From an optimization exercise on the open Yosys and OpenROAD flow, aimed at small area and a short achievable clock period; shortcuts taken in it are not production practice.
In this exercise RTL edits were held to simulation tests only and were not proved equivalent to the original.
Some runs may be left out. An edit can pass the tests and still lose a function that they never use.

`flow/config.mk`:
```
export PLATFORM = sky130hd
export DESIGN_NAME = reduce_instr
export DESIGN_NICKNAME = reduce_instr
export VERILOG_FILES = /design/flow/design.v
export SDC_FILE = /design/flow/constraint.sdc
export NUM_CORES = 4
export LEC_CHECK = 0
export CAP_MARGIN = 20
export CORE_MARGIN = 2
export CORE_UTILIZATION = 40
export SLEW_MARGIN = 20
```
`flow/constraint.sdc`:
```
create_clock -name core_clock -period 20.0 [get_ports {clk}]
set_input_delay 4.0000 -clock core_clock [delete_from_list [all_inputs] [get_ports {clk}]]
set_output_delay 4.0000 -clock core_clock [all_outputs]
set_load 0.01 [all_outputs]
```
`flow/design.v`:
```
`timescale 1ns / 1ns
module reduce_instr#(
	parameter rank_z = 3'b0,
	parameter rank_y = 3'b0,
	parameter rank_x = 3'b0,
	parameter lg_numprocs = 3,
	parameter PayloadWidth = 32
)
(
	input [FlitWidth-1:0] packetIn,
	input [NewCommWidth-1:0] new_comm,
	input clk,
	input rst,
	output rd_en,
	output [FlitChildWidth-1:0] packetOut
);
localparam num_procs = 1 << lg_numprocs;
localparam opPos = PayloadWidth;
localparam opWidth = 4;
localparam AlgTypePos = opPos+opWidth;
localparam AlgTypeWidth = 2;
localparam TagPos=AlgTypePos+AlgTypeWidth;
localparam TagWidth = 8;
localparam ContextIdPos = TagPos+TagWidth;
localparam ContextIdWidth = 8;
localparam RankPos = ContextIdPos + ContextIdWidth;
localparam RankWidth = 9;
localparam Src_XPos = RankPos+RankWidth;
localparam Src_XWidth = 3;
localparam Src_YPos = Src_XPos+Src_XWidth;
localparam Src_YWidth = 3;
localparam Src_ZPos = Src_YPos+Src_YWidth;
localparam Src_ZWidth = 3;
localparam Dst_XPos = Src_ZPos+Src_ZWidth;
localparam Dst_XWidth = 3;
localparam Dst_YPos = Dst_XPos+Dst_XWidth;
localparam Dst_YWidth = 3;
localparam Dst_ZPos = Dst_YPos+Dst_YWidth;
localparam Dst_ZWidth = 3;
localparam SrcPos = Src_XPos;
localparam SrcWidth = Src_XWidth+Src_YWidth+Src_ZWidth;
localparam DstPos = Dst_XPos;
localparam DstWidth = Dst_XWidth+Dst_YWidth+Dst_ZWidth;
localparam ValidBitPos = Dst_ZPos+Dst_ZWidth;
localparam FlitWidth = ValidBitPos + 1;
localparam ChildrenPos=ValidBitPos+1;
localparam ChildrenWidth=lg_numprocs;
localparam FlitChildWidth = FlitWidth+ChildrenWidth;
localparam CommTableSize = 4;
localparam lgCommSizePos = lg_numprocs*DstWidth;
localparam CommChildrenPos = lgCommSizePos+lg_numprocs+1;
localparam LocalRankPos = CommChildrenPos + lg_numprocs;
localparam RootPos = LocalRankPos+DstWidth;
localparam CommTableWidth = RootPos + DstWidth + 1;
localparam NewCommWidth = CommTableWidth+ContextIdWidth;
localparam Scan = 4'b0011;
localparam AlltoAll = 4'b0100;
localparam LargeBcast = 4'b0101;
localparam MediumBcast = 4'b0110;
localparam ShortBcast = 4'b0111;
localparam Scatter = 4'b1000;
localparam LargeAllGather = 4'b1001;
localparam ShortAllGather = 4'b1010;
localparam Gather = 4'b1011;
localparam ShortReduce = 4'b1100;
localparam LargeReduce = 4'b1101;
localparam ShortAllReduce = 4'b1110;
localparam LargeAllReduce = 4'b1111;
assign rd_en = ((t_op==ShortAllReduce)||(t_op==ShortAllGather))?rd_en_doubling: (t_op == LargeAllGather)? rd_en_ring : (t_op == ShortBcast) ? rd_en_bcast : 1'b1;
function [SrcWidth-1:0] rank_lookup;
	input [DstWidth:0] idx;
	begin
		rank_lookup = 0;
		if (idx < num_procs*num_procs) begin
			case (idx[5:0])
			6'd0: rank_lookup = {3'b0, 3'b0, 3'b0};
			6'd1: rank_lookup = {3'b0, 3'b0, 3'b01};
			6'd2: rank_lookup = {3'b0, 3'b01, 3'b0};
			6'd3: rank_lookup = {3'b0, 3'b1, 3'b1};	 
			6'd4: rank_lookup = {3'b1, 3'b0, 3'b0};
			6'd5: rank_lookup = {3'b01, 3'b0, 3'b01};
			6'd6: rank_lookup = {3'b01, 3'b01, 3'b0};
			6'd7: rank_lookup = {3'b01, 3'b01, 3'b01};	 
			6'd8: rank_lookup = {3'b0, 3'b0, 3'b011};
			6'd9: rank_lookup = {3'b0, 3'b0, 3'b010};
			6'd10: rank_lookup = {3'b0, 3'b01, 3'b011};
			6'd11: rank_lookup = {3'b0, 3'b1, 3'b010};	 
			6'd12: rank_lookup = {3'b1, 3'b0, 3'b011};
			6'd13: rank_lookup = {3'b01, 3'b0, 3'b010};
			6'd14: rank_lookup = {3'b01, 3'b01, 3'b011};
			6'd15: rank_lookup = {3'b01, 3'b01, 3'b010};
			6'd16: rank_lookup = {3'b0, 3'b011, 3'b0};
			6'd17: rank_lookup = {3'b0, 3'b011, 3'b01};
			6'd18: rank_lookup = {3'b0, 3'b010, 3'b0};
			6'd19: rank_lookup = {3'b0, 3'b10, 3'b1};	 
			6'd20: rank_lookup = {3'b1, 3'b011, 3'b0};
			6'd21: rank_lookup = {3'b01, 3'b011, 3'b01};
			6'd22: rank_lookup = {3'b01, 3'b010, 3'b0};
			6'd23: rank_lookup = {3'b01, 3'b010, 3'b01};	 
			6'd24: rank_lookup = {3'b0, 3'b011, 3'b011};
			6'd25: rank_lookup = {3'b0, 3'b011, 3'b010};
			6'd26: rank_lookup = {3'b0, 3'b010, 3'b011};
			6'd27: rank_lookup = {3'b0, 3'b10, 3'b010};	 
			6'd28: rank_lookup = {3'b1, 3'b011, 3'b011};
			6'd29: rank_lookup = {3'b01, 3'b011, 3'b010};
			6'd30: rank_lookup = {3'b01, 3'b010, 3'b011};
			6'd31: rank_lookup = {3'b01, 3'b010, 3'b010};
			6'd32: rank_lookup = {3'b011, 3'b0, 3'b0};
			6'd33: rank_lookup = {3'b011, 3'b0, 3'b01};
			6'd34: rank_lookup = {3'b011, 3'b01, 3'b0};
			6'd35: rank_lookup = {3'b011, 3'b1, 3'b1};	 
			6'd36: rank_lookup = {3'b010, 3'b0, 3'b0};
			6'd37: rank_lookup = {3'b010, 3'b0, 3'b01};
			6'd38: rank_lookup = {3'b010, 3'b01, 3'b0};
			6'd39: rank_lookup = {3'b010, 3'b01, 3'b01};	 
			6'd40: rank_lookup = {3'b011, 3'b0, 3'b011};
			6'd41: rank_lookup = {3'b011, 3'b0, 3'b010};
			6'd42: rank_lookup = {3'b011, 3'b01, 3'b011};
			6'd43: rank_lookup = {3'b011, 3'b1, 3'b010};	 
			6'd44: rank_lookup = {3'b010, 3'b0, 3'b011};
			6'd45: rank_lookup = {3'b010, 3'b0, 3'b010};
			6'd46: rank_lookup = {3'b010, 3'b01, 3'b011};
			6'd47: rank_lookup = {3'b010, 3'b01, 3'b010};
			6'd48: rank_lookup = {3'b011, 3'b011, 3'b0};
			6'd49: rank_lookup = {3'b011, 3'b011, 3'b01};
			6'd50: rank_lookup = {3'b011, 3'b010, 3'b0};
			6'd51: rank_lookup = {3'b011, 3'b10, 3'b1};	 
			6'd52: rank_lookup = {3'b010, 3'b011, 3'b0};
			6'd53: rank_lookup = {3'b010, 3'b011, 3'b01};
			6'd54: rank_lookup = {3'b010, 3'b010, 3'b0};
			6'd55: rank_lookup = {3'b010, 3'b010, 3'b01};	 
			6'd56: rank_lookup = {3'b011, 3'b011, 3'b011};
			6'd57: rank_lookup = {3'b011, 3'b011, 3'b010};
			6'd58: rank_lookup = {3'b011, 3'b010, 3'b011};
			6'd59: rank_lookup = {3'b011, 3'b10, 3'b010};	 
			6'd60: rank_lookup = {3'b010, 3'b011, 3'b011};
			6'd61: rank_lookup = {3'b010, 3'b011, 3'b010};
			6'd62: rank_lookup = {3'b010, 3'b010, 3'b011};
			6'd63: rank_lookup = {3'b010, 3'b010, 3'b010};
			endcase
		end
	end
endfunction
function [DstWidth-1:0] row_field;
	input [CommTableWidth-1:0] row;
	input [DstWidth:0] off;
	reg [CommTableWidth+2*DstWidth+1:0] ext;
	begin
		ext = {{(2*DstWidth+2){1'b0}}, row};
		row_field = (off < CommTableWidth) ? ext[off[5:0] +: DstWidth] : {DstWidth{1'b0}};
	end
endfunction
reg[CommTableWidth-1:0] comm_table[CommTableSize-1:0];
reg [CommTableSize-1:0]i;
wire [ContextIdWidth-1:0]new_comm_context = new_comm[NewCommWidth-2:NewCommWidth-1-ContextIdWidth];
always @(posedge clk) begin
 if (rst) begin  
  for(i=0;i<CommTableSize;i=i+1)begin
	comm_table[i]<=0;
  end
 end
 else if((new_comm[NewCommWidth-1]==1'b1)&&(new_comm_context < CommTableSize))begin
		comm_table[new_comm_context[1:0]][CommTableWidth-2:0] <= new_comm[CommTableWidth-2:0];
		comm_table[new_comm_context[1:0]][CommTableWidth-1] <= 1'b1;
 end
end
wire [ContextIdWidth-1:0]pkt_context = packetIn[ContextIdPos+ContextIdWidth-1:ContextIdPos];
wire [CommTableWidth-1:0]comm_row = (pkt_context < CommTableSize) ? comm_table[pkt_context[1:0]] : {CommTableWidth{1'b0}};
wire [lg_numprocs-1:0]lg_commsize = comm_row[lgCommSizePos+lg_numprocs-1:lgCommSizePos];
wire [num_procs-1:0]commsize = 1 << lg_commsize;
wire [lg_numprocs-1:0]communicator_children = comm_row[CommChildrenPos+ChildrenWidth-1:CommChildrenPos];
wire [DstWidth-1:0]local_rank = comm_row[LocalRankPos+DstWidth-1:LocalRankPos];
wire [DstWidth-1:0]t_root = comm_row[RootPos+DstWidth-1:RootPos];
wire [TagWidth-1:0]t_tag = (packetIn[TagPos+TagWidth-1:TagPos])%commsize;
wire [DstWidth-1:0]t_rank = packetIn[RankPos+RankWidth-1:RankPos];
wire [opWidth-1:0]t_op = packetIn[opPos+opWidth-1:opPos];
wire [DstWidth-1:0]my_rank = {rank_z[Dst_ZWidth-1:0], rank_y[Dst_YWidth-1:0], rank_x[Dst_XWidth-1:0]};
wire from_guest = (my_rank!=packetIn[SrcPos+SrcWidth-1:SrcPos]);
reg [Dst_XWidth-1:0] dst_x_ring, dst_y_ring, dst_z_ring;
reg home_ring;
wire rd_en_ring = ((home_ring) || (!from_guest));
always @(posedge clk) begin
	if(rst) begin
		home_ring <= 0;
		{dst_z_ring, dst_y_ring, dst_x_ring} <= 0;
	end
	else if (packetIn[ValidBitPos])begin
		{dst_z_ring, dst_y_ring, dst_x_ring} <= (home_ring)? my_rank : (local_rank == (num_procs-1))? t_root : rank_lookup(local_rank+1);
		home_ring <= ((from_guest) && (!home_ring) && (t_op==LargeAllGather));
	end
	else begin
		{dst_z_ring, dst_y_ring, dst_x_ring} <= 0;
	end
end
wire [Dst_XWidth-1:0] dst_x_uptree, dst_y_uptree, dst_z_uptree;
wire [DstWidth:0]uptree_offset = (lg_commsize-communicator_children-1)*DstWidth;
assign {dst_z_uptree, dst_y_uptree, dst_x_uptree} = (local_rank == 0)? my_rank : rank_lookup(row_field(comm_row, uptree_offset));  
reg [Dst_XWidth-1:0] dst_x_bcast, dst_y_bcast, dst_z_bcast;
reg [lg_numprocs:0] send_again_bcast;
reg home_bcast, send_home_bcast, one_child;
wire valid_bcast = (t_op == ShortBcast);
wire [DstWidth:0]bcast_offset = ((lg_commsize - communicator_children)+send_again_bcast)*DstWidth;
wire [DstWidth:0]bcast_threshold = (lg_commsize-2)*DstWidth;
wire rd_en_bcast = (local_rank==0)? (bcast_offset == bcast_threshold) : (communicator_children == 1)? one_child : ((home_bcast)||(local_rank[0]));
always @(posedge clk) begin
	if(rst) begin
		{dst_x_bcast, dst_y_bcast, dst_z_bcast} <= 0;
		send_again_bcast <= 0;
		home_bcast <= 0;
		one_child <= 0;
	end
	else if (packetIn[ValidBitPos])begin
		if(send_again_bcast == communicator_children-1) begin
			send_again_bcast<=0;
			home_bcast <= (local_rank!=0);
		end
		else begin
			send_again_bcast <= ((!home_bcast)&&(valid_bcast))? send_again_bcast+1 : send_again_bcast;
			home_bcast <= 0;
		end
		case(communicator_children)
			3'b000: {dst_z_bcast, dst_y_bcast, dst_x_bcast} <= my_rank;
			3'b001: {dst_z_bcast, dst_y_bcast, dst_x_bcast} <= (one_child)? my_rank : rank_lookup(row_field(comm_row, DstWidth*(lg_numprocs-1)));
			default: {dst_z_bcast, dst_y_bcast, dst_x_bcast} <= (send_home_bcast)? my_rank : rank_lookup(row_field(comm_row, bcast_offset));
		endcase
		one_child <= ((communicator_children==1) && (!one_child) && (t_op==ShortBcast));
	end
end
always @(posedge clk)begin
	send_home_bcast <= (rst)? 0 : home_bcast;
end
reg [Dst_XWidth-1:0] dst_x_halving, dst_y_halving, dst_z_halving;
reg [lg_numprocs-1:0]bitmask;
reg higher_differs;
reg [DstWidth:0]halving_offset;
reg [lg_numprocs:0]p, f;
always @(*)begin
	higher_differs = 0;
	for(f=0; f<lg_numprocs; f=f+1)begin
		bitmask[f] = ((t_tag[lg_numprocs-1-f] != local_rank[lg_numprocs-1-f])&&(!higher_differs));
		higher_differs = higher_differs || (t_tag[lg_numprocs-1-f] != local_rank[lg_numprocs-1-f]);
	end
	halving_offset=0;
	for(p=0; p<lg_numprocs; p=p+1) begin
		if ((1<<p) <= bitmask)
			halving_offset = p*DstWidth;
	end
end
always @(posedge clk)begin	 
	if (rst) begin
		{dst_z_halving, dst_y_halving, dst_x_halving} <= 0;
	end
	else if (packetIn[ValidBitPos])begin
		{dst_z_halving, dst_y_halving, dst_x_halving} <= (t_tag == local_rank[TagWidth-1:0])? my_rank : rank_lookup(row_field(comm_row, halving_offset));
	end
end
reg [Dst_XWidth-1:0]dst_x_doubling, dst_y_doubling, dst_z_doubling;
reg [lg_numprocs:0]send_again_doubling;
reg [lg_numprocs:0]base2;
reg home_doubling, send_home_doubling;
integer a;
wire valid_doubling = ((t_op == ShortAllGather) || (t_op == ShortAllReduce));
wire [DstWidth - 1 : 0] diff  = (t_rank > local_rank)? t_rank - local_rank : local_rank - t_rank;
wire [DstWidth : 0] doubling_offset = (((lg_commsize - 1) - (send_again_doubling+base2)) * DstWidth);
wire rd_en_doubling = (from_guest)? ((home_doubling)||(diff==(commsize/2))) : (doubling_offset == DstWidth);
always @(*)begin
	base2 = 0;
	for(a=0; a<DstWidth; a=a+1) begin
		if (diff[a])
			base2 = a+1;
	end
end
always @(posedge clk)begin
	if(rst) begin
		{dst_z_doubling, dst_y_doubling, dst_x_doubling} <= 0;
		send_again_doubling <= 0;
		home_doubling <= 0;
	end
	else if(packetIn[ValidBitPos])begin
		if((send_again_doubling == (lg_commsize-base2-1))&&(!home_doubling))begin
			send_again_doubling <= 0;
			home_doubling <= from_guest;
		end
		else begin
			if(valid_doubling) begin
				send_again_doubling <= ((!home_doubling)&&(valid_doubling))? send_again_doubling+1 : send_again_doubling;
			end
			home_doubling <= 0;
		end
		{dst_z_doubling, dst_y_doubling, dst_x_doubling} <= ((send_home_doubling)||(diff==(commsize/2)))? my_rank : rank_lookup(row_field(comm_row, doubling_offset));
	end
end
always @(posedge clk) begin
	send_home_doubling <= (rst)? 0 : home_doubling;
end
wire meant_for_me = ((packetIn[DstPos+DstWidth-1:DstPos]==my_rank)&&(comm_row[CommTableWidth-1]));
reg [Dst_XWidth-1:0] dst1, dst2, dst3;
reg [ChildrenWidth-1:0]children;
reg [TagWidth-1:0]tag;
always @(posedge clk) begin
	if(rst) begin
		{dst1, dst2, dst3} <= 0;
		children <= 0;
		tag <= 0;
	end
	else if((meant_for_me)&&(t_op>4'b0)) begin
		tag <= packetIn[TagPos+TagWidth-1:TagPos];
		case(t_op)
			LargeBcast: 	begin
									children <= 0;
									{dst1, dst2, dst3} <= {dst_x_halving, dst_y_halving, dst_z_halving};
								end
			MediumBcast: 	begin
									children <= 0;
									{dst1, dst2, dst3} <= {dst_x_halving, dst_y_halving, dst_z_halving};
								end
			ShortBcast: 	begin
									children <= 0;
									{dst1, dst2, dst3} <= {dst_x_bcast, dst_y_bcast, dst_z_bcast};
								end
			Scatter: 		begin
									children <= 0;
									{dst1, dst2, dst3} <= {dst_x_halving, dst_y_halving, dst_z_halving};
								end
			LargeAllGather:begin
									children <= 0;
									{dst1, dst2, dst3} <= {dst_x_ring, dst_y_ring, dst_z_ring};
								end
			ShortAllGather:begin
									children <= 0;
									{dst1, dst2, dst3} <= {dst_x_doubling, dst_y_doubling, dst_z_doubling};
								end
			Gather: 			begin
									children <= 0;
									{dst1, dst2, dst3} <= {dst_x_uptree, dst_y_uptree, dst_z_uptree};
								end
			ShortReduce: 	begin
									children <= communicator_children;
									{dst1, dst2, dst3} <= {dst_x_uptree, dst_y_uptree, dst_z_uptree};
								end
			LargeReduce: 	begin
									children <= (t_tag == local_rank)? lg_commsize : (halving_offset/DstWidth);
									{dst1, dst2, dst3} <= {dst_x_halving, dst_y_halving, dst_z_halving};
								end
			ShortAllReduce:begin
									children <= ((send_home_doubling)||(diff==(commsize/2)))? lg_commsize : ((lg_commsize-1)-(doubling_offset/DstWidth));
									{dst1, dst2, dst3} <= {dst_x_doubling, dst_y_doubling, dst_z_doubling};
								end
			LargeAllReduce:begin
									children <= (t_tag == local_rank)? lg_commsize : (halving_offset/DstWidth);
									{dst1, dst2, dst3} <= {dst_x_halving, dst_y_halving, dst_z_halving};
								end
			default: 		begin
									children <= 0;
									{dst3, dst2, dst1} <= packetIn[DstPos+DstWidth-1:DstPos];
								end
		endcase
	end
	else begin
			tag <= packetIn[TagPos+TagWidth-1:TagPos];
			children <= 0;
		   {dst3, dst2, dst1} <= packetIn[DstPos+DstWidth-1:DstPos];
	end
end
reg [PayloadWidth-1:0]payload;
reg [ContextIdWidth-1:0]contextId;
reg [opWidth-1:0]op;
reg [AlgTypeWidth-1:0]algtype;
reg [RankWidth-1:0]rank;
reg [Src_XWidth-1:0] src_x, src_y, src_z;
reg valid;
reg ok_meant_for_me;
reg [RankWidth-1:0]loc_rank;
always @(posedge clk) begin
 if ((rst) || (!packetIn[ValidBitPos])) begin  
  payload<=0;
  contextId<=0;
  op <= 0;
  algtype <= 0;
  rank<=0;
  {src_z, src_y, src_x}<=0;
  valid<=0;
  ok_meant_for_me <= 0;
  loc_rank <= 0;
 end
 else begin
  payload<=packetIn[PayloadWidth-1:0];
  contextId <= pkt_context;
  op <= t_op;
  algtype <= packetIn[AlgTypePos+AlgTypeWidth-1:AlgTypePos];
  rank<= t_rank;
  {src_z, src_y, src_x}<= packetIn[SrcPos+SrcWidth-1:SrcPos];
  valid<=packetIn[ValidBitPos];
  ok_meant_for_me <= meant_for_me;
  loc_rank <= local_rank;
 end  
end  
assign packetOut[PayloadWidth-1:0] = payload;
assign packetOut[opPos+opWidth-1:opPos] = op;
assign packetOut[AlgTypePos+AlgTypeWidth-1:AlgTypePos] = algtype;
assign packetOut[TagPos+TagWidth-1:TagPos] = tag;
assign packetOut[ContextIdPos+ContextIdWidth-1:ContextIdPos] = contextId;
assign packetOut[DstPos+DstWidth-1:DstPos] = {dst3, dst2, dst1};
assign packetOut[RankPos+RankWidth-1:RankPos] = ((ok_meant_for_me)&&({dst3, dst2, dst1}!=my_rank))? loc_rank : rank;
assign packetOut[SrcPos+SrcWidth-1:SrcPos] = ((ok_meant_for_me)&&({dst3, dst2, dst1}!=my_rank))? my_rank : {src_z, src_y, src_x};
assign packetOut[ValidBitPos] = valid;
assign packetOut[ChildrenPos+ChildrenWidth-1:ChildrenPos] = children;
endmodule
```
`flow/run.sh`:
```
#!/bin/bash
# synth_recipe.tcl (not shown) runs the flow's synth.tcl, then flattens the netlist and writes it again
# the make line also repeats each setting of config.mk as NAME=value (left out here)
make -C /OpenROAD-flow-scripts/flow DESIGN_CONFIG=/design/flow/config.mk WORK_HOME=/design/flow/orfs CLKGATE_MAP_FILE= SYNTH_SCRIPT=/design/flow/synth_recipe.tcl finish
```
==> run_1/ff_map.png <==
The bar under the picture is 100 um long. Other sequential cells in the stronger grey, the rest of the logic in the fainter grey.
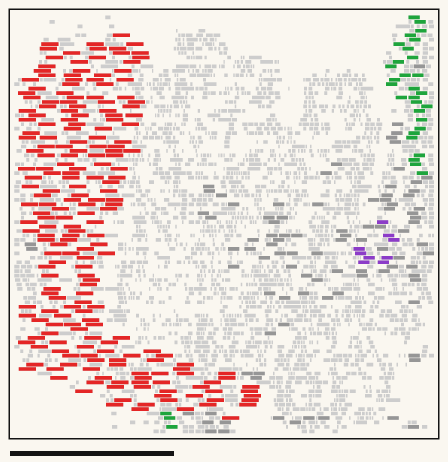
| colour | netlist name | flops |
|---|---|---|
| purple | `loc_rank` | 9 |
| green | `payload` | 32 |
| red | `comm_table` | 212 |
not coloured: 95

==> run_1/m4.png <==
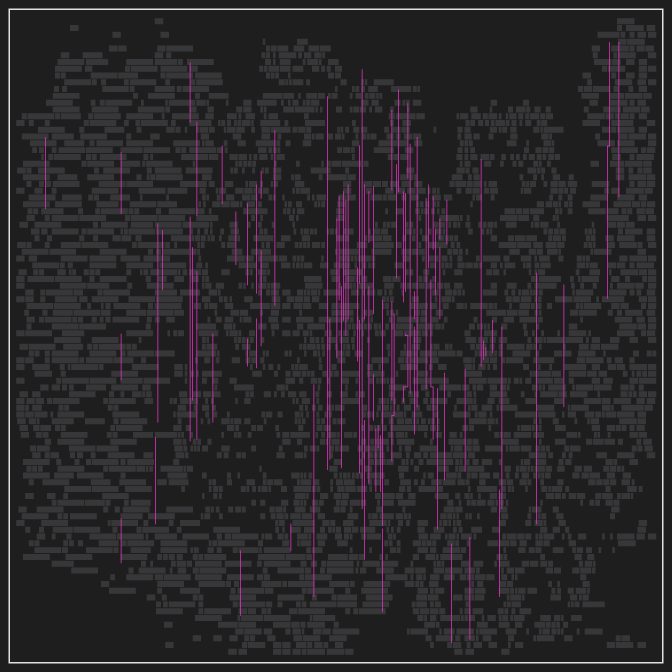
main direction: vertical
share of all routed wire: 4.3%
wire length on this layer: 3910 um

==> run_1/ir_map.png <==
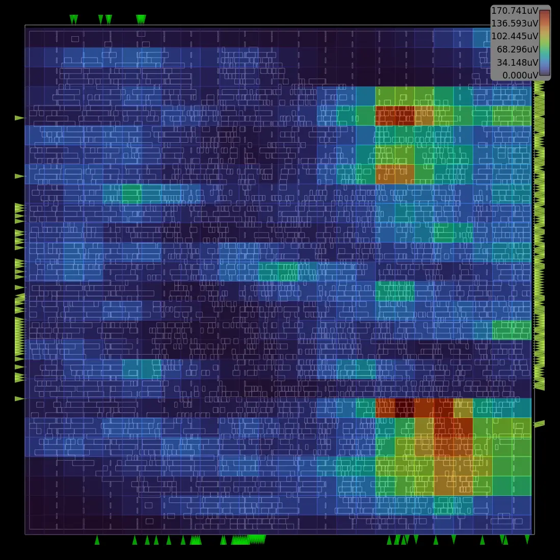

==> run_1/route_heat.png <==
The bar under the picture is 100 um long. 26 x 26 tiles, from dark blue (low) to red (high), scaled to the fullest tile. Values are wire area over tile area, all layers added.
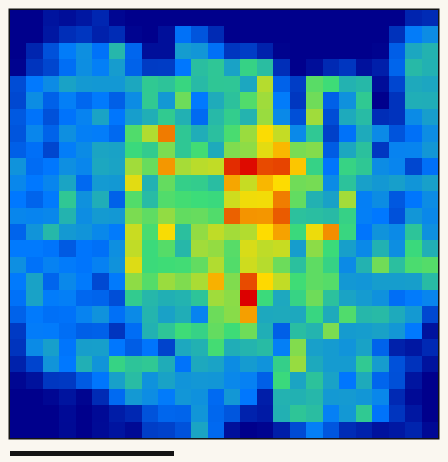
fullest tile: 0.67
nearly empty tiles: 9.5%
mean over tiles: 0.22
densest ninth of the die: middle
tiles over half the peak: 18%

run 1: cells in the mapped netlist, types with 11 or more instances:
master	number	share of area
nor2_1	285	0.040
and2_1	274	0.065
nand2_1	225	0.032
edfxtp_1	212	0.24
mux2i_1	195	0.074
clkbuf_1	153	0.022
o21ai_0	152	0.029
a21oi_1	143	0.027
dfxtp_1	136	0.10
ha_1	131	0.062
inv_1	103	0.015
mux4_2	77	0.065
nor3_1	63	0.012
mux2_2	60	0.025
xnor2_1	57	0.019
a211oi_1	36	0.010
o21a_1	36	0.010
a31oi_1	35	0.0083
nor2b_1	35	0.0083
buf_1	32	0.0045
xor2_1	32	0.011
a21o_1	31	0.0088
nand3_1	30	0.0057
and3_1	29	0.0068
nand2b_1	27	0.0064
o211ai_1	24	0.0068
a22oi_1	17	0.0048
nor4_1	16	0.0038
fa_1	14	0.011
o22ai_1	13	0.0031
a311oi_1	11	0.0036
o211a_1	11	0.0041
run 1: critical path, delay by kind of cell:
family / cells / cell delay [ns]
muxes: 2 / 0.67
and+or+nand+nor: 11 / 3.26
buffers and inverters: 7 / 2.11
AOI/OAI and AO/OA: 10 / 3.12
adders and majority gates: 5 / 1.50
xor gates and xnor gates: 2 / 0.45
==> notes.md, run 1 <==
FILL cells=6131; metal3 WL=5.702 mm; Seq cells=348; final core utilization=0.4738; DP Cell Count=3834; non-clock inverter count=110; metal2 WL=41.87 mm; first-pass GRT wire length=137.2 mm; Mapped Nets=3169; NonClk Buf Share=0.08833; Worst-Skew Late Latency=0.59 ns; crit path max-delay cell type=clkdlybuf4s50_1; top flop regs=comm_table (212), payload (32); Clk pin slew, worst setup/hold paths=0.06 ns; hold endpoint=dst1[2]; Initial Util=0.4036; fin crit share=0.9564; n_diodes=0; met3 usage=0.04075; # Taps=864; Iter 0 DRT Violations=1996; hold wc startpoint=dst_x_ring[2]; placed cell area=0.02964 mm2; Mapped Cells=2879; Clock Tree Buf Depth=3; crit-path max FO=18; metal1 wirelength=39.10 mm; Hold Path Cell Cnt=2; GPL Wtd Cong=0.9720; status=timing/DRC/antenna clean; M2 GR Usage=0.4310; Worst Path Class, Setup=input port to output pin; Vias/cell=5.823; final non-filler cell total=3912; commonest non-fill, non-tap cell in the layout=nor2_1; Synth Area in Adders=0.07270; endpoint class of the critical path=output pin; XOR/XNOR share of the synthesized area=0.03022; # setup viols final=0; Die H=261.6 um; Fmax=0.05228 GHz; Startpoint Class=input port
## Run 2: files that changed since run 1, shown whole
==> flow/design.v <==
`timescale 1ns / 1ns
module reduce_instr (
	input  [81:0] packetIn,
	input  [60:0] new_comm,
	input         clk,
	input         rst,
	output        rd_en,
	output [84:0] packetOut
);
function [5:0] addr6;
	input [5:0] i;
	addr6 = {i[5], i[5]^i[2], i[4], i[4]^i[1], i[3], i[3]^i[0]};
endfunction
function [8:0] expand;
	input [5:0] a;
	expand = {1'b0, a[5:4], 1'b0, a[3:2], 1'b0, a[1:0]};
endfunction
function [5:0] rank_addr;
	input [8:0] r;
	rank_addr = (r[8:6] == 3'd0) ? addr6(r[5:0]) : 6'd0;
endfunction
reg        t_v    [0:3];
reg [8:0]  t_root [0:3];
reg [8:0]  t_lr   [0:3];
reg [2:0]  t_ch   [0:3];
reg [3:0]  t_lg   [0:3];
reg [5:0]  t_p1   [0:3];
reg [5:0]  t_p2   [0:3];
reg [5:0]  t_p3   [0:3];
wire wr = new_comm[60] && (new_comm[59:54] == 6'd0);
wire [1:0] wsel = new_comm[53:52];
integer n;
always @(posedge clk) begin
	for (n = 0; n < 4; n = n + 1) begin
		if (rst)
			t_v[n] <= 1'b0;
		else if (wr && wsel == n)
			t_v[n] <= 1'b1;
		if (wr && wsel == n) begin
			t_root[n] <= new_comm[51:43];
			t_lr[n]   <= new_comm[42:34];
			t_ch[n]   <= new_comm[33:31];
			t_lg[n]   <= new_comm[30:27];
			t_p3[n]   <= rank_addr(new_comm[26:18]);
			t_p2[n]   <= rank_addr(new_comm[17:9]);
			t_p1[n]   <= rank_addr(new_comm[8:0]);
		end
	end
end
wire [7:0] pkt_context = packetIn[53:46];
reg  [3:0] rs;
reg  [8:0] root, lr;
reg  [2:0] ch;
reg  [3:0] lg4;
reg  [5:0] p1, p2, p3;
always @(*) begin
	root = 0; lr = 0; ch = 0; lg4 = 0; p1 = 0; p2 = 0; p3 = 0;
	for (n = 0; n < 4; n = n + 1) begin
		rs[n] = (pkt_context == n) && t_v[n];
		root = root | ({9{rs[n]}} & t_root[n]);
		lr   = lr   | ({9{rs[n]}} & t_lr[n]);
		ch   = ch   | ({3{rs[n]}} & t_ch[n]);
		lg4  = lg4  | ({4{rs[n]}} & t_lg[n]);
		p1   = p1   | ({6{rs[n]}} & t_p1[n]);
		p2   = p2   | ({6{rs[n]}} & t_p2[n]);
		p3   = p3   | ({6{rs[n]}} & t_p3[n]);
	end
end
wire row_valid = |rs;
wire [2:0] lg = lg4[2:0];
wire [5:0] fa3 = (lr[1:0] == 2'd0 && ch[2] == 1'b0) ? addr6({ch[1:0], lg4}) : 6'd0;
wire [5:0] fa4 = (root[1:0] == 2'd0 && lr[8] == 1'b0) ? addr6(lr[7:2]) : 6'd0;
function [5:0] fsel;
	input [2:0] k;
	input en;
	input [5:0] a0, a1, a2, a3, a4;
	begin
		fsel = 6'd0;
		if (en) case (k)
			3'd0: fsel = a0;
			3'd1: fsel = a1;
			3'd2: fsel = a2;
			3'd3: fsel = a3;
			3'd4: fsel = a4;
			default: fsel = 6'd0;
		endcase
	end
endfunction
wire [7:0] tag_raw   = packetIn[45:38];
wire [7:0] lgmask    = ~(8'hFF << lg);
wire [7:0] t_tag     = tag_raw & lgmask;
wire [8:0] t_rank    = packetIn[62:54];
wire [3:0] t_op      = packetIn[35:32];
wire       from_guest = (packetIn[71:63] != 9'd0);
wire       vin       = packetIn[81];
wire op_bc   = (t_op == 4'b0111);
wire op_ring = (t_op == 4'b1001);
wire op_dbl  = (t_op == 4'b1110) || (t_op == 4'b1010);
reg [8:0] dst_ring;
reg       home_ring;
wire rd_en_ring = home_ring || !from_guest;
always @(posedge clk) begin
	if (rst) begin
		home_ring <= 1'b0;
		dst_ring  <= 9'd0;
	end else if (vin) begin
		dst_ring  <= home_ring ? 9'd0 : (lr == 9'd7) ? root : (lr < 9'd63) ? expand(addr6(lr[5:0] + 6'd1)) : 9'd0;
		home_ring <= from_guest && !home_ring && op_ring;
	end else
		dst_ring  <= 9'd0;
end
wire [4:0] ku = {2'b0, lg} - {2'b0, ch} - 5'd1;
wire [5:0] dst_uptree = (lr == 9'd0) ? 6'd0 : fsel(ku[2:0], !ku[4] && !ku[3], p1, p2, p3, fa3, fa4);
reg [5:0] dst_bcast;
reg [3:0] sa_b;
reg       home_b, send_home_b, one_child;
wire [5:0] kb = {3'b0, lg} - {3'b0, ch} + {2'b0, sa_b};
wire rd_en_bcast = (lr == 9'd0) ? ({2'b0, ch} == {1'b0, sa_b} + 5'd2) :
                   (ch == 3'd1) ? one_child : (home_b || lr[0]);
always @(posedge clk) begin
	if (rst) begin
		dst_bcast <= 6'd0;
		sa_b      <= 4'd0;
		home_b    <= 1'b0;
		one_child <= 1'b0;
	end else if (vin) begin
		if (ch != 3'd0 && sa_b == {1'b0, ch} - 4'd1) begin
			sa_b   <= 4'd0;
			home_b <= (lr != 9'd0);
		end else begin
			if (!home_b && op_bc) sa_b <= sa_b + 4'd1;
			home_b <= 1'b0;
		end
		case (ch)
			3'd0: dst_bcast <= 6'd0;
			3'd1: dst_bcast <= one_child ? 6'd0 : p3;
			default: dst_bcast <= send_home_b ? 6'd0 : fsel(kb[2:0], kb[5:3] == 3'd0, p1, p2, p3, fa3, fa4);
		endcase
		one_child <= (ch == 3'd1) && !one_child && op_bc;
	end
end
always @(posedge clk)
	send_home_b <= rst ? 1'b0 : home_b;
wire [2:0] tx = t_tag[2:0] ^ lr[2:0];
wire [1:0] hidx = tx[2] ? 2'd0 : tx[1] ? 2'd1 : tx[0] ? 2'd2 : 2'd0;
wire       tag_eq8 = (t_tag == lr[7:0]);
reg  [5:0] dst_halving;
always @(posedge clk) begin
	if (rst)
		dst_halving <= 6'd0;
	else if (vin)
		dst_halving <= tag_eq8 ? 6'd0 : (hidx == 2'd2) ? p3 : (hidx == 2'd1) ? p2 : p1;
end
reg [5:0] dst_doubling;
reg [3:0] sa_d;
reg       home_d, send_home_d;
wire [9:0] sub  = {1'b0, t_rank} - {1'b0, lr};
wire [8:0] diff = sub[9] ? (lr - t_rank) : sub[8:0];
reg  [3:0] base2;
integer a;
always @(*) begin
	base2 = 4'd0;
	for (a = 0; a < 9; a = a + 1)
		if (diff[a]) base2 = a + 1;
end
wire [7:0] half     = (lg == 3'd0) ? 8'd0 : (8'd1 << (lg - 3'd1));
wire       diff_half = (diff == {1'b0, half});
wire [4:0] sb       = {1'b0, sa_d} + {1'b0, base2};           
wire [5:0] xd       = {3'b0, lg} - 6'd1 - {1'b0, sb};         
wire rd_en_doubling = from_guest ? (home_d || diff_half) : ({2'b0, lg} == sb + 5'd2);
always @(posedge clk) begin
	if (rst) begin
		dst_doubling <= 6'd0;
		sa_d         <= 4'd0;
		home_d       <= 1'b0;
	end else if (vin) begin
		if (({2'b0, lg} == sb + 5'd1) && !home_d) begin
			sa_d   <= 4'd0;
			home_d <= from_guest;
		end else begin
			if (op_dbl && !home_d) sa_d <= sa_d + 4'd1;
			home_d <= 1'b0;
		end
		dst_doubling <= (send_home_d || diff_half) ? 6'd0 : fsel(xd[2:0], xd[5:3] == 3'd0, p1, p2, p3, fa3, fa4);
	end
end
always @(posedge clk)
	send_home_d <= rst ? 1'b0 : home_d;
assign rd_en = op_dbl ? rd_en_doubling : op_ring ? rd_en_ring : op_bc ? rd_en_bcast : 1'b1;
wire [8:0] pkt_dst = packetIn[80:72];
wire mfm = (pkt_dst == 9'd0) && row_valid;
reg [8:0] dsel;
reg [2:0] csel;
always @(*) begin
	dsel = 9'd0;
	csel = 3'd0;
	case (t_op)
		4'b0101, 4'b0110, 4'b1000: dsel = expand(dst_halving);
		4'b0111: dsel = expand(dst_bcast);
		4'b1001: dsel = dst_ring;
		4'b1010: dsel = expand(dst_doubling);
		4'b1011: dsel = expand(dst_uptree);
		4'b1100: begin dsel = expand(dst_uptree); csel = ch; end
		4'b1101, 4'b1111: begin
			dsel = expand(dst_halving);
			csel = (tag_eq8 && !lr[8]) ? lg : {1'b0, hidx};
		end
		4'b1110: begin
			dsel = expand(dst_doubling);
			csel = (send_home_d || diff_half) ? lg : (sb[2:0] - {2'b0, (sb >= {2'b0, lg})});
		end
		default: ;
	endcase
end
wire fwd = mfm && (dsel != 9'd0);
reg [8:0]  dst_o;
reg [2:0]  children;
reg [7:0]  tag;
reg [31:0] payload;
reg [7:0]  contextId;
reg [3:0]  op;
reg [1:0]  algtype;
reg [8:0]  rank_o, src_o;
reg        valid;
always @(posedge clk) begin
	if (rst) begin
		dst_o    <= 9'd0;
		children <= 3'd0;
		tag      <= 8'd0;
	end else begin
		dst_o    <= pkt_dst | (mfm ? dsel : 9'd0);
		children <= mfm ? csel : 3'd0;
		tag      <= tag_raw;
	end
	if (rst || !vin) begin
		payload   <= 32'd0;
		contextId <= 8'd0;
		op        <= 4'd0;
		algtype   <= 2'd0;
		rank_o    <= 9'd0;
		src_o     <= 9'd0;
		valid     <= 1'b0;
	end else begin
		payload   <= packetIn[31:0];
		contextId <= pkt_context;
		op        <= t_op;
		algtype   <= packetIn[37:36];
		rank_o    <= fwd ? lr : t_rank;
		src_o     <= fwd ? 9'd0 : packetIn[71:63];
		valid     <= 1'b1;
	end
end
assign packetOut = {children, valid, dst_o, src_o, rank_o, contextId, tag, algtype, op, payload};
endmodule
==> flow/config.mk <==
export PLATFORM = sky130hd
export DESIGN_NAME = reduce_instr
export DESIGN_NICKNAME = reduce_instr
export VERILOG_FILES = /design/flow/design.v
export SDC_FILE = /design/flow/constraint.sdc
export NUM_CORES = 4
export LEC_CHECK = 0
export CAP_MARGIN = 20
export CORE_MARGIN = 2
export CORE_UTILIZATION = 40
export SETUP_SLACK_MARGIN = 5
export SLEW_MARGIN = 20
==> run_2/ir_map.png <==
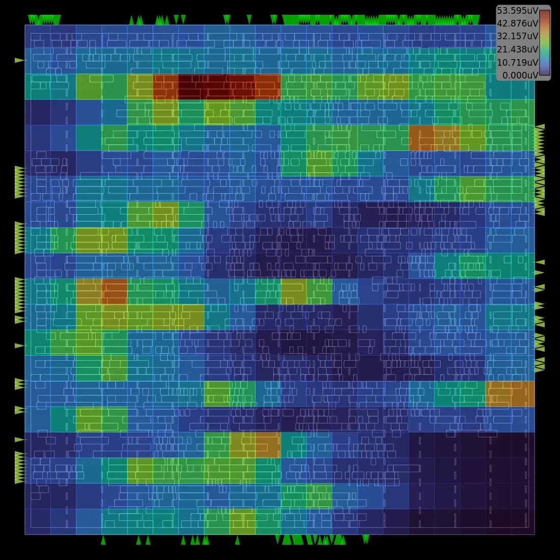

==> notes.md, run 2 <==
status=timing/DRC/antenna clean; n_diodes=0; Worst Path Class, Setup=input port to output pin; fin crit share=0.7334; Iter 0 DRT Violations=887; Worst-Skew Late Latency=0.54 ns; Clock Tree Buf Depth=3; metal3 WL=2.607 mm; M2 GR Usage=0.3696; top flop regs=t_lr (36), t_root (36), payload (32); first-pass GRT wire length=68.41 mm; Area contributors post-synth=edfxtp_1 34%, dfxtp_1 17%, ha_1 4.5%; Mapped Cells=1439; final core utilization=0.5105; metal1 wirelength=20.00 mm; placed cell area=0.01797 mm2; Startpoint Class=input port; XOR/XNOR share of the synthesized area=0.03599; final non-filler cell total=2186; Fmax=0.06818 GHz; met3 usage=0.03511; Vias/cell=5.543; metal2 WL=21.46 mm
==> run_2/ff_map.png <==
The bar under the picture is 50 um long. Other sequential cells in the stronger grey, the rest of the logic in the fainter grey.
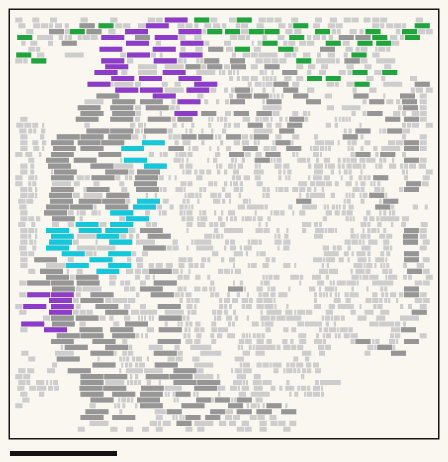
| colour | netlist name | flops |
|---|---|---|
| cyan | `t_p2` | 24 |
| green | `payload` | 32 |
| purple | `t_root` | 36 |
not coloured: 210

-- run 2: cell types whose count changed in the layout (fill, tap and decap cells not counted), moves of 83 or more --
cell | before | now
a21oi_1 | 143 | 60
and2_1 | 273 | 68
mux2i_1 | 194 | 30
nand2_1 | 224 | 109
nor2_1 | 282 | 103
o21ai_0 | 152 | 65
-- run 2: area by class of cell --
| cell class | instances | area share |
|---|---|---|
| Multi-Input combinational cell | 996 | 0.3651 |
| Clock inverter | 14 | 0.003913 |
| Sequential cell | 302 | 0.4049 |
| Timing Repair Buffer | 255 | 0.1301 |
| Inverter | 60 | 0.01181 |
| Clock buffer | 48 | 0.05094 |
| Tap cell | 511 | 0.03333 |
-- run 2: final timing paths --
| check | from | end |
|---|---|---|
| max reg2reg | t_v[0] | dst_doubling[3] |
| max | packetIn[49] | rd_en |
| min | home_b | home_b |
| min reg2reg | home_b | home_b |
-- run 2: worst max-delay path, delay by kind of cell --
family / cells / cell delay (ns)
adders and majority gates: 3 / 1.07
xor gates and xnor gates: 1 / 0.15
and+or+nand+nor: 7 / 1.42
buffers and inverters: 3 / 1.22
AOI/OAI and AO/OA: 13 / 2.77
==> run_2/route_heat.png <==
The bar under the picture is 50 um long. 40 x 40 tiles, from dark blue (low) to red (high), scaled to the fullest tile. Values are wire area over tile area, all layers added.
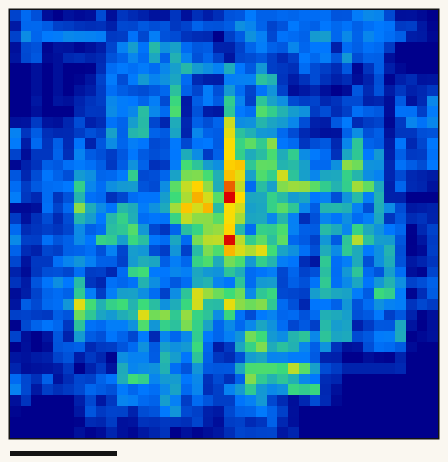

==> inputs of run 3 (changes only) <==
--- a/flow/config.mk
+++ b/flow/config.mk
@@ -10,3 +10,2 @@
 export CORE_UTILIZATION = 40
-export SETUP_SLACK_MARGIN = 5
 export SLEW_MARGIN = 20
==> run_3/route_heat.png <==
The bar under the picture is 50 um long. 40 x 40 tiles, from dark blue (low) to red (high), scaled to the fullest tile. Values are wire area over tile area, all layers added.
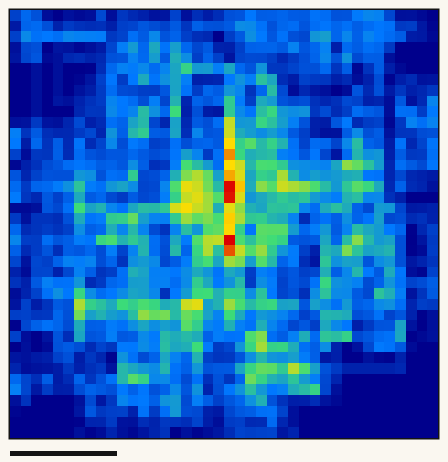
nearly empty tiles: 11%
emptiest ninth of the die: bottom right
fullest tile: 0.86
tiles over half the peak: 6.1%
densest ninth of the die: middle

==> run_3/m4.png <==
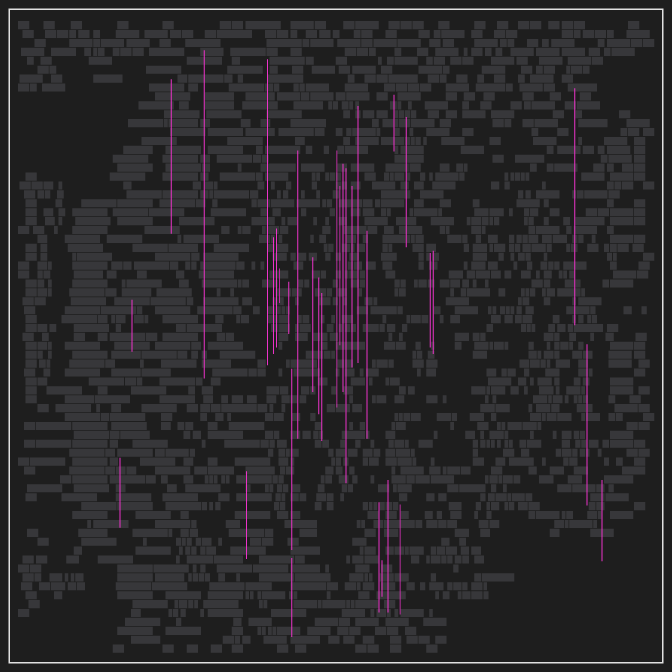
longest straight run: 100 um
wire length on this layer: 1560 um
main direction: vertical
nets with wire on the layer: 27
share of all routed wire: 3.4%

==> notes.md, run 3 <==
Multi-input gate area=0.006922 mm2; WL final=45.52 mm; main flop type after synthesis=edfxtp_1; leading area contributor after synthesis=edfxtp_1; # setup viols final=0; Worst R2R End=dst_doubling[3]; met3 usage=0.03511; fin crit share=0.7905; final core utilization=0.5063; Clk pin slew, worst setup/hold paths=0.06 ns; Area contributors post-synth=edfxtp_1 34%, dfxtp_1 17%, ha_1 4.5%; top-count cell post-synth=edfxtp_1; Critical Path Source=packetIn[46]; Vias/cell=5.562; GPL Wtd Cong=0.9825; Iter 0 DRT Violations=946; status=timing/DRC/antenna clean; final non-filler cell total=2178; n_diodes=0; FILL cells=3463; M2 GR Usage=0.3705; metal1 wirelength=19.75 mm; metal3 WL=2.858 mm; metal2 WL=21.35 mm; Startpoint Class=input port; Synth Area in Adders=0.05308; DP Cell Count=2116; Synth top area share=0.3392; Clock Tree Buf Depth=3; Post-synth top cells=172 x edfxtp_1, 130 x dfxtp_1, 109 x nand2_1, 109 x nor2_1, 71 x and2_1; Worst-Skew Late Latency=0.55 ns; Die H=199.1 um; Fmax=0.06325 GHz; Initial Util=0.4052; Setup Skew=0.02983 ns; XOR/XNOR share of the synthesized area=0.03599; Hold Path Cell Cnt=2; endpoint class of the critical path=output pin; first-pass GRT wire length=68.32 mm; grt peak-use layer=met2; hold wc startpoint=home_b
run 3: changes by cell type in the layout (fill, tap and decap cells not counted), sizes merged:
cell / previous run / this run
buf: 27 / 19
run 3: worst max-delay path: stages:
cell	delay (ns)
clkdlybuf4s50_1	0.40
buf_4	0.26
nor3b_2	0.84
a2111oi_4	0.21
nor2_1	0.67
ha_1	0.45
and2_1	0.21
o21a_1	0.20
a221oi_4	0.35
a31oi_2	0.18
nor2_1	0.42
mux2i_1	0.38
xnor2_1	0.13
o21ai_0	0.17
nand2_1	0.07
a21bo_2	0.23
a21bo_2	0.22
ha_1	0.21
fa_1	0.41
xor2_1	0.51
ha_1	0.36
xnor2_1	0.15
a31oi_1	0.11
o21ai_1	0.11
clkdlybuf4s50_1	0.56
run 3: cell type report:
type / instances / share of cell area
multi-input cells: 996 / 0.3638
clock buffers: 48 / 0.05136
well taps: 511 / 0.03361
flip-flops and latches: 302 / 0.4083
inverters: 60 / 0.01184
clock inverters: 14 / 0.003946
repair buffers: 247 / 0.1272
run 3: how the worst max path moves through the flow:
stage          endpoint
2_1_floorplan     rd_en
3_3_place_gp      rd_en
3_5_place_dp      rd_en
4_1_cts           rd_en
5_1_grt           rd_en
6_report          rd_en
==> inputs of run 4 (changes only) <==
--- a/flow/design.v
+++ b/flow/design.v
@@ -156,6 +156,20 @@
 reg       home_d, send_home_d;
-wire [9:0] sub  = {1'b0, t_rank} - {1'b0, lr};
-wire [8:0] diff = sub[9] ? (lr - t_rank) : sub[8:0];
-reg  [3:0] base2;
+wire [9:0] s = {1'b0, t_rank} - {1'b0, lr};
+reg  [10:0] zh, oh;    
+reg  [10:0] zl;        
+reg  [9:0]  zm;        
 integer a;
+always @(*) begin
+	zh[10] = 1'b1; oh[10] = 1'b1;
+	for (a = 9; a >= 0; a = a - 1) begin
+		zh[a] = zh[a+1] & ~s[a];
+		oh[a] = oh[a+1] & s[a];
+	end
+	zl[0] = 1'b1;
+	for (a = 0; a < 10; a = a + 1)
+		zl[a+1] = zl[a] & ~s[a];
+	for (a = 0; a < 10; a = a + 1)
+		zm[a] = zh[a] | (oh[a] & ~zl[a]);
+end
+reg [3:0] base2;
 always @(*) begin
@@ -163,9 +177,21 @@
 	for (a = 0; a < 9; a = a + 1)
-		if (diff[a]) base2 = a + 1;
-end
-wire [7:0] half     = (lg == 3'd0) ? 8'd0 : (8'd1 << (lg - 3'd1));
-wire       diff_half = (diff == {1'b0, half});
+		if (!zm[a]) base2 = a + 1;
+end
+reg diff_half;
+always @(*) begin
+	diff_half = zh[0];
+	for (a = 0; a < 7; a = a + 1)
+		if (lg == a + 1) diff_half = zl[a] & s[a] & (zh[a+1] | oh[a+1]);
+end
+wire [4:0] tq = {2'b0, lg} - 5'd2 - {1'b0, sa_d};
+reg eq_t;
+always @(*) begin
+	eq_t = 1'b0;
+	if (tq == 5'd0) eq_t = zh[0];
+	for (a = 1; a < 6; a = a + 1)
+		if (tq == a) eq_t = zm[a] & ~zm[a-1];
+end
 wire [4:0] sb       = {1'b0, sa_d} + {1'b0, base2};           
 wire [5:0] xd       = {3'b0, lg} - 6'd1 - {1'b0, sb};         
-wire rd_en_doubling = from_guest ? (home_d || diff_half) : ({2'b0, lg} == sb + 5'd2);
+wire rd_en_doubling = from_guest ? (home_d || diff_half) : eq_t;
 always @(posedge clk) begin
--- a/flow/config.mk
+++ b/flow/config.mk
@@ -7,2 +7,3 @@
 export LEC_CHECK = 0
+export ABC_AREA = 1
 export CAP_MARGIN = 20
@@ -10,2 +11,3 @@
 export CORE_UTILIZATION = 40
+export SETUP_SLACK_MARGIN = 5
 export SLEW_MARGIN = 20
==> run_4/m4.png <==
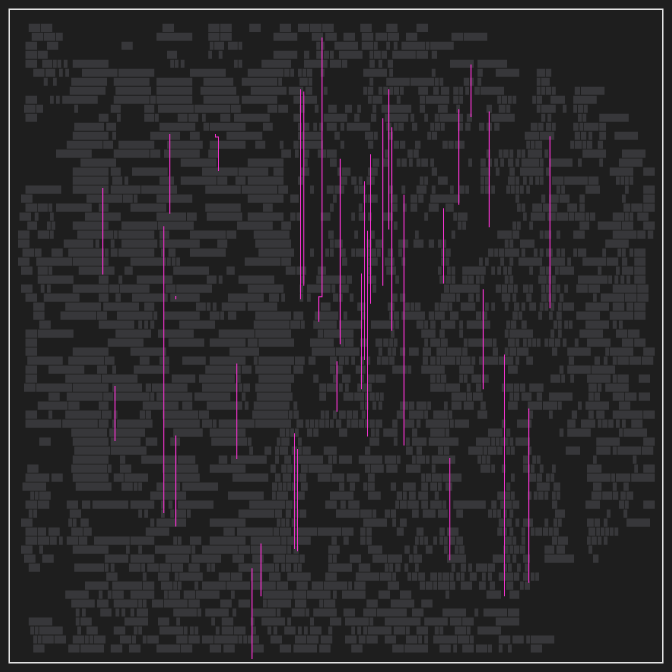
longest straight run: 86.4 um
main direction: vertical

==> notes.md, run 4 <==
worst path buffer plus inverter count=6; fin crit share=0.6811; Die H=197.1 um; commonest non-fill, non-tap cell in the layout=inv_1; Synth top area share=0.3462; status=timing/DRC/antenna clean; met3 usage=0.03500; top-count cell post-synth=inv_1; XOR/XNOR share of the synthesized area=0.02633; hold endpoint=one_child; Mapped Cells=1608; DP Cell Count=2287; crit path max-delay cell type=clkdlybuf4s50_1; Crit path max-delay family=simple AND/OR/NAND/NOR gates; Worst R2R End=dst_doubling[3]; Vias/cell=5.246; # setup viols final=0; Setup Skew=0.02687 ns; hold wc startpoint=one_child; GPL Wtd Cong=1.006; Initial Util=0.4066; Worst-Skew Late Latency=0.55 ns; Post-synth top cells=241 x inv_1, 202 x nor2_1, 201 x nand2_1; Clock Tree Buf Depth=3; Startpoint Class=input port; placed cell area=0.01781 mm2; Clk pin slew, worst setup/hold paths=0.06 ns; Synth Area in Adders=0.04998; CP max stage delay=0.58 ns; endpoint class of the critical path=output pin; FF-to-FF Start=t_v[1]; crit-path max FO=37
==> run_4/m2.png <==
The bar under the picture is 50 um long.
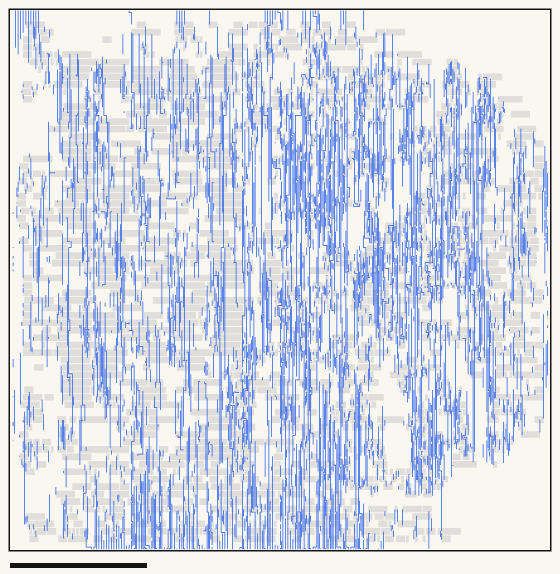
nets with wire on the layer: 1697
wire length on this layer: 20.9 mm
longest straight run: 76.2 um
main direction: vertical

## run 4: changes by cell type after synthesis, moves of 28 or more
cell,delta
nand2_1,+92
nand2_2,+28
clkbuf_1,-36
mux2i_1,-30
a21oi_1,+34
nor2_1,+93
and2_1,-70
inv_1,+184
## run 4: worst max path at each step
stage	from	end	slack [ns]	depth (start not counted)
final	packetIn[47]	rd_en	6.38	35
after floorplan	packetIn[53]	rd_en	8.24	37
after global routing	packetIn[47]	rd_en	5.85	35
after global placement	packetIn[47]	rd_en	6.46	35
after detailed placement	packetIn[47]	rd_en	6.37	35
after CTS	packetIn[47]	rd_en	6.37	35
## run 4: cell type report
cell class                      count  area [um2]
Tap cell                          468       585.6
Clock buffer                       43       905.9
Clock inverter                     18       191.4
Fill cell                        3409       17790
Multi-Input combinational cell   1008        6041
Inverter                          262       991.0
Sequential cell                   302        7767
Timing Repair Buffer              247        2425
## run 4: worst min-delay path, stage by stage, from the launching register on
cell	delay [ns]
dfxtp_1	0.31
nand2_1	0.06
a21oi_1	0.05
## run 4: layer usage
metal	part of all wire	vias to the layer above
li1	-	5969
met1	0.45	5914
met2	0.47	360
met3	0.053	75
met4	0.031	0
met5	0	-
==> inputs of run 5 (changes only) <==
==> flow/flow/run.sh (new file) <==
#!/bin/bash
# Standard layout, with plain buf_1 cells as the port buffers.
set -euo pipefail
export BUFFER_PORTS_ARGS="-buffer_cell sky130_fd_sc_hd__buf_1"
bash standard.sh finish > standard.log 2>&1
==> flow/standard.sh (new file) <==
#!/bin/bash
# synth_recipe.tcl (not shown) runs the flow's synth.tcl, then flattens the netlist and writes it again
# the make line also repeats each setting of config.mk as NAME=value (left out here)
make -C /OpenROAD-flow-scripts/flow DESIGN_CONFIG=/design/flow/config.mk WORK_HOME=/design/flow/orfs CLKGATE_MAP_FILE= SYNTH_SCRIPT=/design/flow/synth_recipe.tcl "${@:-finish}"
removed: flow/run.sh
==> run_5/route_heat.png <==
The bar under the picture is 50 um long. 39 x 39 tiles, from dark blue (low) to red (high), scaled to the fullest tile. Values are wire area over tile area, all layers added.
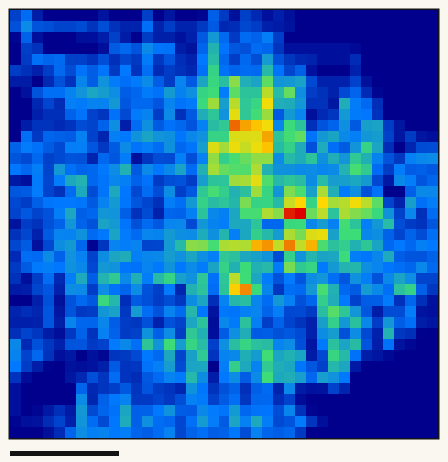
nearly empty tiles: 15%
fullest tile: 0.81
tiles over half the peak: 6.4%

==> notes.md, run 5 <==
status=timing/DRC/antenna clean; NonClk Buf Share=0.05796; FILL cells=3539; Highest Signal Layer=met5; # setup viols final=0; first-pass GRT wire length=64.30 mm; layout clock buffer count=43; Area contributors post-synth=edfxtp_1 35%, dfxtp_1 17%, inv_1 6.1%; Worst Path Class, Setup=input port to output pin; fraction of area in multi-input gates=0.3445; Iter 0 DRT Violations=1044; top flop regs=t_lr (36), t_root (36), payload (32); Clock Tree Buf Depth=3; endpoint class of the critical path=output pin; met3 usage=0.03381; Clk pin slew, worst setup/hold paths=0.06 ns; Multi-input gate area=0.006032 mm2; Multi-input comb cells=1008; Fmax=0.07766 GHz; leading area contributor after synthesis=edfxtp_1; Startpoint Class=input port; fin crit share=0.6438; worst path buffer plus inverter count=6; metal2 WL=19.61 mm; Initial Util=0.4066; Setup Skew=0.02653 ns; fraction of area in clock buffers and inverters=0.06382; Worst R2R End=dst_doubling[3]; fraction of area in registers=0.4437; Worst-Skew Late Latency=0.54 ns; main flop type after synthesis=edfxtp_1; M2 GR Usage=0.3579; Buffers excl. clock=250; Die H=197.1 um
==> run_5/m2.png <==
The bar under the picture is 50 um long.
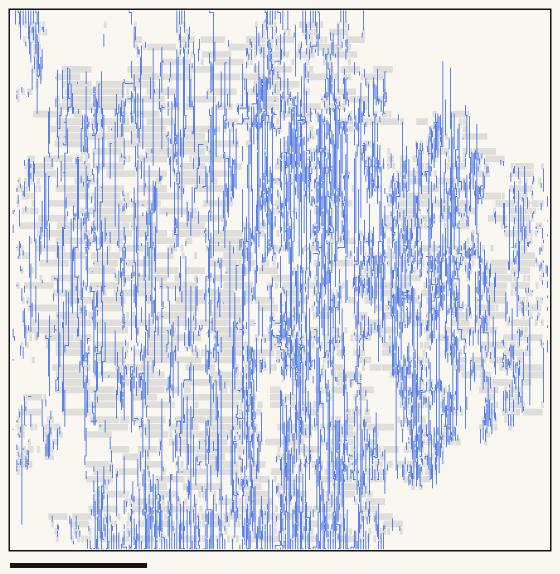
longest straight run: 88.9 um
main direction: vertical

run 5: kinds of logic after synthesis:
group | synth area share
xor+xnor | 0.02633
flops | 0.5206
buf+inv | 0.07690
simple gates | 0.1951
fa+ha+maj | 0.04998
compound gates | 0.1312
run 5: stage by stage:
| step | util | hold WS (ns) | setup WS (ns) | std cells |
|---|---|---|---|---|
| floorplan | - | 0.4402 | 8.236 | 1608 |
| global placement | 0.4466 | 0.4526 | 7.278 | 2290 |
| detailed placement | 0.4466 | 0.4595 | 7.093 | 2290 |
| CTS | 0.4771 | 0.4689 | 7.091 | 2352 |
| global route | 0.4771 | 0.4912 | 6.581 | 2352 |
| finish | 0.4771 | 0.4662 | 7.124 | 2352 |
run 5: worst max path at each step:
| stage | from | to | slack (ns) | cells after the start |
|---|---|---|---|---|
| final | packetIn[47] | rd_en | 7.12 | 35 |
| after global routing | packetIn[46] | rd_en | 6.58 | 32 |
| after CTS | packetIn[46] | rd_en | 7.09 | 33 |
| after detailed placement | packetIn[46] | rd_en | 7.09 | 25 |
| after global placement | packetIn[46] | rd_en | 7.28 | 33 |
| after floorplan | packetIn[53] | rd_en | 8.24 | 37 |
==> inputs of run 6 (changes only) <==
==> flow/flow/run.sh (replaced) <==
#!/bin/bash
# Standard layout, with plain buf_1 cells as the port buffers and a larger
# setup target for the timing repair steps.
set -euo pipefail
export BUFFER_PORTS_ARGS="-buffer_cell sky130_fd_sc_hd__buf_1"
export SETUP_SLACK_MARGIN=8
bash standard.sh finish > standard.log 2>&1
--- a/flow/config.mk
+++ b/flow/config.mk
@@ -11,3 +11,2 @@
 export CORE_UTILIZATION = 40
-export SETUP_SLACK_MARGIN = 5
 export SLEW_MARGIN = 20
==> notes.md, run 6 <==
Clock Tree Buf Depth=3; Multi-input gate area=0.006332 mm2; FILL cells=3419; n_diodes=0; main flop type after synthesis=edfxtp_1; status=timing/DRC/antenna clean; Startpoint Class=input port; DP Cell Count=2290; Worst R2R End=dst_doubling[3]; GPL Wtd Cong=0.9728; fin crit share=0.5914; FF-to-FF Start=t_v[1]; Die H=197.1 um; top-count cell post-synth=inv_1; metal2 WL=21.41 mm; Mapped Nets=1809; final non-filler cell total=2401; non-clock inverter count=264; final worst hold slack=0.4670 ns; hold endpoint=dst_halving[4]; met3 usage=0.03244; worst setup margin=8.171 ns; # Taps=468; metal1 wirelength=19.52 mm; Seq cells=302; Multi-input comb cells=1008; fraction of area in registers=0.4215; NonClk Buf Share=0.08433; WL final=44.99 mm; Buffers excl. clock=297; endpoint class of the critical path=output pin; Top class by area=flip-flops and latches; # setup viols final=0; Synth top area share=0.3462; Iter 0 DRT Violations=967; Clk pin slew, worst setup/hold paths=0.06 ns; Highest Signal Layer=met4
[run 6: cell counts after synthesis]
No cell type changed its count.
[run 6: timing repair]
action	4_1_cts	5_1_grt
resized for setup	51	59
setup endpoints to repair	7	1
setup buffers	14	28
cloned	6	1
pin swaps	13	38
[run 6: how the worst max path moves through the flow]
stage                       startpoint  slack (ns)  endpoint
after CTS                 packetIn[51]        8.00     rd_en
after global placement    packetIn[46]        7.28     rd_en
after detailed placement  packetIn[46]        7.09     rd_en
final                     packetIn[52]        8.17     rd_en
after floorplan           packetIn[53]        8.24     rd_en
after global routing      packetIn[48]        7.84     rd_en
[run 6: cells by family (layout without fill, tap and decap cells)]
family                     after synthesis  in the layout  synth area share
DFF                                    302            302            0.5206
and+or+nand+nor                        615            615            0.1951
xor gates and xnor gates                41             41           0.02633
adders and majority gates               56             56           0.04998
AOI/OAI and AO/OA                      296            296            0.1312
buffers and inverters                  298            623           0.07690
[run 6: worst max-delay path, delay by kind of cell]
family / cells / cell delay [ns]
AOI/OAI and AO/OA: 2 / 0.44
adders and majority gates: 2 / 0.49
buffers and inverters: 6 / 0.57
and+or+nand+nor: 26 / 2.28
==> run_6/m2.png <==
The bar under the picture is 50 um long.
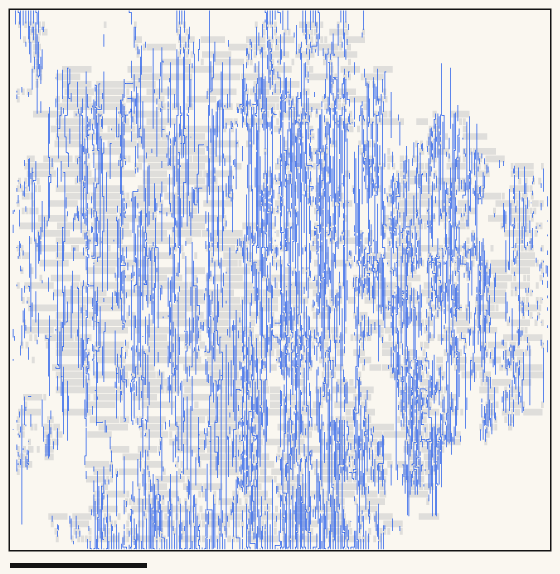
nets with wire on the layer: 1772
wire length on this layer: 21.4 mm
longest straight run: 70.4 um
main direction: vertical

==> run_6/ff_map.png <==
The bar under the picture is 50 um long. Other sequential cells in the stronger grey, the rest of the logic in the fainter grey.
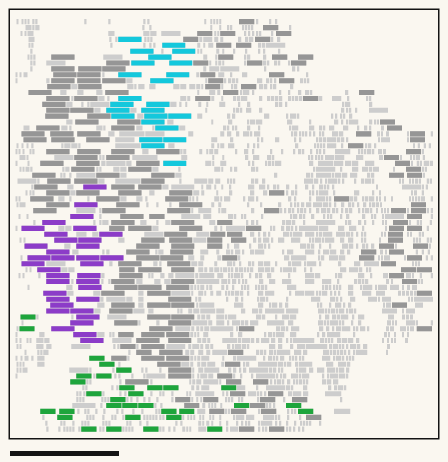
final core utilization: 0.5021
Reg area: 0.007767 mm2

==> inputs of run 7 (changes only) <==
--- a/flow/flow/run.sh
+++ b/flow/flow/run.sh
@@ -5,3 +5,3 @@
 export BUFFER_PORTS_ARGS="-buffer_cell sky130_fd_sc_hd__buf_1"
-export SETUP_SLACK_MARGIN=8
+export SETUP_SLACK_MARGIN=10
 bash standard.sh finish > standard.log 2>&1
==> run_7/m4.png <==
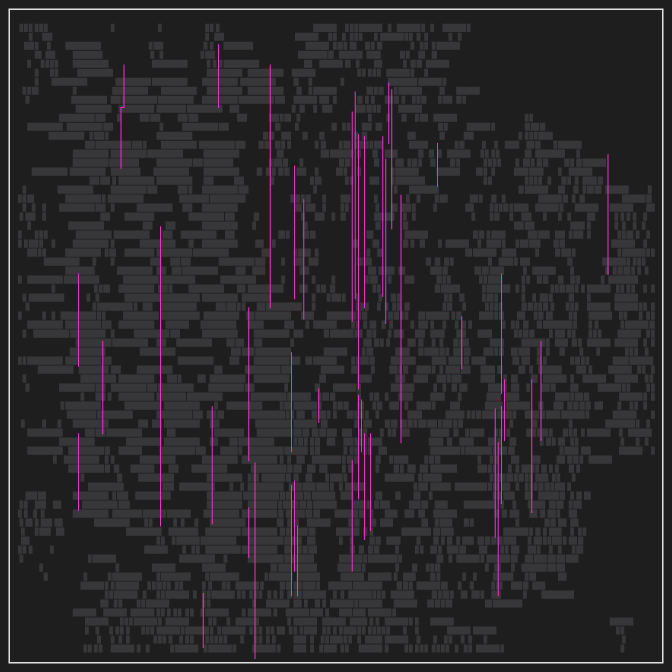
nets with wire on the layer: 33
longest straight run: 90.4 um
wire length on this layer: 1600 um
share of all routed wire: 3.5%
main direction: vertical

==> notes.md, run 7 <==
Compound-Gate Fraction of Synth Area=0.1312; M2 GR Usage=0.3795; Worst-Skew Late Latency=0.55 ns; Synth top area share=0.3462; Clk pin slew, worst setup/hold paths=0.06 ns; Initial Util=0.4066; Mapped Nets=1809; status=timing/DRC/antenna clean; Post-synth top cells=241 x inv_1, 202 x nor2_1, 201 x nand2_1; metal3 WL=2.729 mm; CP Depth=36; crit path max-delay cell type=ha_1; XOR/XNOR share of the synthesized area=0.02633; Worst R2R End=dst_doubling[5]; final non-filler cell total=2412; Startpoint Class=input port; endpoint class of the critical path=output pin; Hold Path Cell Cnt=2; Clock Tree Buf Depth=3; DP Cell Count=2287; worst path buffer plus inverter count=7; leading area contributor after synthesis=edfxtp_1; cell repeated most along the worst path=nand2_1; grt peak-use layer=met2; metal2 WL=20.98 mm; Setup Skew=0.02817 ns; # setup viols final=0; Setup crit end=rd_en; GPL Wtd Cong=0.9790; Mapped Cells=1608; crit-path max FO=11; Vias/cell=5.227; Fmax=0.08512 GHz; DP Worst Slack=7.222 ns; Worst Path Class, Setup=input port to output pin; Synth Area in Simple Gates=0.1951; metal1 wirelength=19.88 mm; largest family of logic cells by synthesized area=simple AND/OR/NAND/NOR gates; commonest non-fill, non-tap cell in the layout=inv_1; CP max stage delay=0.27 ns; top-count cell post-synth=inv_1; worst setup margin=8.252 ns; final worst hold slack=0.4673 ns; FF-to-FF Start=t_v[2]; WL final=45.19 mm; Synth Area in Adders=0.04998; fin crit share=0.5874; Iter 0 DRT Violations=857; met3 usage=0.03278; Crit path max-delay family=simple AND/OR/NAND/NOR gates
==> run_7/route_heat.png <==
The bar under the picture is 50 um long. 39 x 39 tiles, from dark blue (low) to red (high), scaled to the fullest tile. Values are wire area over tile area, all layers added.
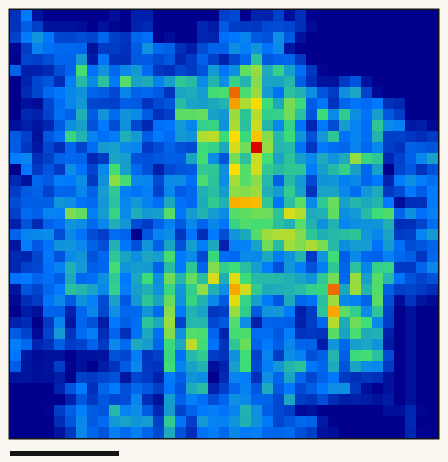
tiles over half the peak: 8.3%
nearly empty tiles: 14%
mean over tiles: 0.19

==> run 7: cell count changes in the layout (fill, tap and decap cells not counted), sizes merged <==
cell      delta
clkinvlp     +2
clkbuf       +2
bufinv       -1
clkinv       -4
bufbuf       -2
buf         +10
inv          +3
diode        +1
==> run 7: cell type report <==
type	count	area, um2
diodes	1	2.502
clock buffers	46	938.4
clock inverters	17	171.4
fillers	3421	18190
inverters	262	1045
multi-input cells	1008	6377
flip-flops and latches	302	7767
well taps	468	585.6
repair buffers	304	1583
repair inverters	4	35.03
==> run 7: cell families (layout without fill, tap and decap cells) <==
group                      Yosys count  count (layout)
buffers and inverters              298             633
and+or+nand+nor                    615             615
adders and majority gates           56              56
other                                0               1
xor gates and xnor gates            41              41
AOI/OAI and AO/OA                  296             296
DFF                                302             302
==> run 7: what timing repair did <==
item,4_1_cts,5_1_grt
pin swaps,32,35
gates cloned,6,0
endpoints found under the setup margin,15,10
gates resized for setup,71,34
buffers inserted,41,14
==> run 7: metrics by stage <==
step	area (um2)	utilization
global placement	16430	0.4478
CTS	18230	0.4968
global route	18510	0.5043
detailed placement	16430	0.4478
floorplan	15010	-
finish	18510	0.5043
==> run_7/m2.png <==
The bar under the picture is 50 um long.
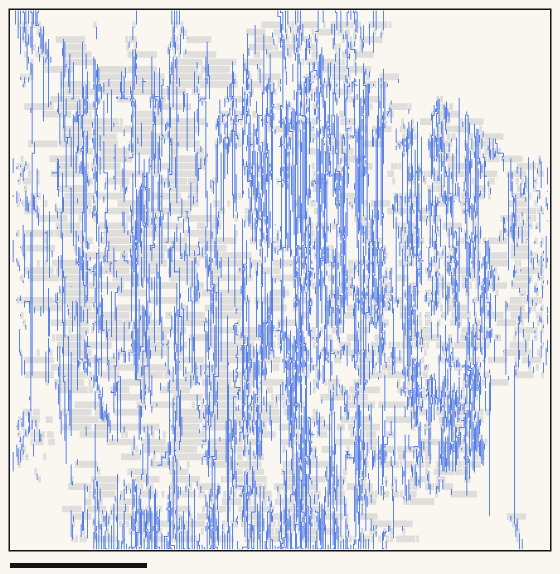

==> inputs of run 8 (changes only) <==
==> flow/flow/run.sh (replaced) <==
#!/bin/bash
# Standard layout, with plain buf_1 cells as the port buffers, a larger setup
# target for the timing repair steps and a lighter clock tree.
set -euo pipefail
export BUFFER_PORTS_ARGS="-buffer_cell sky130_fd_sc_hd__buf_1"
export SETUP_SLACK_MARGIN=10
export CTS_ARGS="-sink_clustering_enable -repair_clock_nets -buf_list sky130_fd_sc_hd__clkbuf_8 -dont_use_dummy_load"
bash standard.sh finish > standard.log 2>&1
==> run_8/m2.png <==
The bar under the picture is 50 um long.
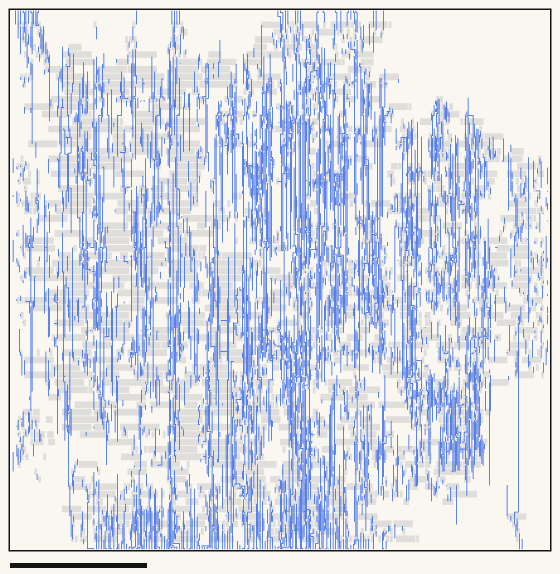
WL final: 45.25 mm
vias: 12565
M2 GR Usage: 0.3786

==> run_8/ff_map.png <==
The bar under the picture is 50 um long. Other sequential cells in the stronger grey, the rest of the logic in the fainter grey.
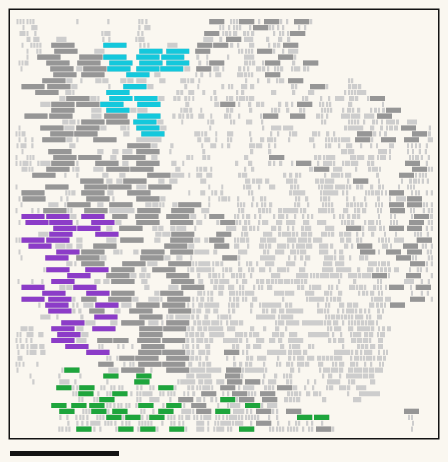
| colour | netlist name | flops |
|---|---|---|
| green | `payload` | 32 |
| purple | `t_root` | 36 |
| cyan | `t_p2` | 24 |

==> notes.md, run 8 <==
# setup viols final=0; Hold Path Cell Cnt=2; Clock Tree Buf Depth=3; hold wc startpoint=home_d; Synth Area in Simple Gates=0.1951; FF-to-FF Start=t_v[1]; grt peak-use layer=met2; CP max stage delay=0.38 ns; Worst R2R End=dst_doubling[1]; Mapped Nets=1809; Clk pin slew, worst setup/hold paths=0.06 ns; Startpoint Class=input port; worst setup margin=8.268 ns; metal3 WL=2.791 mm; main flop type after synthesis=edfxtp_1; crit path max-delay cell type=ha_1; Synth top area share=0.3462; hold endpoint=send_home_d; status=timing/DRC/antenna clean; Initial Util=0.4066; metal2 WL=21.09 mm; worst path buffer plus inverter count=6; FILL cells=3490; Area contributors post-synth=edfxtp_1 35%, dfxtp_1 17%, inv_1 6.1%; metal1 wirelength=19.91 mm; endpoint class of the critical path=output pin; leading area contributor after synthesis=edfxtp_1; Synth Area in Adders=0.04998; Fmax=0.08524 GHz; cell repeated most along the worst path=nand2_1; DP Cell Count=2287; GPL Wtd Cong=0.9790; top flop regs=t_lr (36), t_root (36), payload (32); Highest Signal Layer=met4; Mapped Cells=1608; Vias/cell=5.240; CP Depth=34; Setup Skew=0.07818 ns; Worst-Skew Late Latency=0.62 ns; fin crit share=0.5866; commonest non-fill, non-tap cell in the layout=inv_1; first-pass GRT wire length=67.70 mm
## run 8: what timing repair did
action                     CTS  global route
hold buffers                 0             0
buffers inserted            40            14
setup endpoints to repair   15             9
gates resized for setup     71            37
pin swaps                   32            41
cloned                       6             1
## run 8: worst register-to-register path: cells and delay by family, from the launching register on
family	cells	cell delay, ns
and+or+nand+nor	19	2.50
AOI/OAI and AO/OA	9	1.60
adders and majority gates	4	1.32
buffers and inverters	9	0.74
DFF	1	0.39
xor gates and xnor gates	1	0.16
## run 8: area by class of cell
type / instances / area [um2] / area share
sequential: 302 / 7767 / 0.4295
multi-input combinational: 1008 / 6401 / 0.3539
tap: 468 / 585.6 / 0.03238
timing repair buffer: 303 / 1567 / 0.08661
antenna: 1 / 2.502 / 0.0001384
inverter: 262 / 1045 / 0.05777
timing repair inverter: 5 / 43.79 / 0.002421
clock buffer: 49 / 674.4 / 0.03729
## run 8: stage by stage
stage               hold WS (ns)  area (um2)  utilization
detailed placement        0.4559       16430       0.4478
floorplan                 0.4402       15010            -
CTS                       0.4517       17790       0.4847
global route              0.4665       18090       0.4928
finish                    0.4509       18090       0.4928
global placement          0.4515       16430       0.4478
==> inputs of run 9 (changes only) <==
--- a/flow/flow/run.sh
+++ b/flow/flow/run.sh
@@ -6,3 +6,3 @@
 export SETUP_SLACK_MARGIN=10
-export CTS_ARGS="-sink_clustering_enable -repair_clock_nets -buf_list sky130_fd_sc_hd__clkbuf_8 -dont_use_dummy_load"
+export CTS_ARGS="-sink_clustering_enable -repair_clock_nets -buf_list sky130_fd_sc_hd__clkbuf_4 -dont_use_dummy_load"
 bash standard.sh finish > standard.log 2>&1
==> run_9/route_heat.png <==
The bar under the picture is 50 um long. 39 x 39 tiles, from dark blue (low) to red (high), scaled to the fullest tile. Values are wire area over tile area, all layers added.
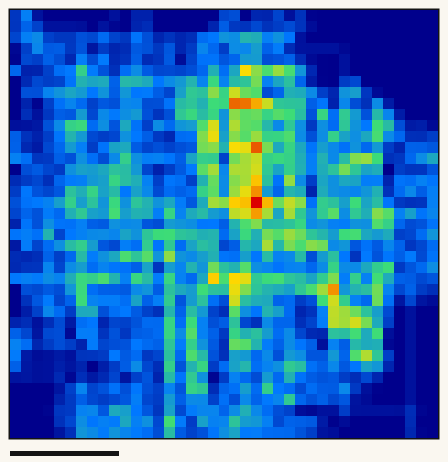
densest ninth of the die: middle
tiles over half the peak: 8.5%
fullest tile: 0.76
emptiest ninth of the die: top right

==> run_9/m4.png <==
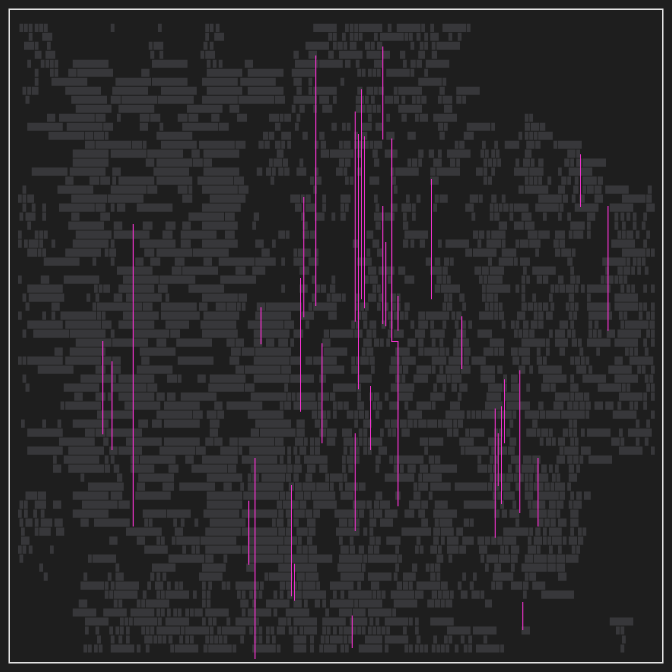
main direction: vertical
wire length on this layer: 1260 um

==> notes.md, run 9 <==
Multi-input gate area=0.006406 mm2; Post-synth top cells=241 x inv_1, 202 x nor2_1, 201 x nand2_1; endpoint class of the critical path=output pin; fin crit share=0.5876; largest family of logic cells by synthesized area=simple AND/OR/NAND/NOR gates; Startpoint Class=input port; Seq cells=302; Crit path max-delay family=simple AND/OR/NAND/NOR gates; Reg area=0.007767 mm2; Area contributors post-synth=edfxtp_1 35%, dfxtp_1 17%, inv_1 6.1%; Synth Area in Simple Gates=0.1951; Iter 0 DRT Violations=744; layout clock buffer count=80; XOR/XNOR share of the synthesized area=0.02633; first-pass GRT wire length=68.03 mm; commonest non-fill, non-tap cell in the layout=inv_1; NonClk Buf Share=0.08859; crit path max-delay cell type=ha_4; Die H=197.1 um; Top class by area=flip-flops and latches; cell repeated most along the worst path=nor2_4; leading area contributor after synthesis=edfxtp_1; status=timing/DRC/antenna clean; Synth top area share=0.3462; Compound-Gate Fraction of Synth Area=0.1312; placed cell area=0.01643 mm2; design area=0.01806 mm2; # setup viols final=0; GPL Wtd Cong=0.9790; # Taps=468; top-count cell post-synth=inv_1; post-synthesis mux area share=0; non-clock inverter count=267; Fmax=0.08509 GHz; main flop type after synthesis=edfxtp_1; vias=12714; DP Cell Count=2287; Vias/cell=5.213; top flop regs=t_lr (36), t_root (36), payload (32); WL final=45.23 mm; worst setup margin=8.248 ns
[run 9: cell types whose count changed in the layout (fill, tap and decap cells not counted), sizes merged]
cell | previous run | this run
inv | 263 | 262
buf | 299 | 304
diode | 1 | 6
clkbuf | 51 | 82
clkinv | 3 | 4
[run 9: final timing paths]
path	start	to	slack, ns	depth (start not counted)
setup / recovery	packetIn[52]	rd_en	8.25	31
hold reg to reg	dst_doubling[3]	dst_doubling[3]	0.47	2
hold / removal	dst_doubling[3]	dst_doubling[3]	0.47	2
setup reg to reg	t_v[1]	dst_doubling[5]	13.18	42
[run 9: timing repair]
item | 4_1_cts | 5_1_grt
setup buffers | 41 | 18
gates cloned | 6 | 1
gates resized for setup | 71 | 36
endpoints found under the hold margin | 0 | 0
pin swaps | 32 | 40
endpoints found under the setup margin | 14 | 7
hold buffers | 0 | 0
[run 9: metal layers]
| layer | vias to the layer above | GRT usage | part of all wire |
|---|---|---|---|
| li1 | 6200 | - | - |
| met1 | 5976 | 0.3031 | 0.44 |
| met2 | 457 | 0.3798 | 0.47 |
| met3 | 81 | 0.03995 | 0.059 |
| met4 | 0 | 0.08828 | 0.028 |
| met5 | - | 0 | 0 |
==> inputs of run 10 (changes only) <==
==> flow/flow/run.sh (replaced) <==
#!/bin/bash
# Standard synthesis; its combinational cells re-mapped by ABC for area
# (flip-flops untouched); then the standard layout steps, with buf_1 port
# buffers, a larger setup target for timing repair and a lighter clock tree.
set -euo pipefail
export BUFFER_PORTS_ARGS="-buffer_cell sky130_fd_sc_hd__buf_1"
export SETUP_SLACK_MARGIN=10
export CTS_ARGS="-sink_clustering_enable -repair_clock_nets -buf_list sky130_fd_sc_hd__clkbuf_16 -sink_clustering_size 30 -sink_clustering_max_diameter 120 -dont_use_dummy_load"
bash standard.sh synth > synth.log 2>&1
R=orfs/results/$FLOW_PLATFORM/reduce_instr/base
cp $R/1_2_yosys.v std_synth.v
export REMAP_LIB=$FLOW_HOME/platforms/$FLOW_PLATFORM/lib/sky130_fd_sc_hd__tt_025C_1v80.lib
export REMAP_IN=std_synth.v REMAP_OUT=remapped.v REMAP_TOP=$FLOW_TOP
export REMAP_DONT_USE="$(cat flow/dont_use.txt)"
$FLOW_HOME/../tools/install/yosys/bin/yosys -c flow/remap.tcl > remap.log 2>&1
cp remapped.v $R/1_2_yosys.v
rm -f $R/1_synth.odb $R/1_synth.sdc
bash standard.sh finish > finish.log 2>&1
==> flow/flow/dont_use.txt (new file) <==
sky130_fd_sc_hd__probe_p_8
sky130_fd_sc_hd__probec_p_8
sky130_fd_sc_hd__lpflow_bleeder_1
sky130_fd_sc_hd__lpflow_clkbufkapwr_1
sky130_fd_sc_hd__lpflow_clkbufkapwr_16
sky130_fd_sc_hd__lpflow_clkbufkapwr_2
sky130_fd_sc_hd__lpflow_clkbufkapwr_4
sky130_fd_sc_hd__lpflow_clkbufkapwr_8
sky130_fd_sc_hd__lpflow_clkinvkapwr_1
sky130_fd_sc_hd__lpflow_clkinvkapwr_16
sky130_fd_sc_hd__lpflow_clkinvkapwr_2
sky130_fd_sc_hd__lpflow_clkinvkapwr_4
sky130_fd_sc_hd__lpflow_clkinvkapwr_8
sky130_fd_sc_hd__lpflow_decapkapwr_12
sky130_fd_sc_hd__lpflow_decapkapwr_3
sky130_fd_sc_hd__lpflow_decapkapwr_4
sky130_fd_sc_hd__lpflow_decapkapwr_6
sky130_fd_sc_hd__lpflow_decapkapwr_8
sky130_fd_sc_hd__lpflow_inputiso0n_1
sky130_fd_sc_hd__lpflow_inputiso0p_1
sky130_fd_sc_hd__lpflow_inputiso1n_1
sky130_fd_sc_hd__lpflow_inputiso1p_1
sky130_fd_sc_hd__lpflow_inputisolatch_1
sky130_fd_sc_hd__lpflow_isobufsrc_1
sky130_fd_sc_hd__lpflow_isobufsrc_16
sky130_fd_sc_hd__lpflow_isobufsrc_2
sky130_fd_sc_hd__lpflow_isobufsrc_4
sky130_fd_sc_hd__lpflow_isobufsrc_8
sky130_fd_sc_hd__lpflow_isobufsrckapwr_16
sky130_fd_sc_hd__lpflow_lsbuf_lh_hl_isowell_tap_1
sky130_fd_sc_hd__lpflow_lsbuf_lh_hl_isowell_tap_2
sky130_fd_sc_hd__lpflow_lsbuf_lh_hl_isowell_tap_4
sky130_fd_sc_hd__lpflow_lsbuf_lh_isowell_4
sky130_fd_sc_hd__lpflow_lsbuf_lh_isowell_tap_1
sky130_fd_sc_hd__lpflow_lsbuf_lh_isowell_tap_2
sky130_fd_sc_hd__lpflow_lsbuf_lh_isowell_tap_4
==> flow/flow/remap.tcl (new file) <==
# Re-map the combinational cells of the standard synthesis netlist with ABC's
# default area-oriented script. The flip-flop instances (names, cell types)
# are kept as they are: they are black boxes here.
set lib $::env(REMAP_LIB)
yosys read_liberty -ignore_miss_func -overwrite -setattr liberty_cell $lib
yosys read_verilog $::env(REMAP_IN)
yosys hierarchy -top $::env(REMAP_TOP)
set seq {}
foreach c [split [string trim [exec grep -oE {sky130_fd_sc_hd__[a-z0-9_]+} $::env(REMAP_IN) | sort -u]] "\n"] {
  if { [regexp {__(e?dfxtp|dfrtp|dfstp|dfbbp|sdf|dl)} $c] } { lappend seq $c }
}
yosys blackbox {*}$seq
yosys flatten
yosys opt -purge
set du {}
foreach c $::env(REMAP_DONT_USE) { lappend du -dont_use $c }
yosys abc -liberty $lib {*}$du
yosys opt_clean -purge
yosys stat -liberty $lib
yosys write_verilog -noattr -nohex -nodec $::env(REMAP_OUT)
==> run_10/route_heat.png <==
The bar under the picture is 50 um long. 37 x 37 tiles, from dark blue (low) to red (high), scaled to the fullest tile. Values are wire area over tile area, all layers added.
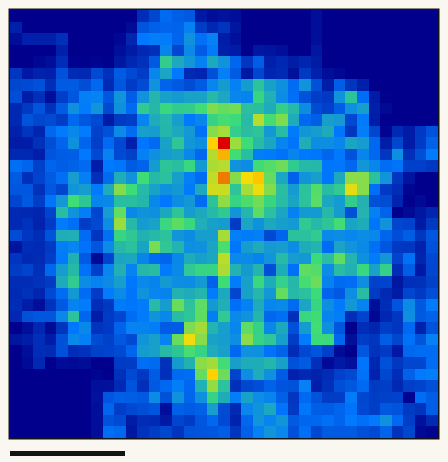
densest ninth of the die: middle
mean over tiles: 0.20
emptiest ninth of the die: top right
tiles over half the peak: 5.9%
nearly empty tiles: 15%

==> run_10/m4.png <==
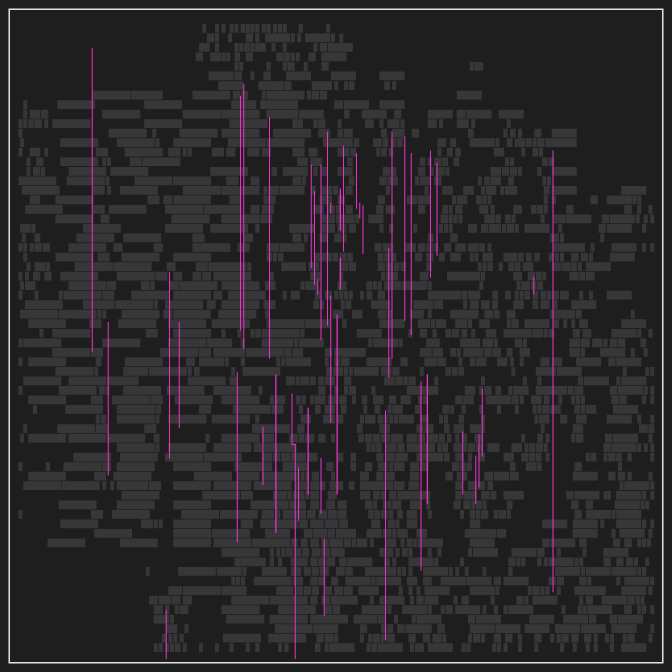
nets with wire on the layer: 36
main direction: vertical
wire length on this layer: 1660 um
share of all routed wire: 3.9%

==> notes.md, run 10 <==
Multi-input comb cells=912; M1 GR Usage=0.3425; Buffers excl. clock=298; Multi-input gate area=0.005873 mm2; metal3 WL=3.060 mm; commonest non-fill, non-tap cell in the layout=buf_1; NonClk Buf Share=0.08827; Fmax=0.08151 GHz; Clk pin slew, worst setup/hold paths=0.08 ns; Top class by area=flip-flops and latches; first-pass GRT wire length=64.41 mm; Iter 0 DRT Violations=1351; top flop regs=t_lr (36), t_root (36), payload (32); crit path max-delay cell type=o32a_1; Worst-Skew Late Latency=0.52 ns; fraction of area in multi-input gates=0.3651; metal1 wirelength=18.25 mm; Reg area=0.007767 mm2; Initial Util=0.4067; # setup viols final=0; non-clock inverter count=32; Mapped Nets=1382; met3 usage=0.02759; worst path buffer plus inverter count=4; Worst Path Class, Setup=input port to output pin; final non-filler cell total=2001; layout clock buffer count=14; FILL cells=3044; metal2 WL=19.27 mm; vias=11506; Crit path max-delay family=simple AND/OR/NAND/NOR gates; endpoint class of the critical path=output pin; Vias/cell=5.750; Critical Path, Cell by Cell=buf_4, nor4_4, buf_6, buf_4, nand4_1, nand4_1, or2_4, a221oi_4, o31ai_2, or3_1, o32a_1, nor4_4, nand4_1, nand2b_1, o21ai_0, a21oi_1, a21oi_1, o22ai_1, a31oi_2, nor4_2, o32ai_2, buf_2; hold_buf cts=0; status=timing/DRC/antenna clean; cell repeated most along the worst path=nand4_1; Mapped Cells=1237; setup bufs post-CTS=45; DP Cell Count=1925; n_diodes=1; Startpoint Class=input port; CP max stage delay=0.41 ns; Setup Skew=0.06605 ns; GPL Wtd Cong=0.9141; Highest Signal Layer=met4; WL final=42.23 mm
## run 10: changes by cell type in the layout (fill, tap and decap cells not counted), moves of 21 or more
cell	before	now
inv_1	235	0
a21oi_1	94	68
and2_0	0	75
nand3_1	55	26
clkbuf_4	81	0
xnor2_1	18	41
a222oi_1	0	41
nand2_1	189	167
nand2_2	33	1
a22o_1	47	7
a221oi_1	22	1
nor2_1	195	99
ha_1	45	0
clkinv_1	3	31
## run 10: final timing paths
kind / from / end / cells past startpoint
worst min register to register: dst_doubling[2] / dst_doubling[2] / 2
worst max-delay path: packetIn[52] / rd_en / 22
worst min-delay path: dst_doubling[2] / dst_doubling[2] / 2
worst max register to register: t_v[3] / dst_doubling[3] / 24
## run 10: metrics by stage
stage | instance area [um2] | setup WS, ns | util | hold WS, ns
global placement | 14990 | 6.864 | 0.4594 | 0.4382
finish | 16090 | 7.732 | 0.4932 | 0.4587
floorplan | 13410 | 7.893 | - | 0.4250
CTS | 15930 | 7.846 | 0.4883 | 0.4608
global route | 16090 | 7.446 | 0.4932 | 0.4801
detailed placement | 14990 | 6.776 | 0.4594 | 0.4418
==> inputs of run 11 (changes only) <==
--- a/flow/flow/run.sh
+++ b/flow/flow/run.sh
@@ -7,3 +7,3 @@
 export SETUP_SLACK_MARGIN=10
-export CTS_ARGS="-sink_clustering_enable -repair_clock_nets -buf_list sky130_fd_sc_hd__clkbuf_16 -sink_clustering_size 30 -sink_clustering_max_diameter 120 -dont_use_dummy_load"
+export CTS_ARGS="-sink_clustering_enable -repair_clock_nets -buf_list sky130_fd_sc_hd__clkbuf_8 -sink_clustering_size 14 -sink_clustering_max_diameter 80 -dont_use_dummy_load"
 bash standard.sh synth > synth.log 2>&1
==> run_11/route_heat.png <==
The bar under the picture is 50 um long. 37 x 37 tiles, from dark blue (low) to red (high), scaled to the fullest tile. Values are wire area over tile area, all layers added.
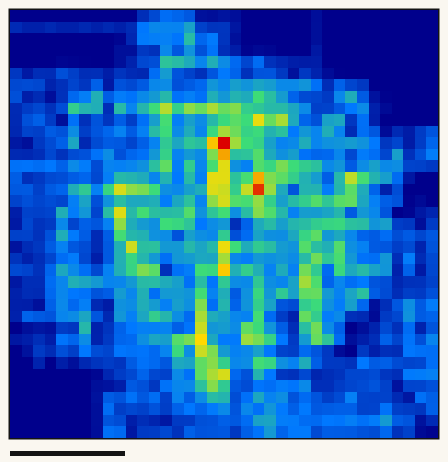
tiles over half the peak: 7.2%
nearly empty tiles: 15%
emptiest ninth of the die: top right
mean over tiles: 0.20
fullest tile: 0.90

==> notes.md, run 11 <==
status=timing/DRC/antenna clean; Reg area=0.007767 mm2; Crit path max-delay family=compound AO/OA/AOI/OAI gates; WL final=42.52 mm; Worst-Skew Late Latency=0.60 ns; Clock Tree Buf Depth=3; final worst hold slack=0.4603 ns; Mapped Cells=1237; CP Depth=22; area delta synth->final=21.04%; final core utilization=0.4923; Setup Skew=0.05900 ns; crit-path max FO=8; Clk pin slew, worst setup/hold paths=0.08 ns; Multi-input gate area=0.005852 mm2; hold wc startpoint=dst_doubling[4]; Setup crit end=rd_en; GPL Wtd Cong=0.9141; Post-Syn Area per Cell=10.72 um2; FF-to-FF Start=t_v[1]; vias=11550; Die H=186.1 um; largest net degree at the start of global routing=50; Initial Util=0.4067; setup TNS=0 ns; quantity of gates resized following cts=49; worst path buffer plus inverter count=4; setup bufs post-CTS=45; top flop regs=t_lr (36), t_root (36), payload (32); Iter 0 DRT Violations=1414; cell repeated most along the worst path=nand4_1; endpoint class of the critical path=output pin; hold_buf cts=0; Worst Path Class, Setup=input port to output pin; Max-cap violations=0; Critical Path, Cell by Cell=buf_4, nor4_4, buf_6, buf_4, nand4_1, a41oi_2, maj3_2, a221oi_4, o311ai_4, a21oi_2, o31ai_2, xor2_1, nand4_1, or4_4, o21a_1, nand4_1, o311ai_0, a21oi_1, o21ai_1, nand2_1, o32ai_2, buf_2; first-pass GRT wire length=64.94 mm; FILL cells=3061; Hold Path Cell Cnt=2; fin crit share=0.6130; r2r worst-path depth=23; Startpoint Class=input port; # setup viols final=0; Critical Path Source=packetIn[51]; flop2flop setup slack=13.62 ns; CP max stage delay=0.60 ns; hold endpoint=dst_doubling[4]; Vias/cell=5.746; crit path max-delay cell type=or4_4; Fmax=0.08156 GHz; Mapped Nets=1382; Slew Viols, Final=0
==> run_11/m4.png <==
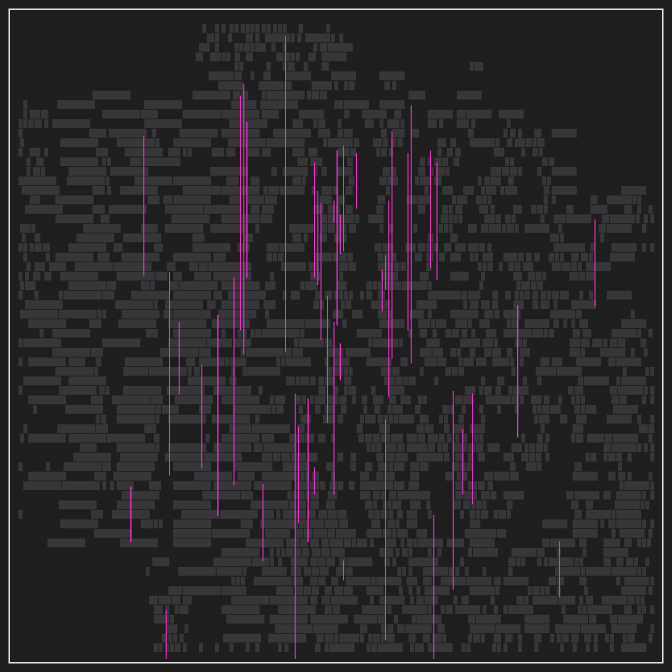
share of all routed wire: 3.9%
main direction: vertical
nets with wire on the layer: 33

run 11: area by class of cell:
class | instances | area share
flip-flops and latches | 302 | 0.4837
clock buffers | 27 | 0.02314
diodes | 1 | 0.0001558
inverters | 32 | 0.007558
repair buffers | 294 | 0.08657
well taps | 442 | 0.03444
multi-input cells | 912 | 0.3644
run 11: metrics by stage:
step           cells  area (um2)  setup slack (ns)
6_report        2010       16060             7.740
5_1_grt         2010       16060             7.450
4_1_cts         2006       15950             7.846
3_5_place_dp    1925       14990             6.776
3_3_place_gp    1925       14990             6.864
2_1_floorplan   1237       13410             7.893
run 11: routing by layer:
metal  vias up  GRT usage  part of all wire
li1       5371          -                 -
met4         0    0.09512             0.039
met5         -          0                 0
met3       101    0.03091             0.073
met1      5523     0.3434              0.43
met2       555     0.3909              0.45
==> inputs of run 12 (changes only) <==
--- a/flow/flow/run.sh
+++ b/flow/flow/run.sh
@@ -14,2 +14,3 @@
 export REMAP_DONT_USE="$(cat flow/dont_use.txt)"
+export REMAP_FAST=flow/fast.abc
 $FLOW_HOME/../tools/install/yosys/bin/yosys -c flow/remap.tcl > remap.log 2>&1
==> flow/flow/fast.abc (new file) <==
strash
dc2
dch
map -B 0.9
--- a/flow/flow/remap.tcl
+++ b/flow/flow/remap.tcl
@@ -16,3 +16,3 @@
 foreach c $::env(REMAP_DONT_USE) { lappend du -dont_use $c }
-yosys abc -liberty $lib {*}$du
+yosys abc -script $::env(REMAP_FAST) -liberty $lib {*}$du
 yosys opt_clean -purge
==> run_12/m4.png <==
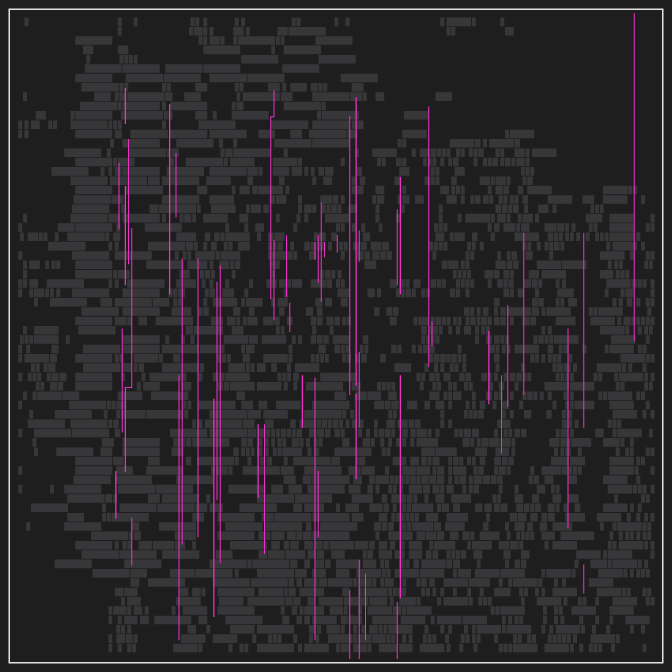
wire length on this layer: 1930 um
main direction: vertical
longest straight run: 95.2 um
nets with wire on the layer: 42

==> notes.md, run 12 <==
status=timing/DRC/antenna clean; r2r worst-path depth=33; WL final=43.60 mm; M1 GR Usage=0.3035; Mapped Cells=1588; commonest non-fill, non-tap cell in the layout=nand2_1; Iter 0 DRT Violations=1125; final core utilization=0.4974; Fmax=0.08639 GHz; hold_buf cts=0; final worst hold slack=0.4672 ns; placed cell area=0.01554 mm2; Crit path max-delay family=simple AND/OR/NAND/NOR gates; top flop regs=t_lr (36), t_root (36), payload (32); M2 GR Usage=0.3810; hold endpoint=dst_doubling[2]; FF-to-FF Start=t_v[0]; DP Worst Slack=7.713 ns; Startpoint Class=input port; metal2 WL=19.97 mm; Setup crit end=rd_en; Hold Path Cell Cnt=2; crit path max-delay cell type=or2_4; metal1 wirelength=18.88 mm; setup TNS=0 ns; hold wc startpoint=dst_doubling[2]; Vias/cell=5.236; Die H=189.8 um; n_diodes=0; fin crit share=0.5788; final non-filler cell total=2365; flop2flop setup slack=14.16 ns; GPL Wtd Cong=0.9714; vias=12383; Clk pin slew, worst setup/hold paths=0.09 ns; grt peak-use layer=met2; Max-cap violations=0; first-pass GRT wire length=64.38 mm; FILL cells=3277; Mapped Nets=1733; CP Depth=29; Worst R2R End=dst_doubling[0]
==> run_12/ff_map.png <==
The bar under the picture is 50 um long. Other sequential cells in the stronger grey, the rest of the logic in the fainter grey.
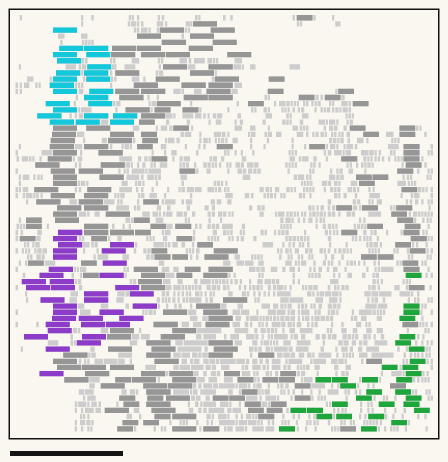
| colour | netlist name | flops |
|---|---|---|
| cyan | `t_p2` | 24 |
| purple | `t_root` | 36 |
| green | `payload` | 32 |

## run 12: cell types whose count changed in the layout (fill, tap and decap cells not counted), sizes merged, moves of 23 or more
| cell | change |
|---|---|
| clkinv | +206 |
| nand2 | +203 |
| nor2 | +124 |
| and2 | -75 |
| nand3 | +66 |
| a222oi | -41 |
| a22o | +34 |
| nand4 | +28 |
| xnor2 | -27 |
| o22ai | -25 |
| a21oi | -24 |
| and3 | -23 |
| o21ai | +23 |
## run 12: area by class of cell
type                    instances  area [um2]  share of cell area
repair inverters               10       142.6            0.008363
inverters                     241        1022             0.05994
repair buffers                286        1380             0.08092
flip-flops and latches        302        7767              0.4554
multi-input cells            1045        5816              0.3410
clock buffers                  26       357.8             0.02098
well taps                     455       569.3             0.03338
## run 12: timing repair
action / 4_1_cts / 5_1_grt
gates cloned: 9 / 1
pin swaps: 36 / 45
endpoints found under the hold margin: 0 / 0
resized for setup: 73 / 96
setup endpoints to repair: 1 / 1
setup buffers: 35 / 10
==> inputs of run 13 (changes only) <==
--- a/flow/design.v
+++ b/flow/design.v
@@ -50,9 +50,13 @@
 wire [7:0] pkt_context = packetIn[53:46];
+wire [1:0] cs = pkt_context[1:0];
+wire       row_valid = (pkt_context[7:2] == 6'd0) && t_v[cs];
+wire [8:0] lr_u = t_lr[cs];
+wire [3:0] lg4_u = t_lg[cs];
+wire [2:0] ch_u = t_ch[cs];
+wire [2:0] lg_u = lg4_u[2:0];
 reg  [3:0] rs;
-reg  [8:0] root, lr;
-reg  [2:0] ch;
-reg  [3:0] lg4;
+reg  [8:0] root;
 reg  [5:0] p1, p2, p3;
 always @(*) begin
-	root = 0; lr = 0; ch = 0; lg4 = 0; p1 = 0; p2 = 0; p3 = 0;
+	root = 0; p1 = 0; p2 = 0; p3 = 0;
 	for (n = 0; n < 4; n = n + 1) begin
@@ -60,5 +64,2 @@
 		root = root | ({9{rs[n]}} & t_root[n]);
-		lr   = lr   | ({9{rs[n]}} & t_lr[n]);
-		ch   = ch   | ({3{rs[n]}} & t_ch[n]);
-		lg4  = lg4  | ({4{rs[n]}} & t_lg[n]);
 		p1   = p1   | ({6{rs[n]}} & t_p1[n]);
@@ -68,4 +69,6 @@
 end
-wire row_valid = |rs;
-wire [2:0] lg = lg4[2:0];
+wire [8:0] lr  = {9{row_valid}} & lr_u;
+wire [3:0] lg4 = {4{row_valid}} & lg4_u;
+wire [2:0] ch  = {3{row_valid}} & ch_u;
+wire [2:0] lg  = lg4[2:0];
 wire [5:0] fa3 = (lr[1:0] == 2'd0 && ch[2] == 1'b0) ? addr6({ch[1:0], lg4}) : 6'd0;
@@ -117,4 +120,5 @@
 wire [5:0] kb = {3'b0, lg} - {3'b0, ch} + {2'b0, sa_b};
-wire rd_en_bcast = (lr == 9'd0) ? ({2'b0, ch} == {1'b0, sa_b} + 5'd2) :
-                   (ch == 3'd1) ? one_child : (home_b || lr[0]);
+wire rd_en_bcast_u = (lr_u == 9'd0) ? ({2'b0, ch_u} == {1'b0, sa_b} + 5'd2) :
+                     (ch_u == 3'd1) ? one_child : (home_b || lr_u[0]);
+wire rd_en_bcast = row_valid && rd_en_bcast_u;
 always @(posedge clk) begin
@@ -156,6 +160,7 @@
 reg       home_d, send_home_d;
-wire [9:0] s = {1'b0, t_rank} - {1'b0, lr};
+wire [9:0] s = {1'b0, t_rank} - {1'b0, lr_u};
 reg  [10:0] zh, oh;    
 reg  [10:0] zl;        
-reg  [9:0]  zm;        
+reg  [9:0]  zm_u;      
+reg  [9:0]  zt;        
 integer a;
@@ -171,4 +176,25 @@
 	for (a = 0; a < 10; a = a + 1)
-		zm[a] = zh[a] | (oh[a] & ~zl[a]);
-end
+		zm_u[a] = zh[a] | (oh[a] & ~zl[a]);
+	zt[9] = 1'b1;
+	for (a = 8; a >= 0; a = a - 1)
+		zt[a] = zt[a+1] & ~t_rank[a];
+end
+reg dh_u;
+always @(*) begin
+	dh_u = zh[0];
+	for (a = 0; a < 7; a = a + 1)
+		if (lg_u == a + 1) dh_u = zl[a] & s[a] & (zh[a+1] | oh[a+1]);
+end
+wire [4:0] tq = {2'b0, lg_u} - 5'd2 - {1'b0, sa_d};
+reg eq_t;
+always @(*) begin
+	eq_t = 1'b0;
+	if (tq == 5'd0) eq_t = zh[0];
+	for (a = 1; a < 6; a = a + 1)
+		if (tq == a) eq_t = zm_u[a] & ~zm_u[a-1];
+end
+wire rd_en_doubling = row_valid ? (from_guest ? (home_d || dh_u) : eq_t)
+                                : (from_guest && (home_d || zt[0]));
+wire [9:0] zm = row_valid ? zm_u : zt;
+wire diff_half = row_valid ? dh_u : zt[0];
 reg [3:0] base2;
@@ -179,19 +205,4 @@
 end
-reg diff_half;
-always @(*) begin
-	diff_half = zh[0];
-	for (a = 0; a < 7; a = a + 1)
-		if (lg == a + 1) diff_half = zl[a] & s[a] & (zh[a+1] | oh[a+1]);
-end
-wire [4:0] tq = {2'b0, lg} - 5'd2 - {1'b0, sa_d};
-reg eq_t;
-always @(*) begin
-	eq_t = 1'b0;
-	if (tq == 5'd0) eq_t = zh[0];
-	for (a = 1; a < 6; a = a + 1)
-		if (tq == a) eq_t = zm[a] & ~zm[a-1];
-end
 wire [4:0] sb       = {1'b0, sa_d} + {1'b0, base2};           
 wire [5:0] xd       = {3'b0, lg} - 6'd1 - {1'b0, sb};         
-wire rd_en_doubling = from_guest ? (home_d || diff_half) : eq_t;
 always @(posedge clk) begin
@@ -202,3 +213,3 @@
 	end else if (vin) begin
-		if (({2'b0, lg} == sb + 5'd1) && !home_d) begin
+		if ((xd == 6'd0) && !home_d) begin
 			sa_d   <= 4'd0;
@@ -235,3 +246,3 @@
 			dsel = expand(dst_doubling);
-			csel = (send_home_d || diff_half) ? lg : (sb[2:0] - {2'b0, (sb >= {2'b0, lg})});
+			csel = (send_home_d || diff_half) ? lg : (sb[2:0] - {2'b0, xd[5]});
 		end
--- a/flow/flow/run.sh
+++ b/flow/flow/run.sh
@@ -14,3 +14,2 @@
 export REMAP_DONT_USE="$(cat flow/dont_use.txt)"
-export REMAP_FAST=flow/fast.abc
 $FLOW_HOME/../tools/install/yosys/bin/yosys -c flow/remap.tcl > remap.log 2>&1
--- a/flow/flow/remap.tcl
+++ b/flow/flow/remap.tcl
@@ -16,3 +16,3 @@
 foreach c $::env(REMAP_DONT_USE) { lappend du -dont_use $c }
-yosys abc -script $::env(REMAP_FAST) -liberty $lib {*}$du
+yosys abc -liberty $lib {*}$du
 yosys opt_clean -purge
removed: flow/flow/fast.abc
==> run_13/ff_map.png <==
The bar under the picture is 50 um long. Other sequential cells in the stronger grey, the rest of the logic in the fainter grey.
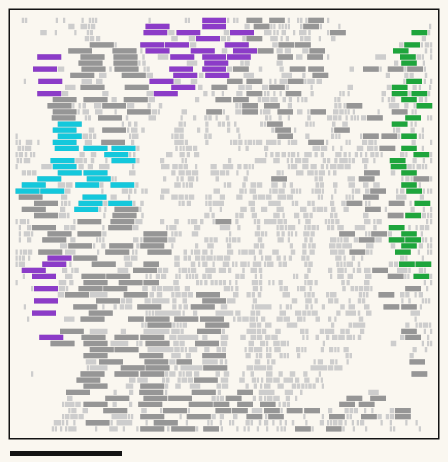
| colour | netlist name | flops |
|---|---|---|
| purple | `t_root` | 36 |
| cyan | `t_p2` | 24 |
| green | `payload` | 32 |
not coloured: 210

==> run_13/ir_map.png <==
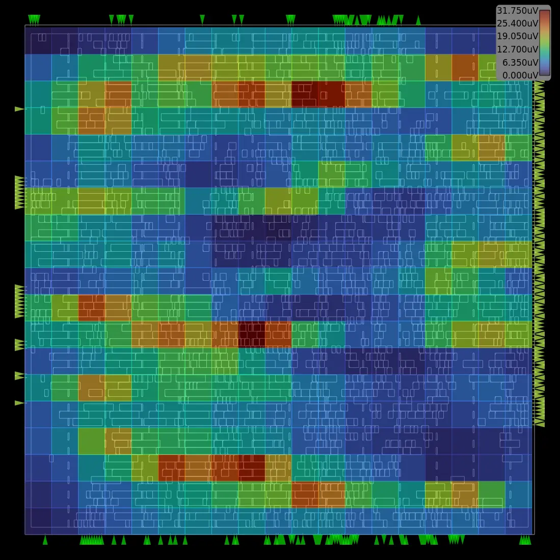

==> notes.md, run 13 <==
DP Worst Slack=6.648 ns; Worst-Skew Late Latency=0.59 ns; DP Cell Count=2058; Iter 0 DRT Violations=1023; Post-Syn Area per Cell=10.41 um2; flop2flop setup slack=13.52 ns; first-pass GRT wire length=69.02 mm; Clock Tree Buf Depth=3; # setup viols final=0; setup TNS=0 ns; fraction of area in registers=0.4669; Hold Path Cell Cnt=2; setup bufs post-CTS=14; crit-path max FO=5; hold endpoint=dst_doubling[0]; WL final=45.91 mm; Mapped Nets=1488; final core utilization=0.4828; layout clock buffer count=26; hold_buf cts=0; status=timing/DRC/antenna clean; NonClk Buf Share=0.08754; Top class by area=flip-flops and latches; fin crit share=0.6235; non-clock inverter count=27; grt peak-use layer=met2; Highest Signal Layer=met4; FF-to-FF Start=t_lr[0][0]; Multi-input comb cells=1014; M1 GR Usage=0.3425; M2 GR Usage=0.4061; Die H=191.0 um; Mapped Cells=1343; met3 usage=0.02992; Worst Path Class, Setup=input port to output pin; n_diodes=1; GPL Wtd Cong=1.005; final worst hold slack=0.4588 ns; vias=12353; Max-cap violations=0; Fmax=0.08020 GHz; Worst R2R End=dst_doubling[5]; area delta synth->final=18.99%; fraction of area in multi-input gates=0.3832; r2r worst-path depth=24; Seq cells=302; Initial Util=0.4058; hold wc startpoint=dst_doubling[0]; metal2 WL=21.25 mm; endpoint class of the critical path=output pin; top flop regs=t_lr (36), t_root (36), payload (32)
==> run 13: worst max path at each step <==
stage	startpoint	end	slack [ns]	cells after the start
after floorplan	packetIn[46]	rd_en	7.98	19
after global placement	packetIn[46]	rd_en	6.68	24
after detailed placement	packetIn[46]	rd_en	6.65	24
after CTS	packetIn[46]	rd_en	7.29	22
after global routing	packetIn[46]	rd_en	7.21	24
final	packetIn[46]	rd_en	7.53	22
==> run 13: worst max-delay path: stages <==
cell      delay (ns)
buf_6           0.10
buf_12          0.12
mux4_2          0.55
nand2b_4        0.11
o31ai_2         0.08
a21oi_2         0.23
o31ai_4         0.08
a2111o_1        0.46
a211oi_4        0.27
o21ai_2         0.09
a2111o_1        0.44
nor4_4          0.25
nand3_1         0.16
nor2b_4         0.17
o41ai_2         0.26
o21ai_1         0.11
a21oi_1         0.16
o22ai_2         0.12
a311oi_1        0.29
nor2_1          0.09
a211oi_2        0.14
buf_2           0.17
==> run_13/route_heat.png <==
The bar under the picture is 50 um long. 38 x 38 tiles, from dark blue (low) to red (high), scaled to the fullest tile. Values are wire area over tile area, all layers added.
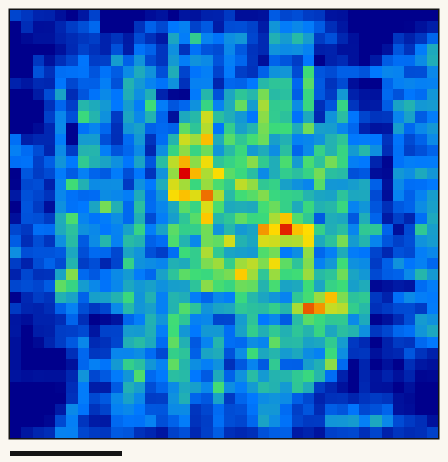

==> inputs of run 14 (changes only) <==
--- a/flow/flow/run.sh
+++ b/flow/flow/run.sh
@@ -14,2 +14,3 @@
 export REMAP_DONT_USE="$(cat flow/dont_use.txt)"
+export REMAP_FAST=flow/fast.abc
 $FLOW_HOME/../tools/install/yosys/bin/yosys -c flow/remap.tcl > remap.log 2>&1
==> flow/flow/fast.abc (new file) <==
strash
dc2
dch
map -B 0.9
--- a/flow/flow/remap.tcl
+++ b/flow/flow/remap.tcl
@@ -16,2 +16,4 @@
 foreach c $::env(REMAP_DONT_USE) { lappend du -dont_use $c }
+yosys select -set cone w:rd_en %cie*
+yosys abc -script $::env(REMAP_FAST) -liberty $lib {*}$du @cone
 yosys abc -liberty $lib {*}$du
==> run_14/route_heat.png <==
The bar under the picture is 50 um long. 38 x 38 tiles, from dark blue (low) to red (high), scaled to the fullest tile. Values are wire area over tile area, all layers added.
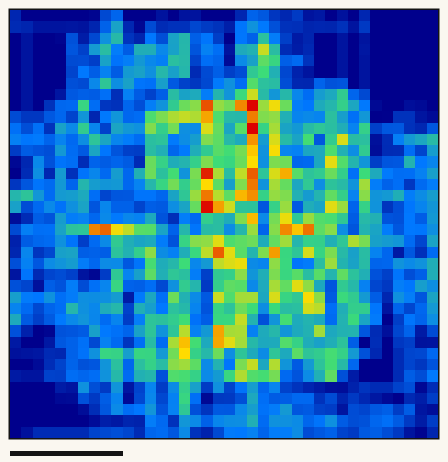
fullest tile: 0.67
densest ninth of the die: middle
nearly empty tiles: 11%

==> notes.md, run 14 <==
status=timing/DRC/antenna clean; Max-cap violations=0; design area=0.01634 mm2; endpoint class of the critical path=output pin; Clock Tree Buf Depth=3; hold wc startpoint=dst_doubling[5]; Startpoint Class=input port; Multi-input gate area=0.005887 mm2; CP max stage delay=0.33 ns; DP Worst Slack=7.997 ns; flop2flop setup slack=13.48 ns; Clk pin slew, worst setup/hold paths=0.08 ns; Iter 0 DRT Violations=919; Post-Syn Area per Cell=9.676 um2; # setup viols final=0; top flop regs=t_lr (36), t_root (36), payload (32); Slew Viols, Final=0; placed cell area=0.01539 mm2; Highest Signal Layer=met5; crit-path max FO=9; Worst-Skew Late Latency=0.63 ns; met3 usage=0.03021; largest net degree at the start of global routing=57; grt peak-use layer=met2; final core utilization=0.4861; final non-filler cell total=2174; WL final=41.02 mm; first-pass GRT wire length=62.36 mm; setup bufs post-CTS=16; Mapped Nets=1560; vias=11966; Reg area=0.007767 mm2; area delta synth->final=19.34%; Worst R2R End=dst_doubling[2]; metal3 WL=2.654 mm; Die H=189.0 um; final worst hold slack=0.4668 ns; quantity of gates resized following cts=39; Setup Skew=0.1191 ns; fin crit share=0.5588; hold endpoint=dst_doubling[5]; FILL cells=3224; Mapped Cells=1415; metal2 WL=19.04 mm; hold_buf cts=0; Fmax=0.08948 GHz; setup TNS=0 ns
==> run_14/m2.png <==
The bar under the picture is 50 um long.
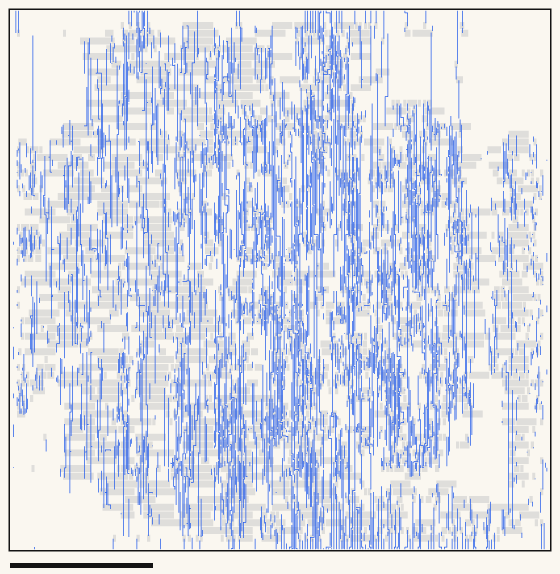
wire length on this layer: 19000 um
longest straight run: 78.9 um
nets with wire on the layer: 1564
main direction: vertical
share of all routed wire: 46%

[run 14: worst max-delay path by stage]
stage / cells after the start / from / endpoint
after floorplan: 26 / packetIn[46] / rd_en
after global placement: 26 / packetIn[47] / rd_en
after detailed placement: 24 / packetIn[46] / rd_en
after CTS: 26 / packetIn[47] / rd_en
after global routing: 28 / packetIn[46] / rd_en
final: 28 / packetIn[46] / rd_en
[run 14: area by class of cell]
class	instances	area share
sequential	302	0.4754
multi-input combinational	1005	0.3603
timing repair buffer	280	0.07841
tap	448	0.03431
inverter	108	0.02688
clock buffer	28	0.02359
timing repair inverter	3	0.001149
[run 14: critical path, delay by kind of cell]
| kind | cells | cell delay, ns |
|---|---|---|
| AO/OA/AOI/OAI | 2 | 0.33 |
| buffers and inverters | 5 | 0.50 |
| AND/OR/NAND/NOR | 21 | 2.32 |

==> gallery <==
Metal 2.
(a)
The bar under the picture is 50 um long.
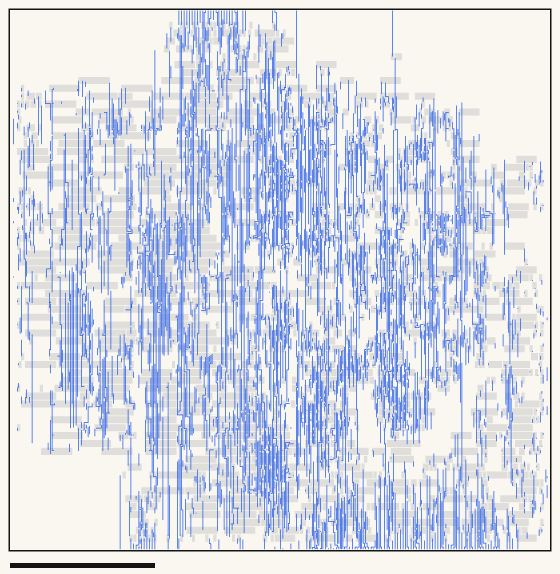
(b)
The bar under the picture is 50 um long.
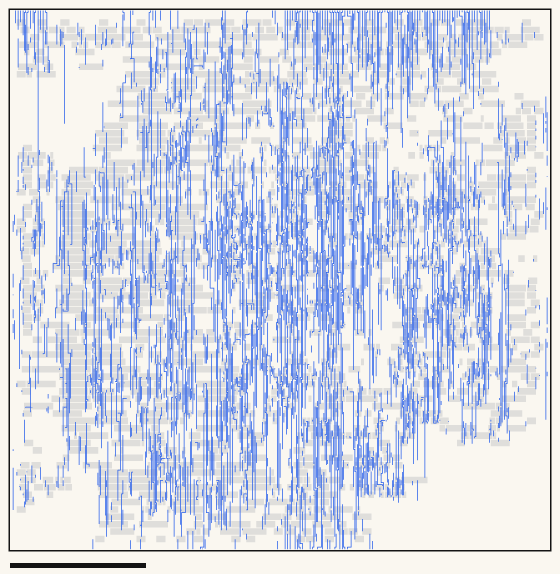
(c)
The bar under the picture is 50 um long.
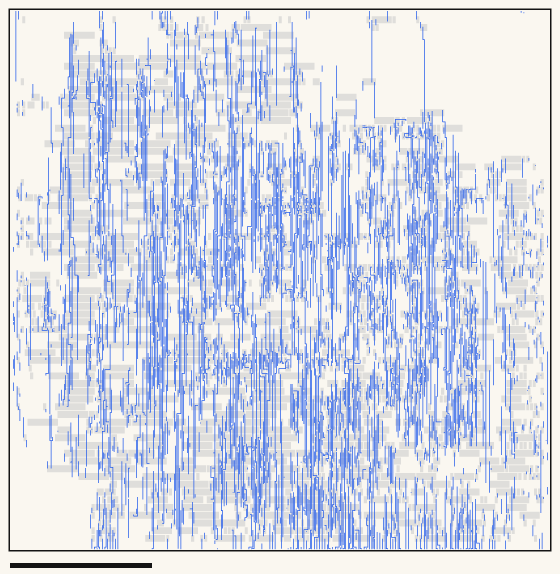
(d)
The bar under the picture is 50 um long.
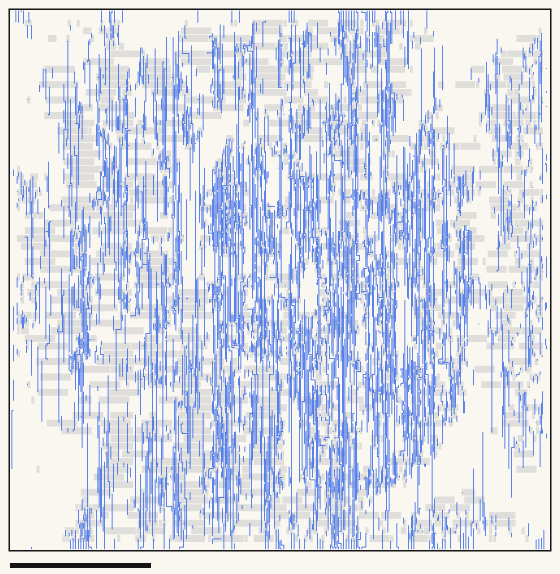
(e)
The bar under the picture is 50 um long.
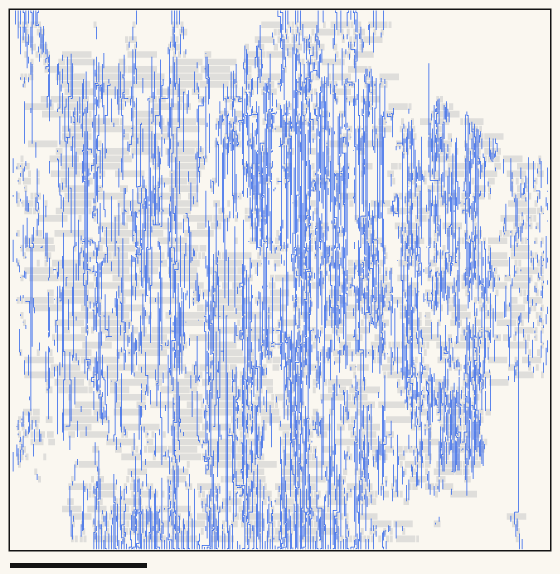
(f)
The bar under the picture is 100 um long.
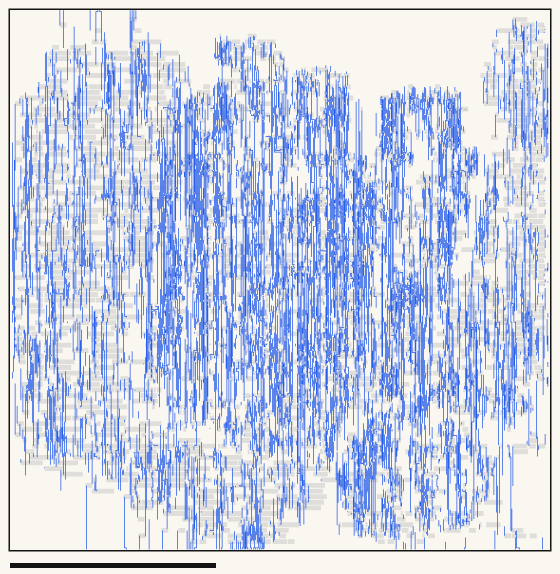
| picture | from |
|---|---|
| (b) | run 3 |
| (e) | run 9 |
| (d) | run 13 |
| (f) | run 1 |
| (a) | run 11 |
| (c) | run 12 |
Of these, largest die: (f)


==> screenshots <==
Signal metal coverage by tile.
panel A
The bar under the picture is 50 um long. 39 x 39 tiles, from dark blue (low) to red (high), scaled to the fullest tile. Values are wire area over tile area, all layers added.
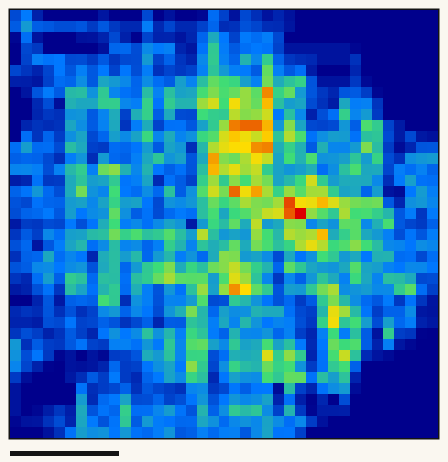
panel B
The bar under the picture is 50 um long. 38 x 38 tiles, from dark blue (low) to red (high), scaled to the fullest tile. Values are wire area over tile area, all layers added.
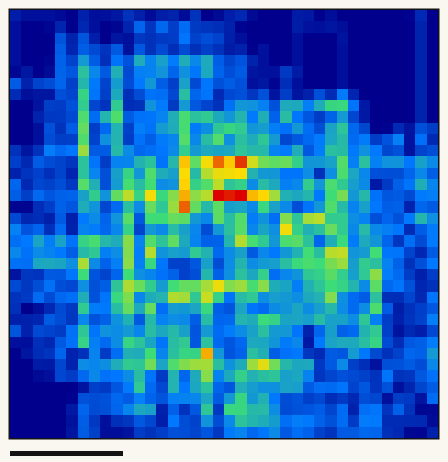
run 12: panel B
run 6: panel A

## re-timing with driven ports
No port has a modelled driver above. Below, the same layouts with a new extraction and two added sets of constraints.
Step 1, drivers: a clkbuf_16 drives clk and a buf_2 each remaining input, both assumed.
Step 2 also shifts input and output timing later by t, the mid clock arrival at the registers, as if the neighbouring blocks saw the same clock.
Three values: ideal, step 1, step 2; two values: the first two.
| run | shift t [ns] | slack for setup (ns) | worst register clock-pin slew, ns |
|---|---|---|---|
| run 1 | 0.643 | 0.871 / 0.845 / 0.369 | 0.07 / 0.07 |
| run 2 | 0.587 | 5.333 / 5.310 / 5.310 | 0.06 / 0.06 |
| run 3 | 0.593 | 4.190 / 4.169 / 4.169 | 0.06 / 0.06 |
| run 4 | 0.587 | 6.378 / 6.341 / 6.341 | 0.06 / 0.06 |
| run 5 | 0.579 | 7.124 / 7.088 / 7.088 | 0.06 / 0.06 |
| run 6 | 0.583 | 8.171 / 8.118 / 8.118 | 0.06 / 0.06 |
| run 7 | 0.589 | 8.252 / 8.199 / 8.199 | 0.07 / 0.07 |
| run 8 | 0.629 | 8.268 / 8.201 / 8.201 | 0.06 / 0.06 |
| run 9 | 0.745 | 8.248 / 8.205 / 8.205 | 0.07 / 0.07 |
| run 10 | 0.543 | 7.732 / 7.690 / 7.690 | 0.12 / 0.12 |
| run 11 | 0.615 | 7.740 / 7.716 / 7.716 | 0.10 / 0.10 |
| run 12 | 0.624 | 8.424 / 8.363 / 8.363 | 0.10 / 0.10 |
| run 13 | 0.618 | 7.531 / 7.494 / 7.494 | 0.09 / 0.09 |
| run 14 | 0.618 | 8.824 / 8.784 / 8.784 | 0.10 / 0.10 |
After both steps setup and hold are still met in every run listed. For run 1, which loses most, drivers alone change the setup slack by -0.026 ns; drivers and shift together by -0.502 ns.
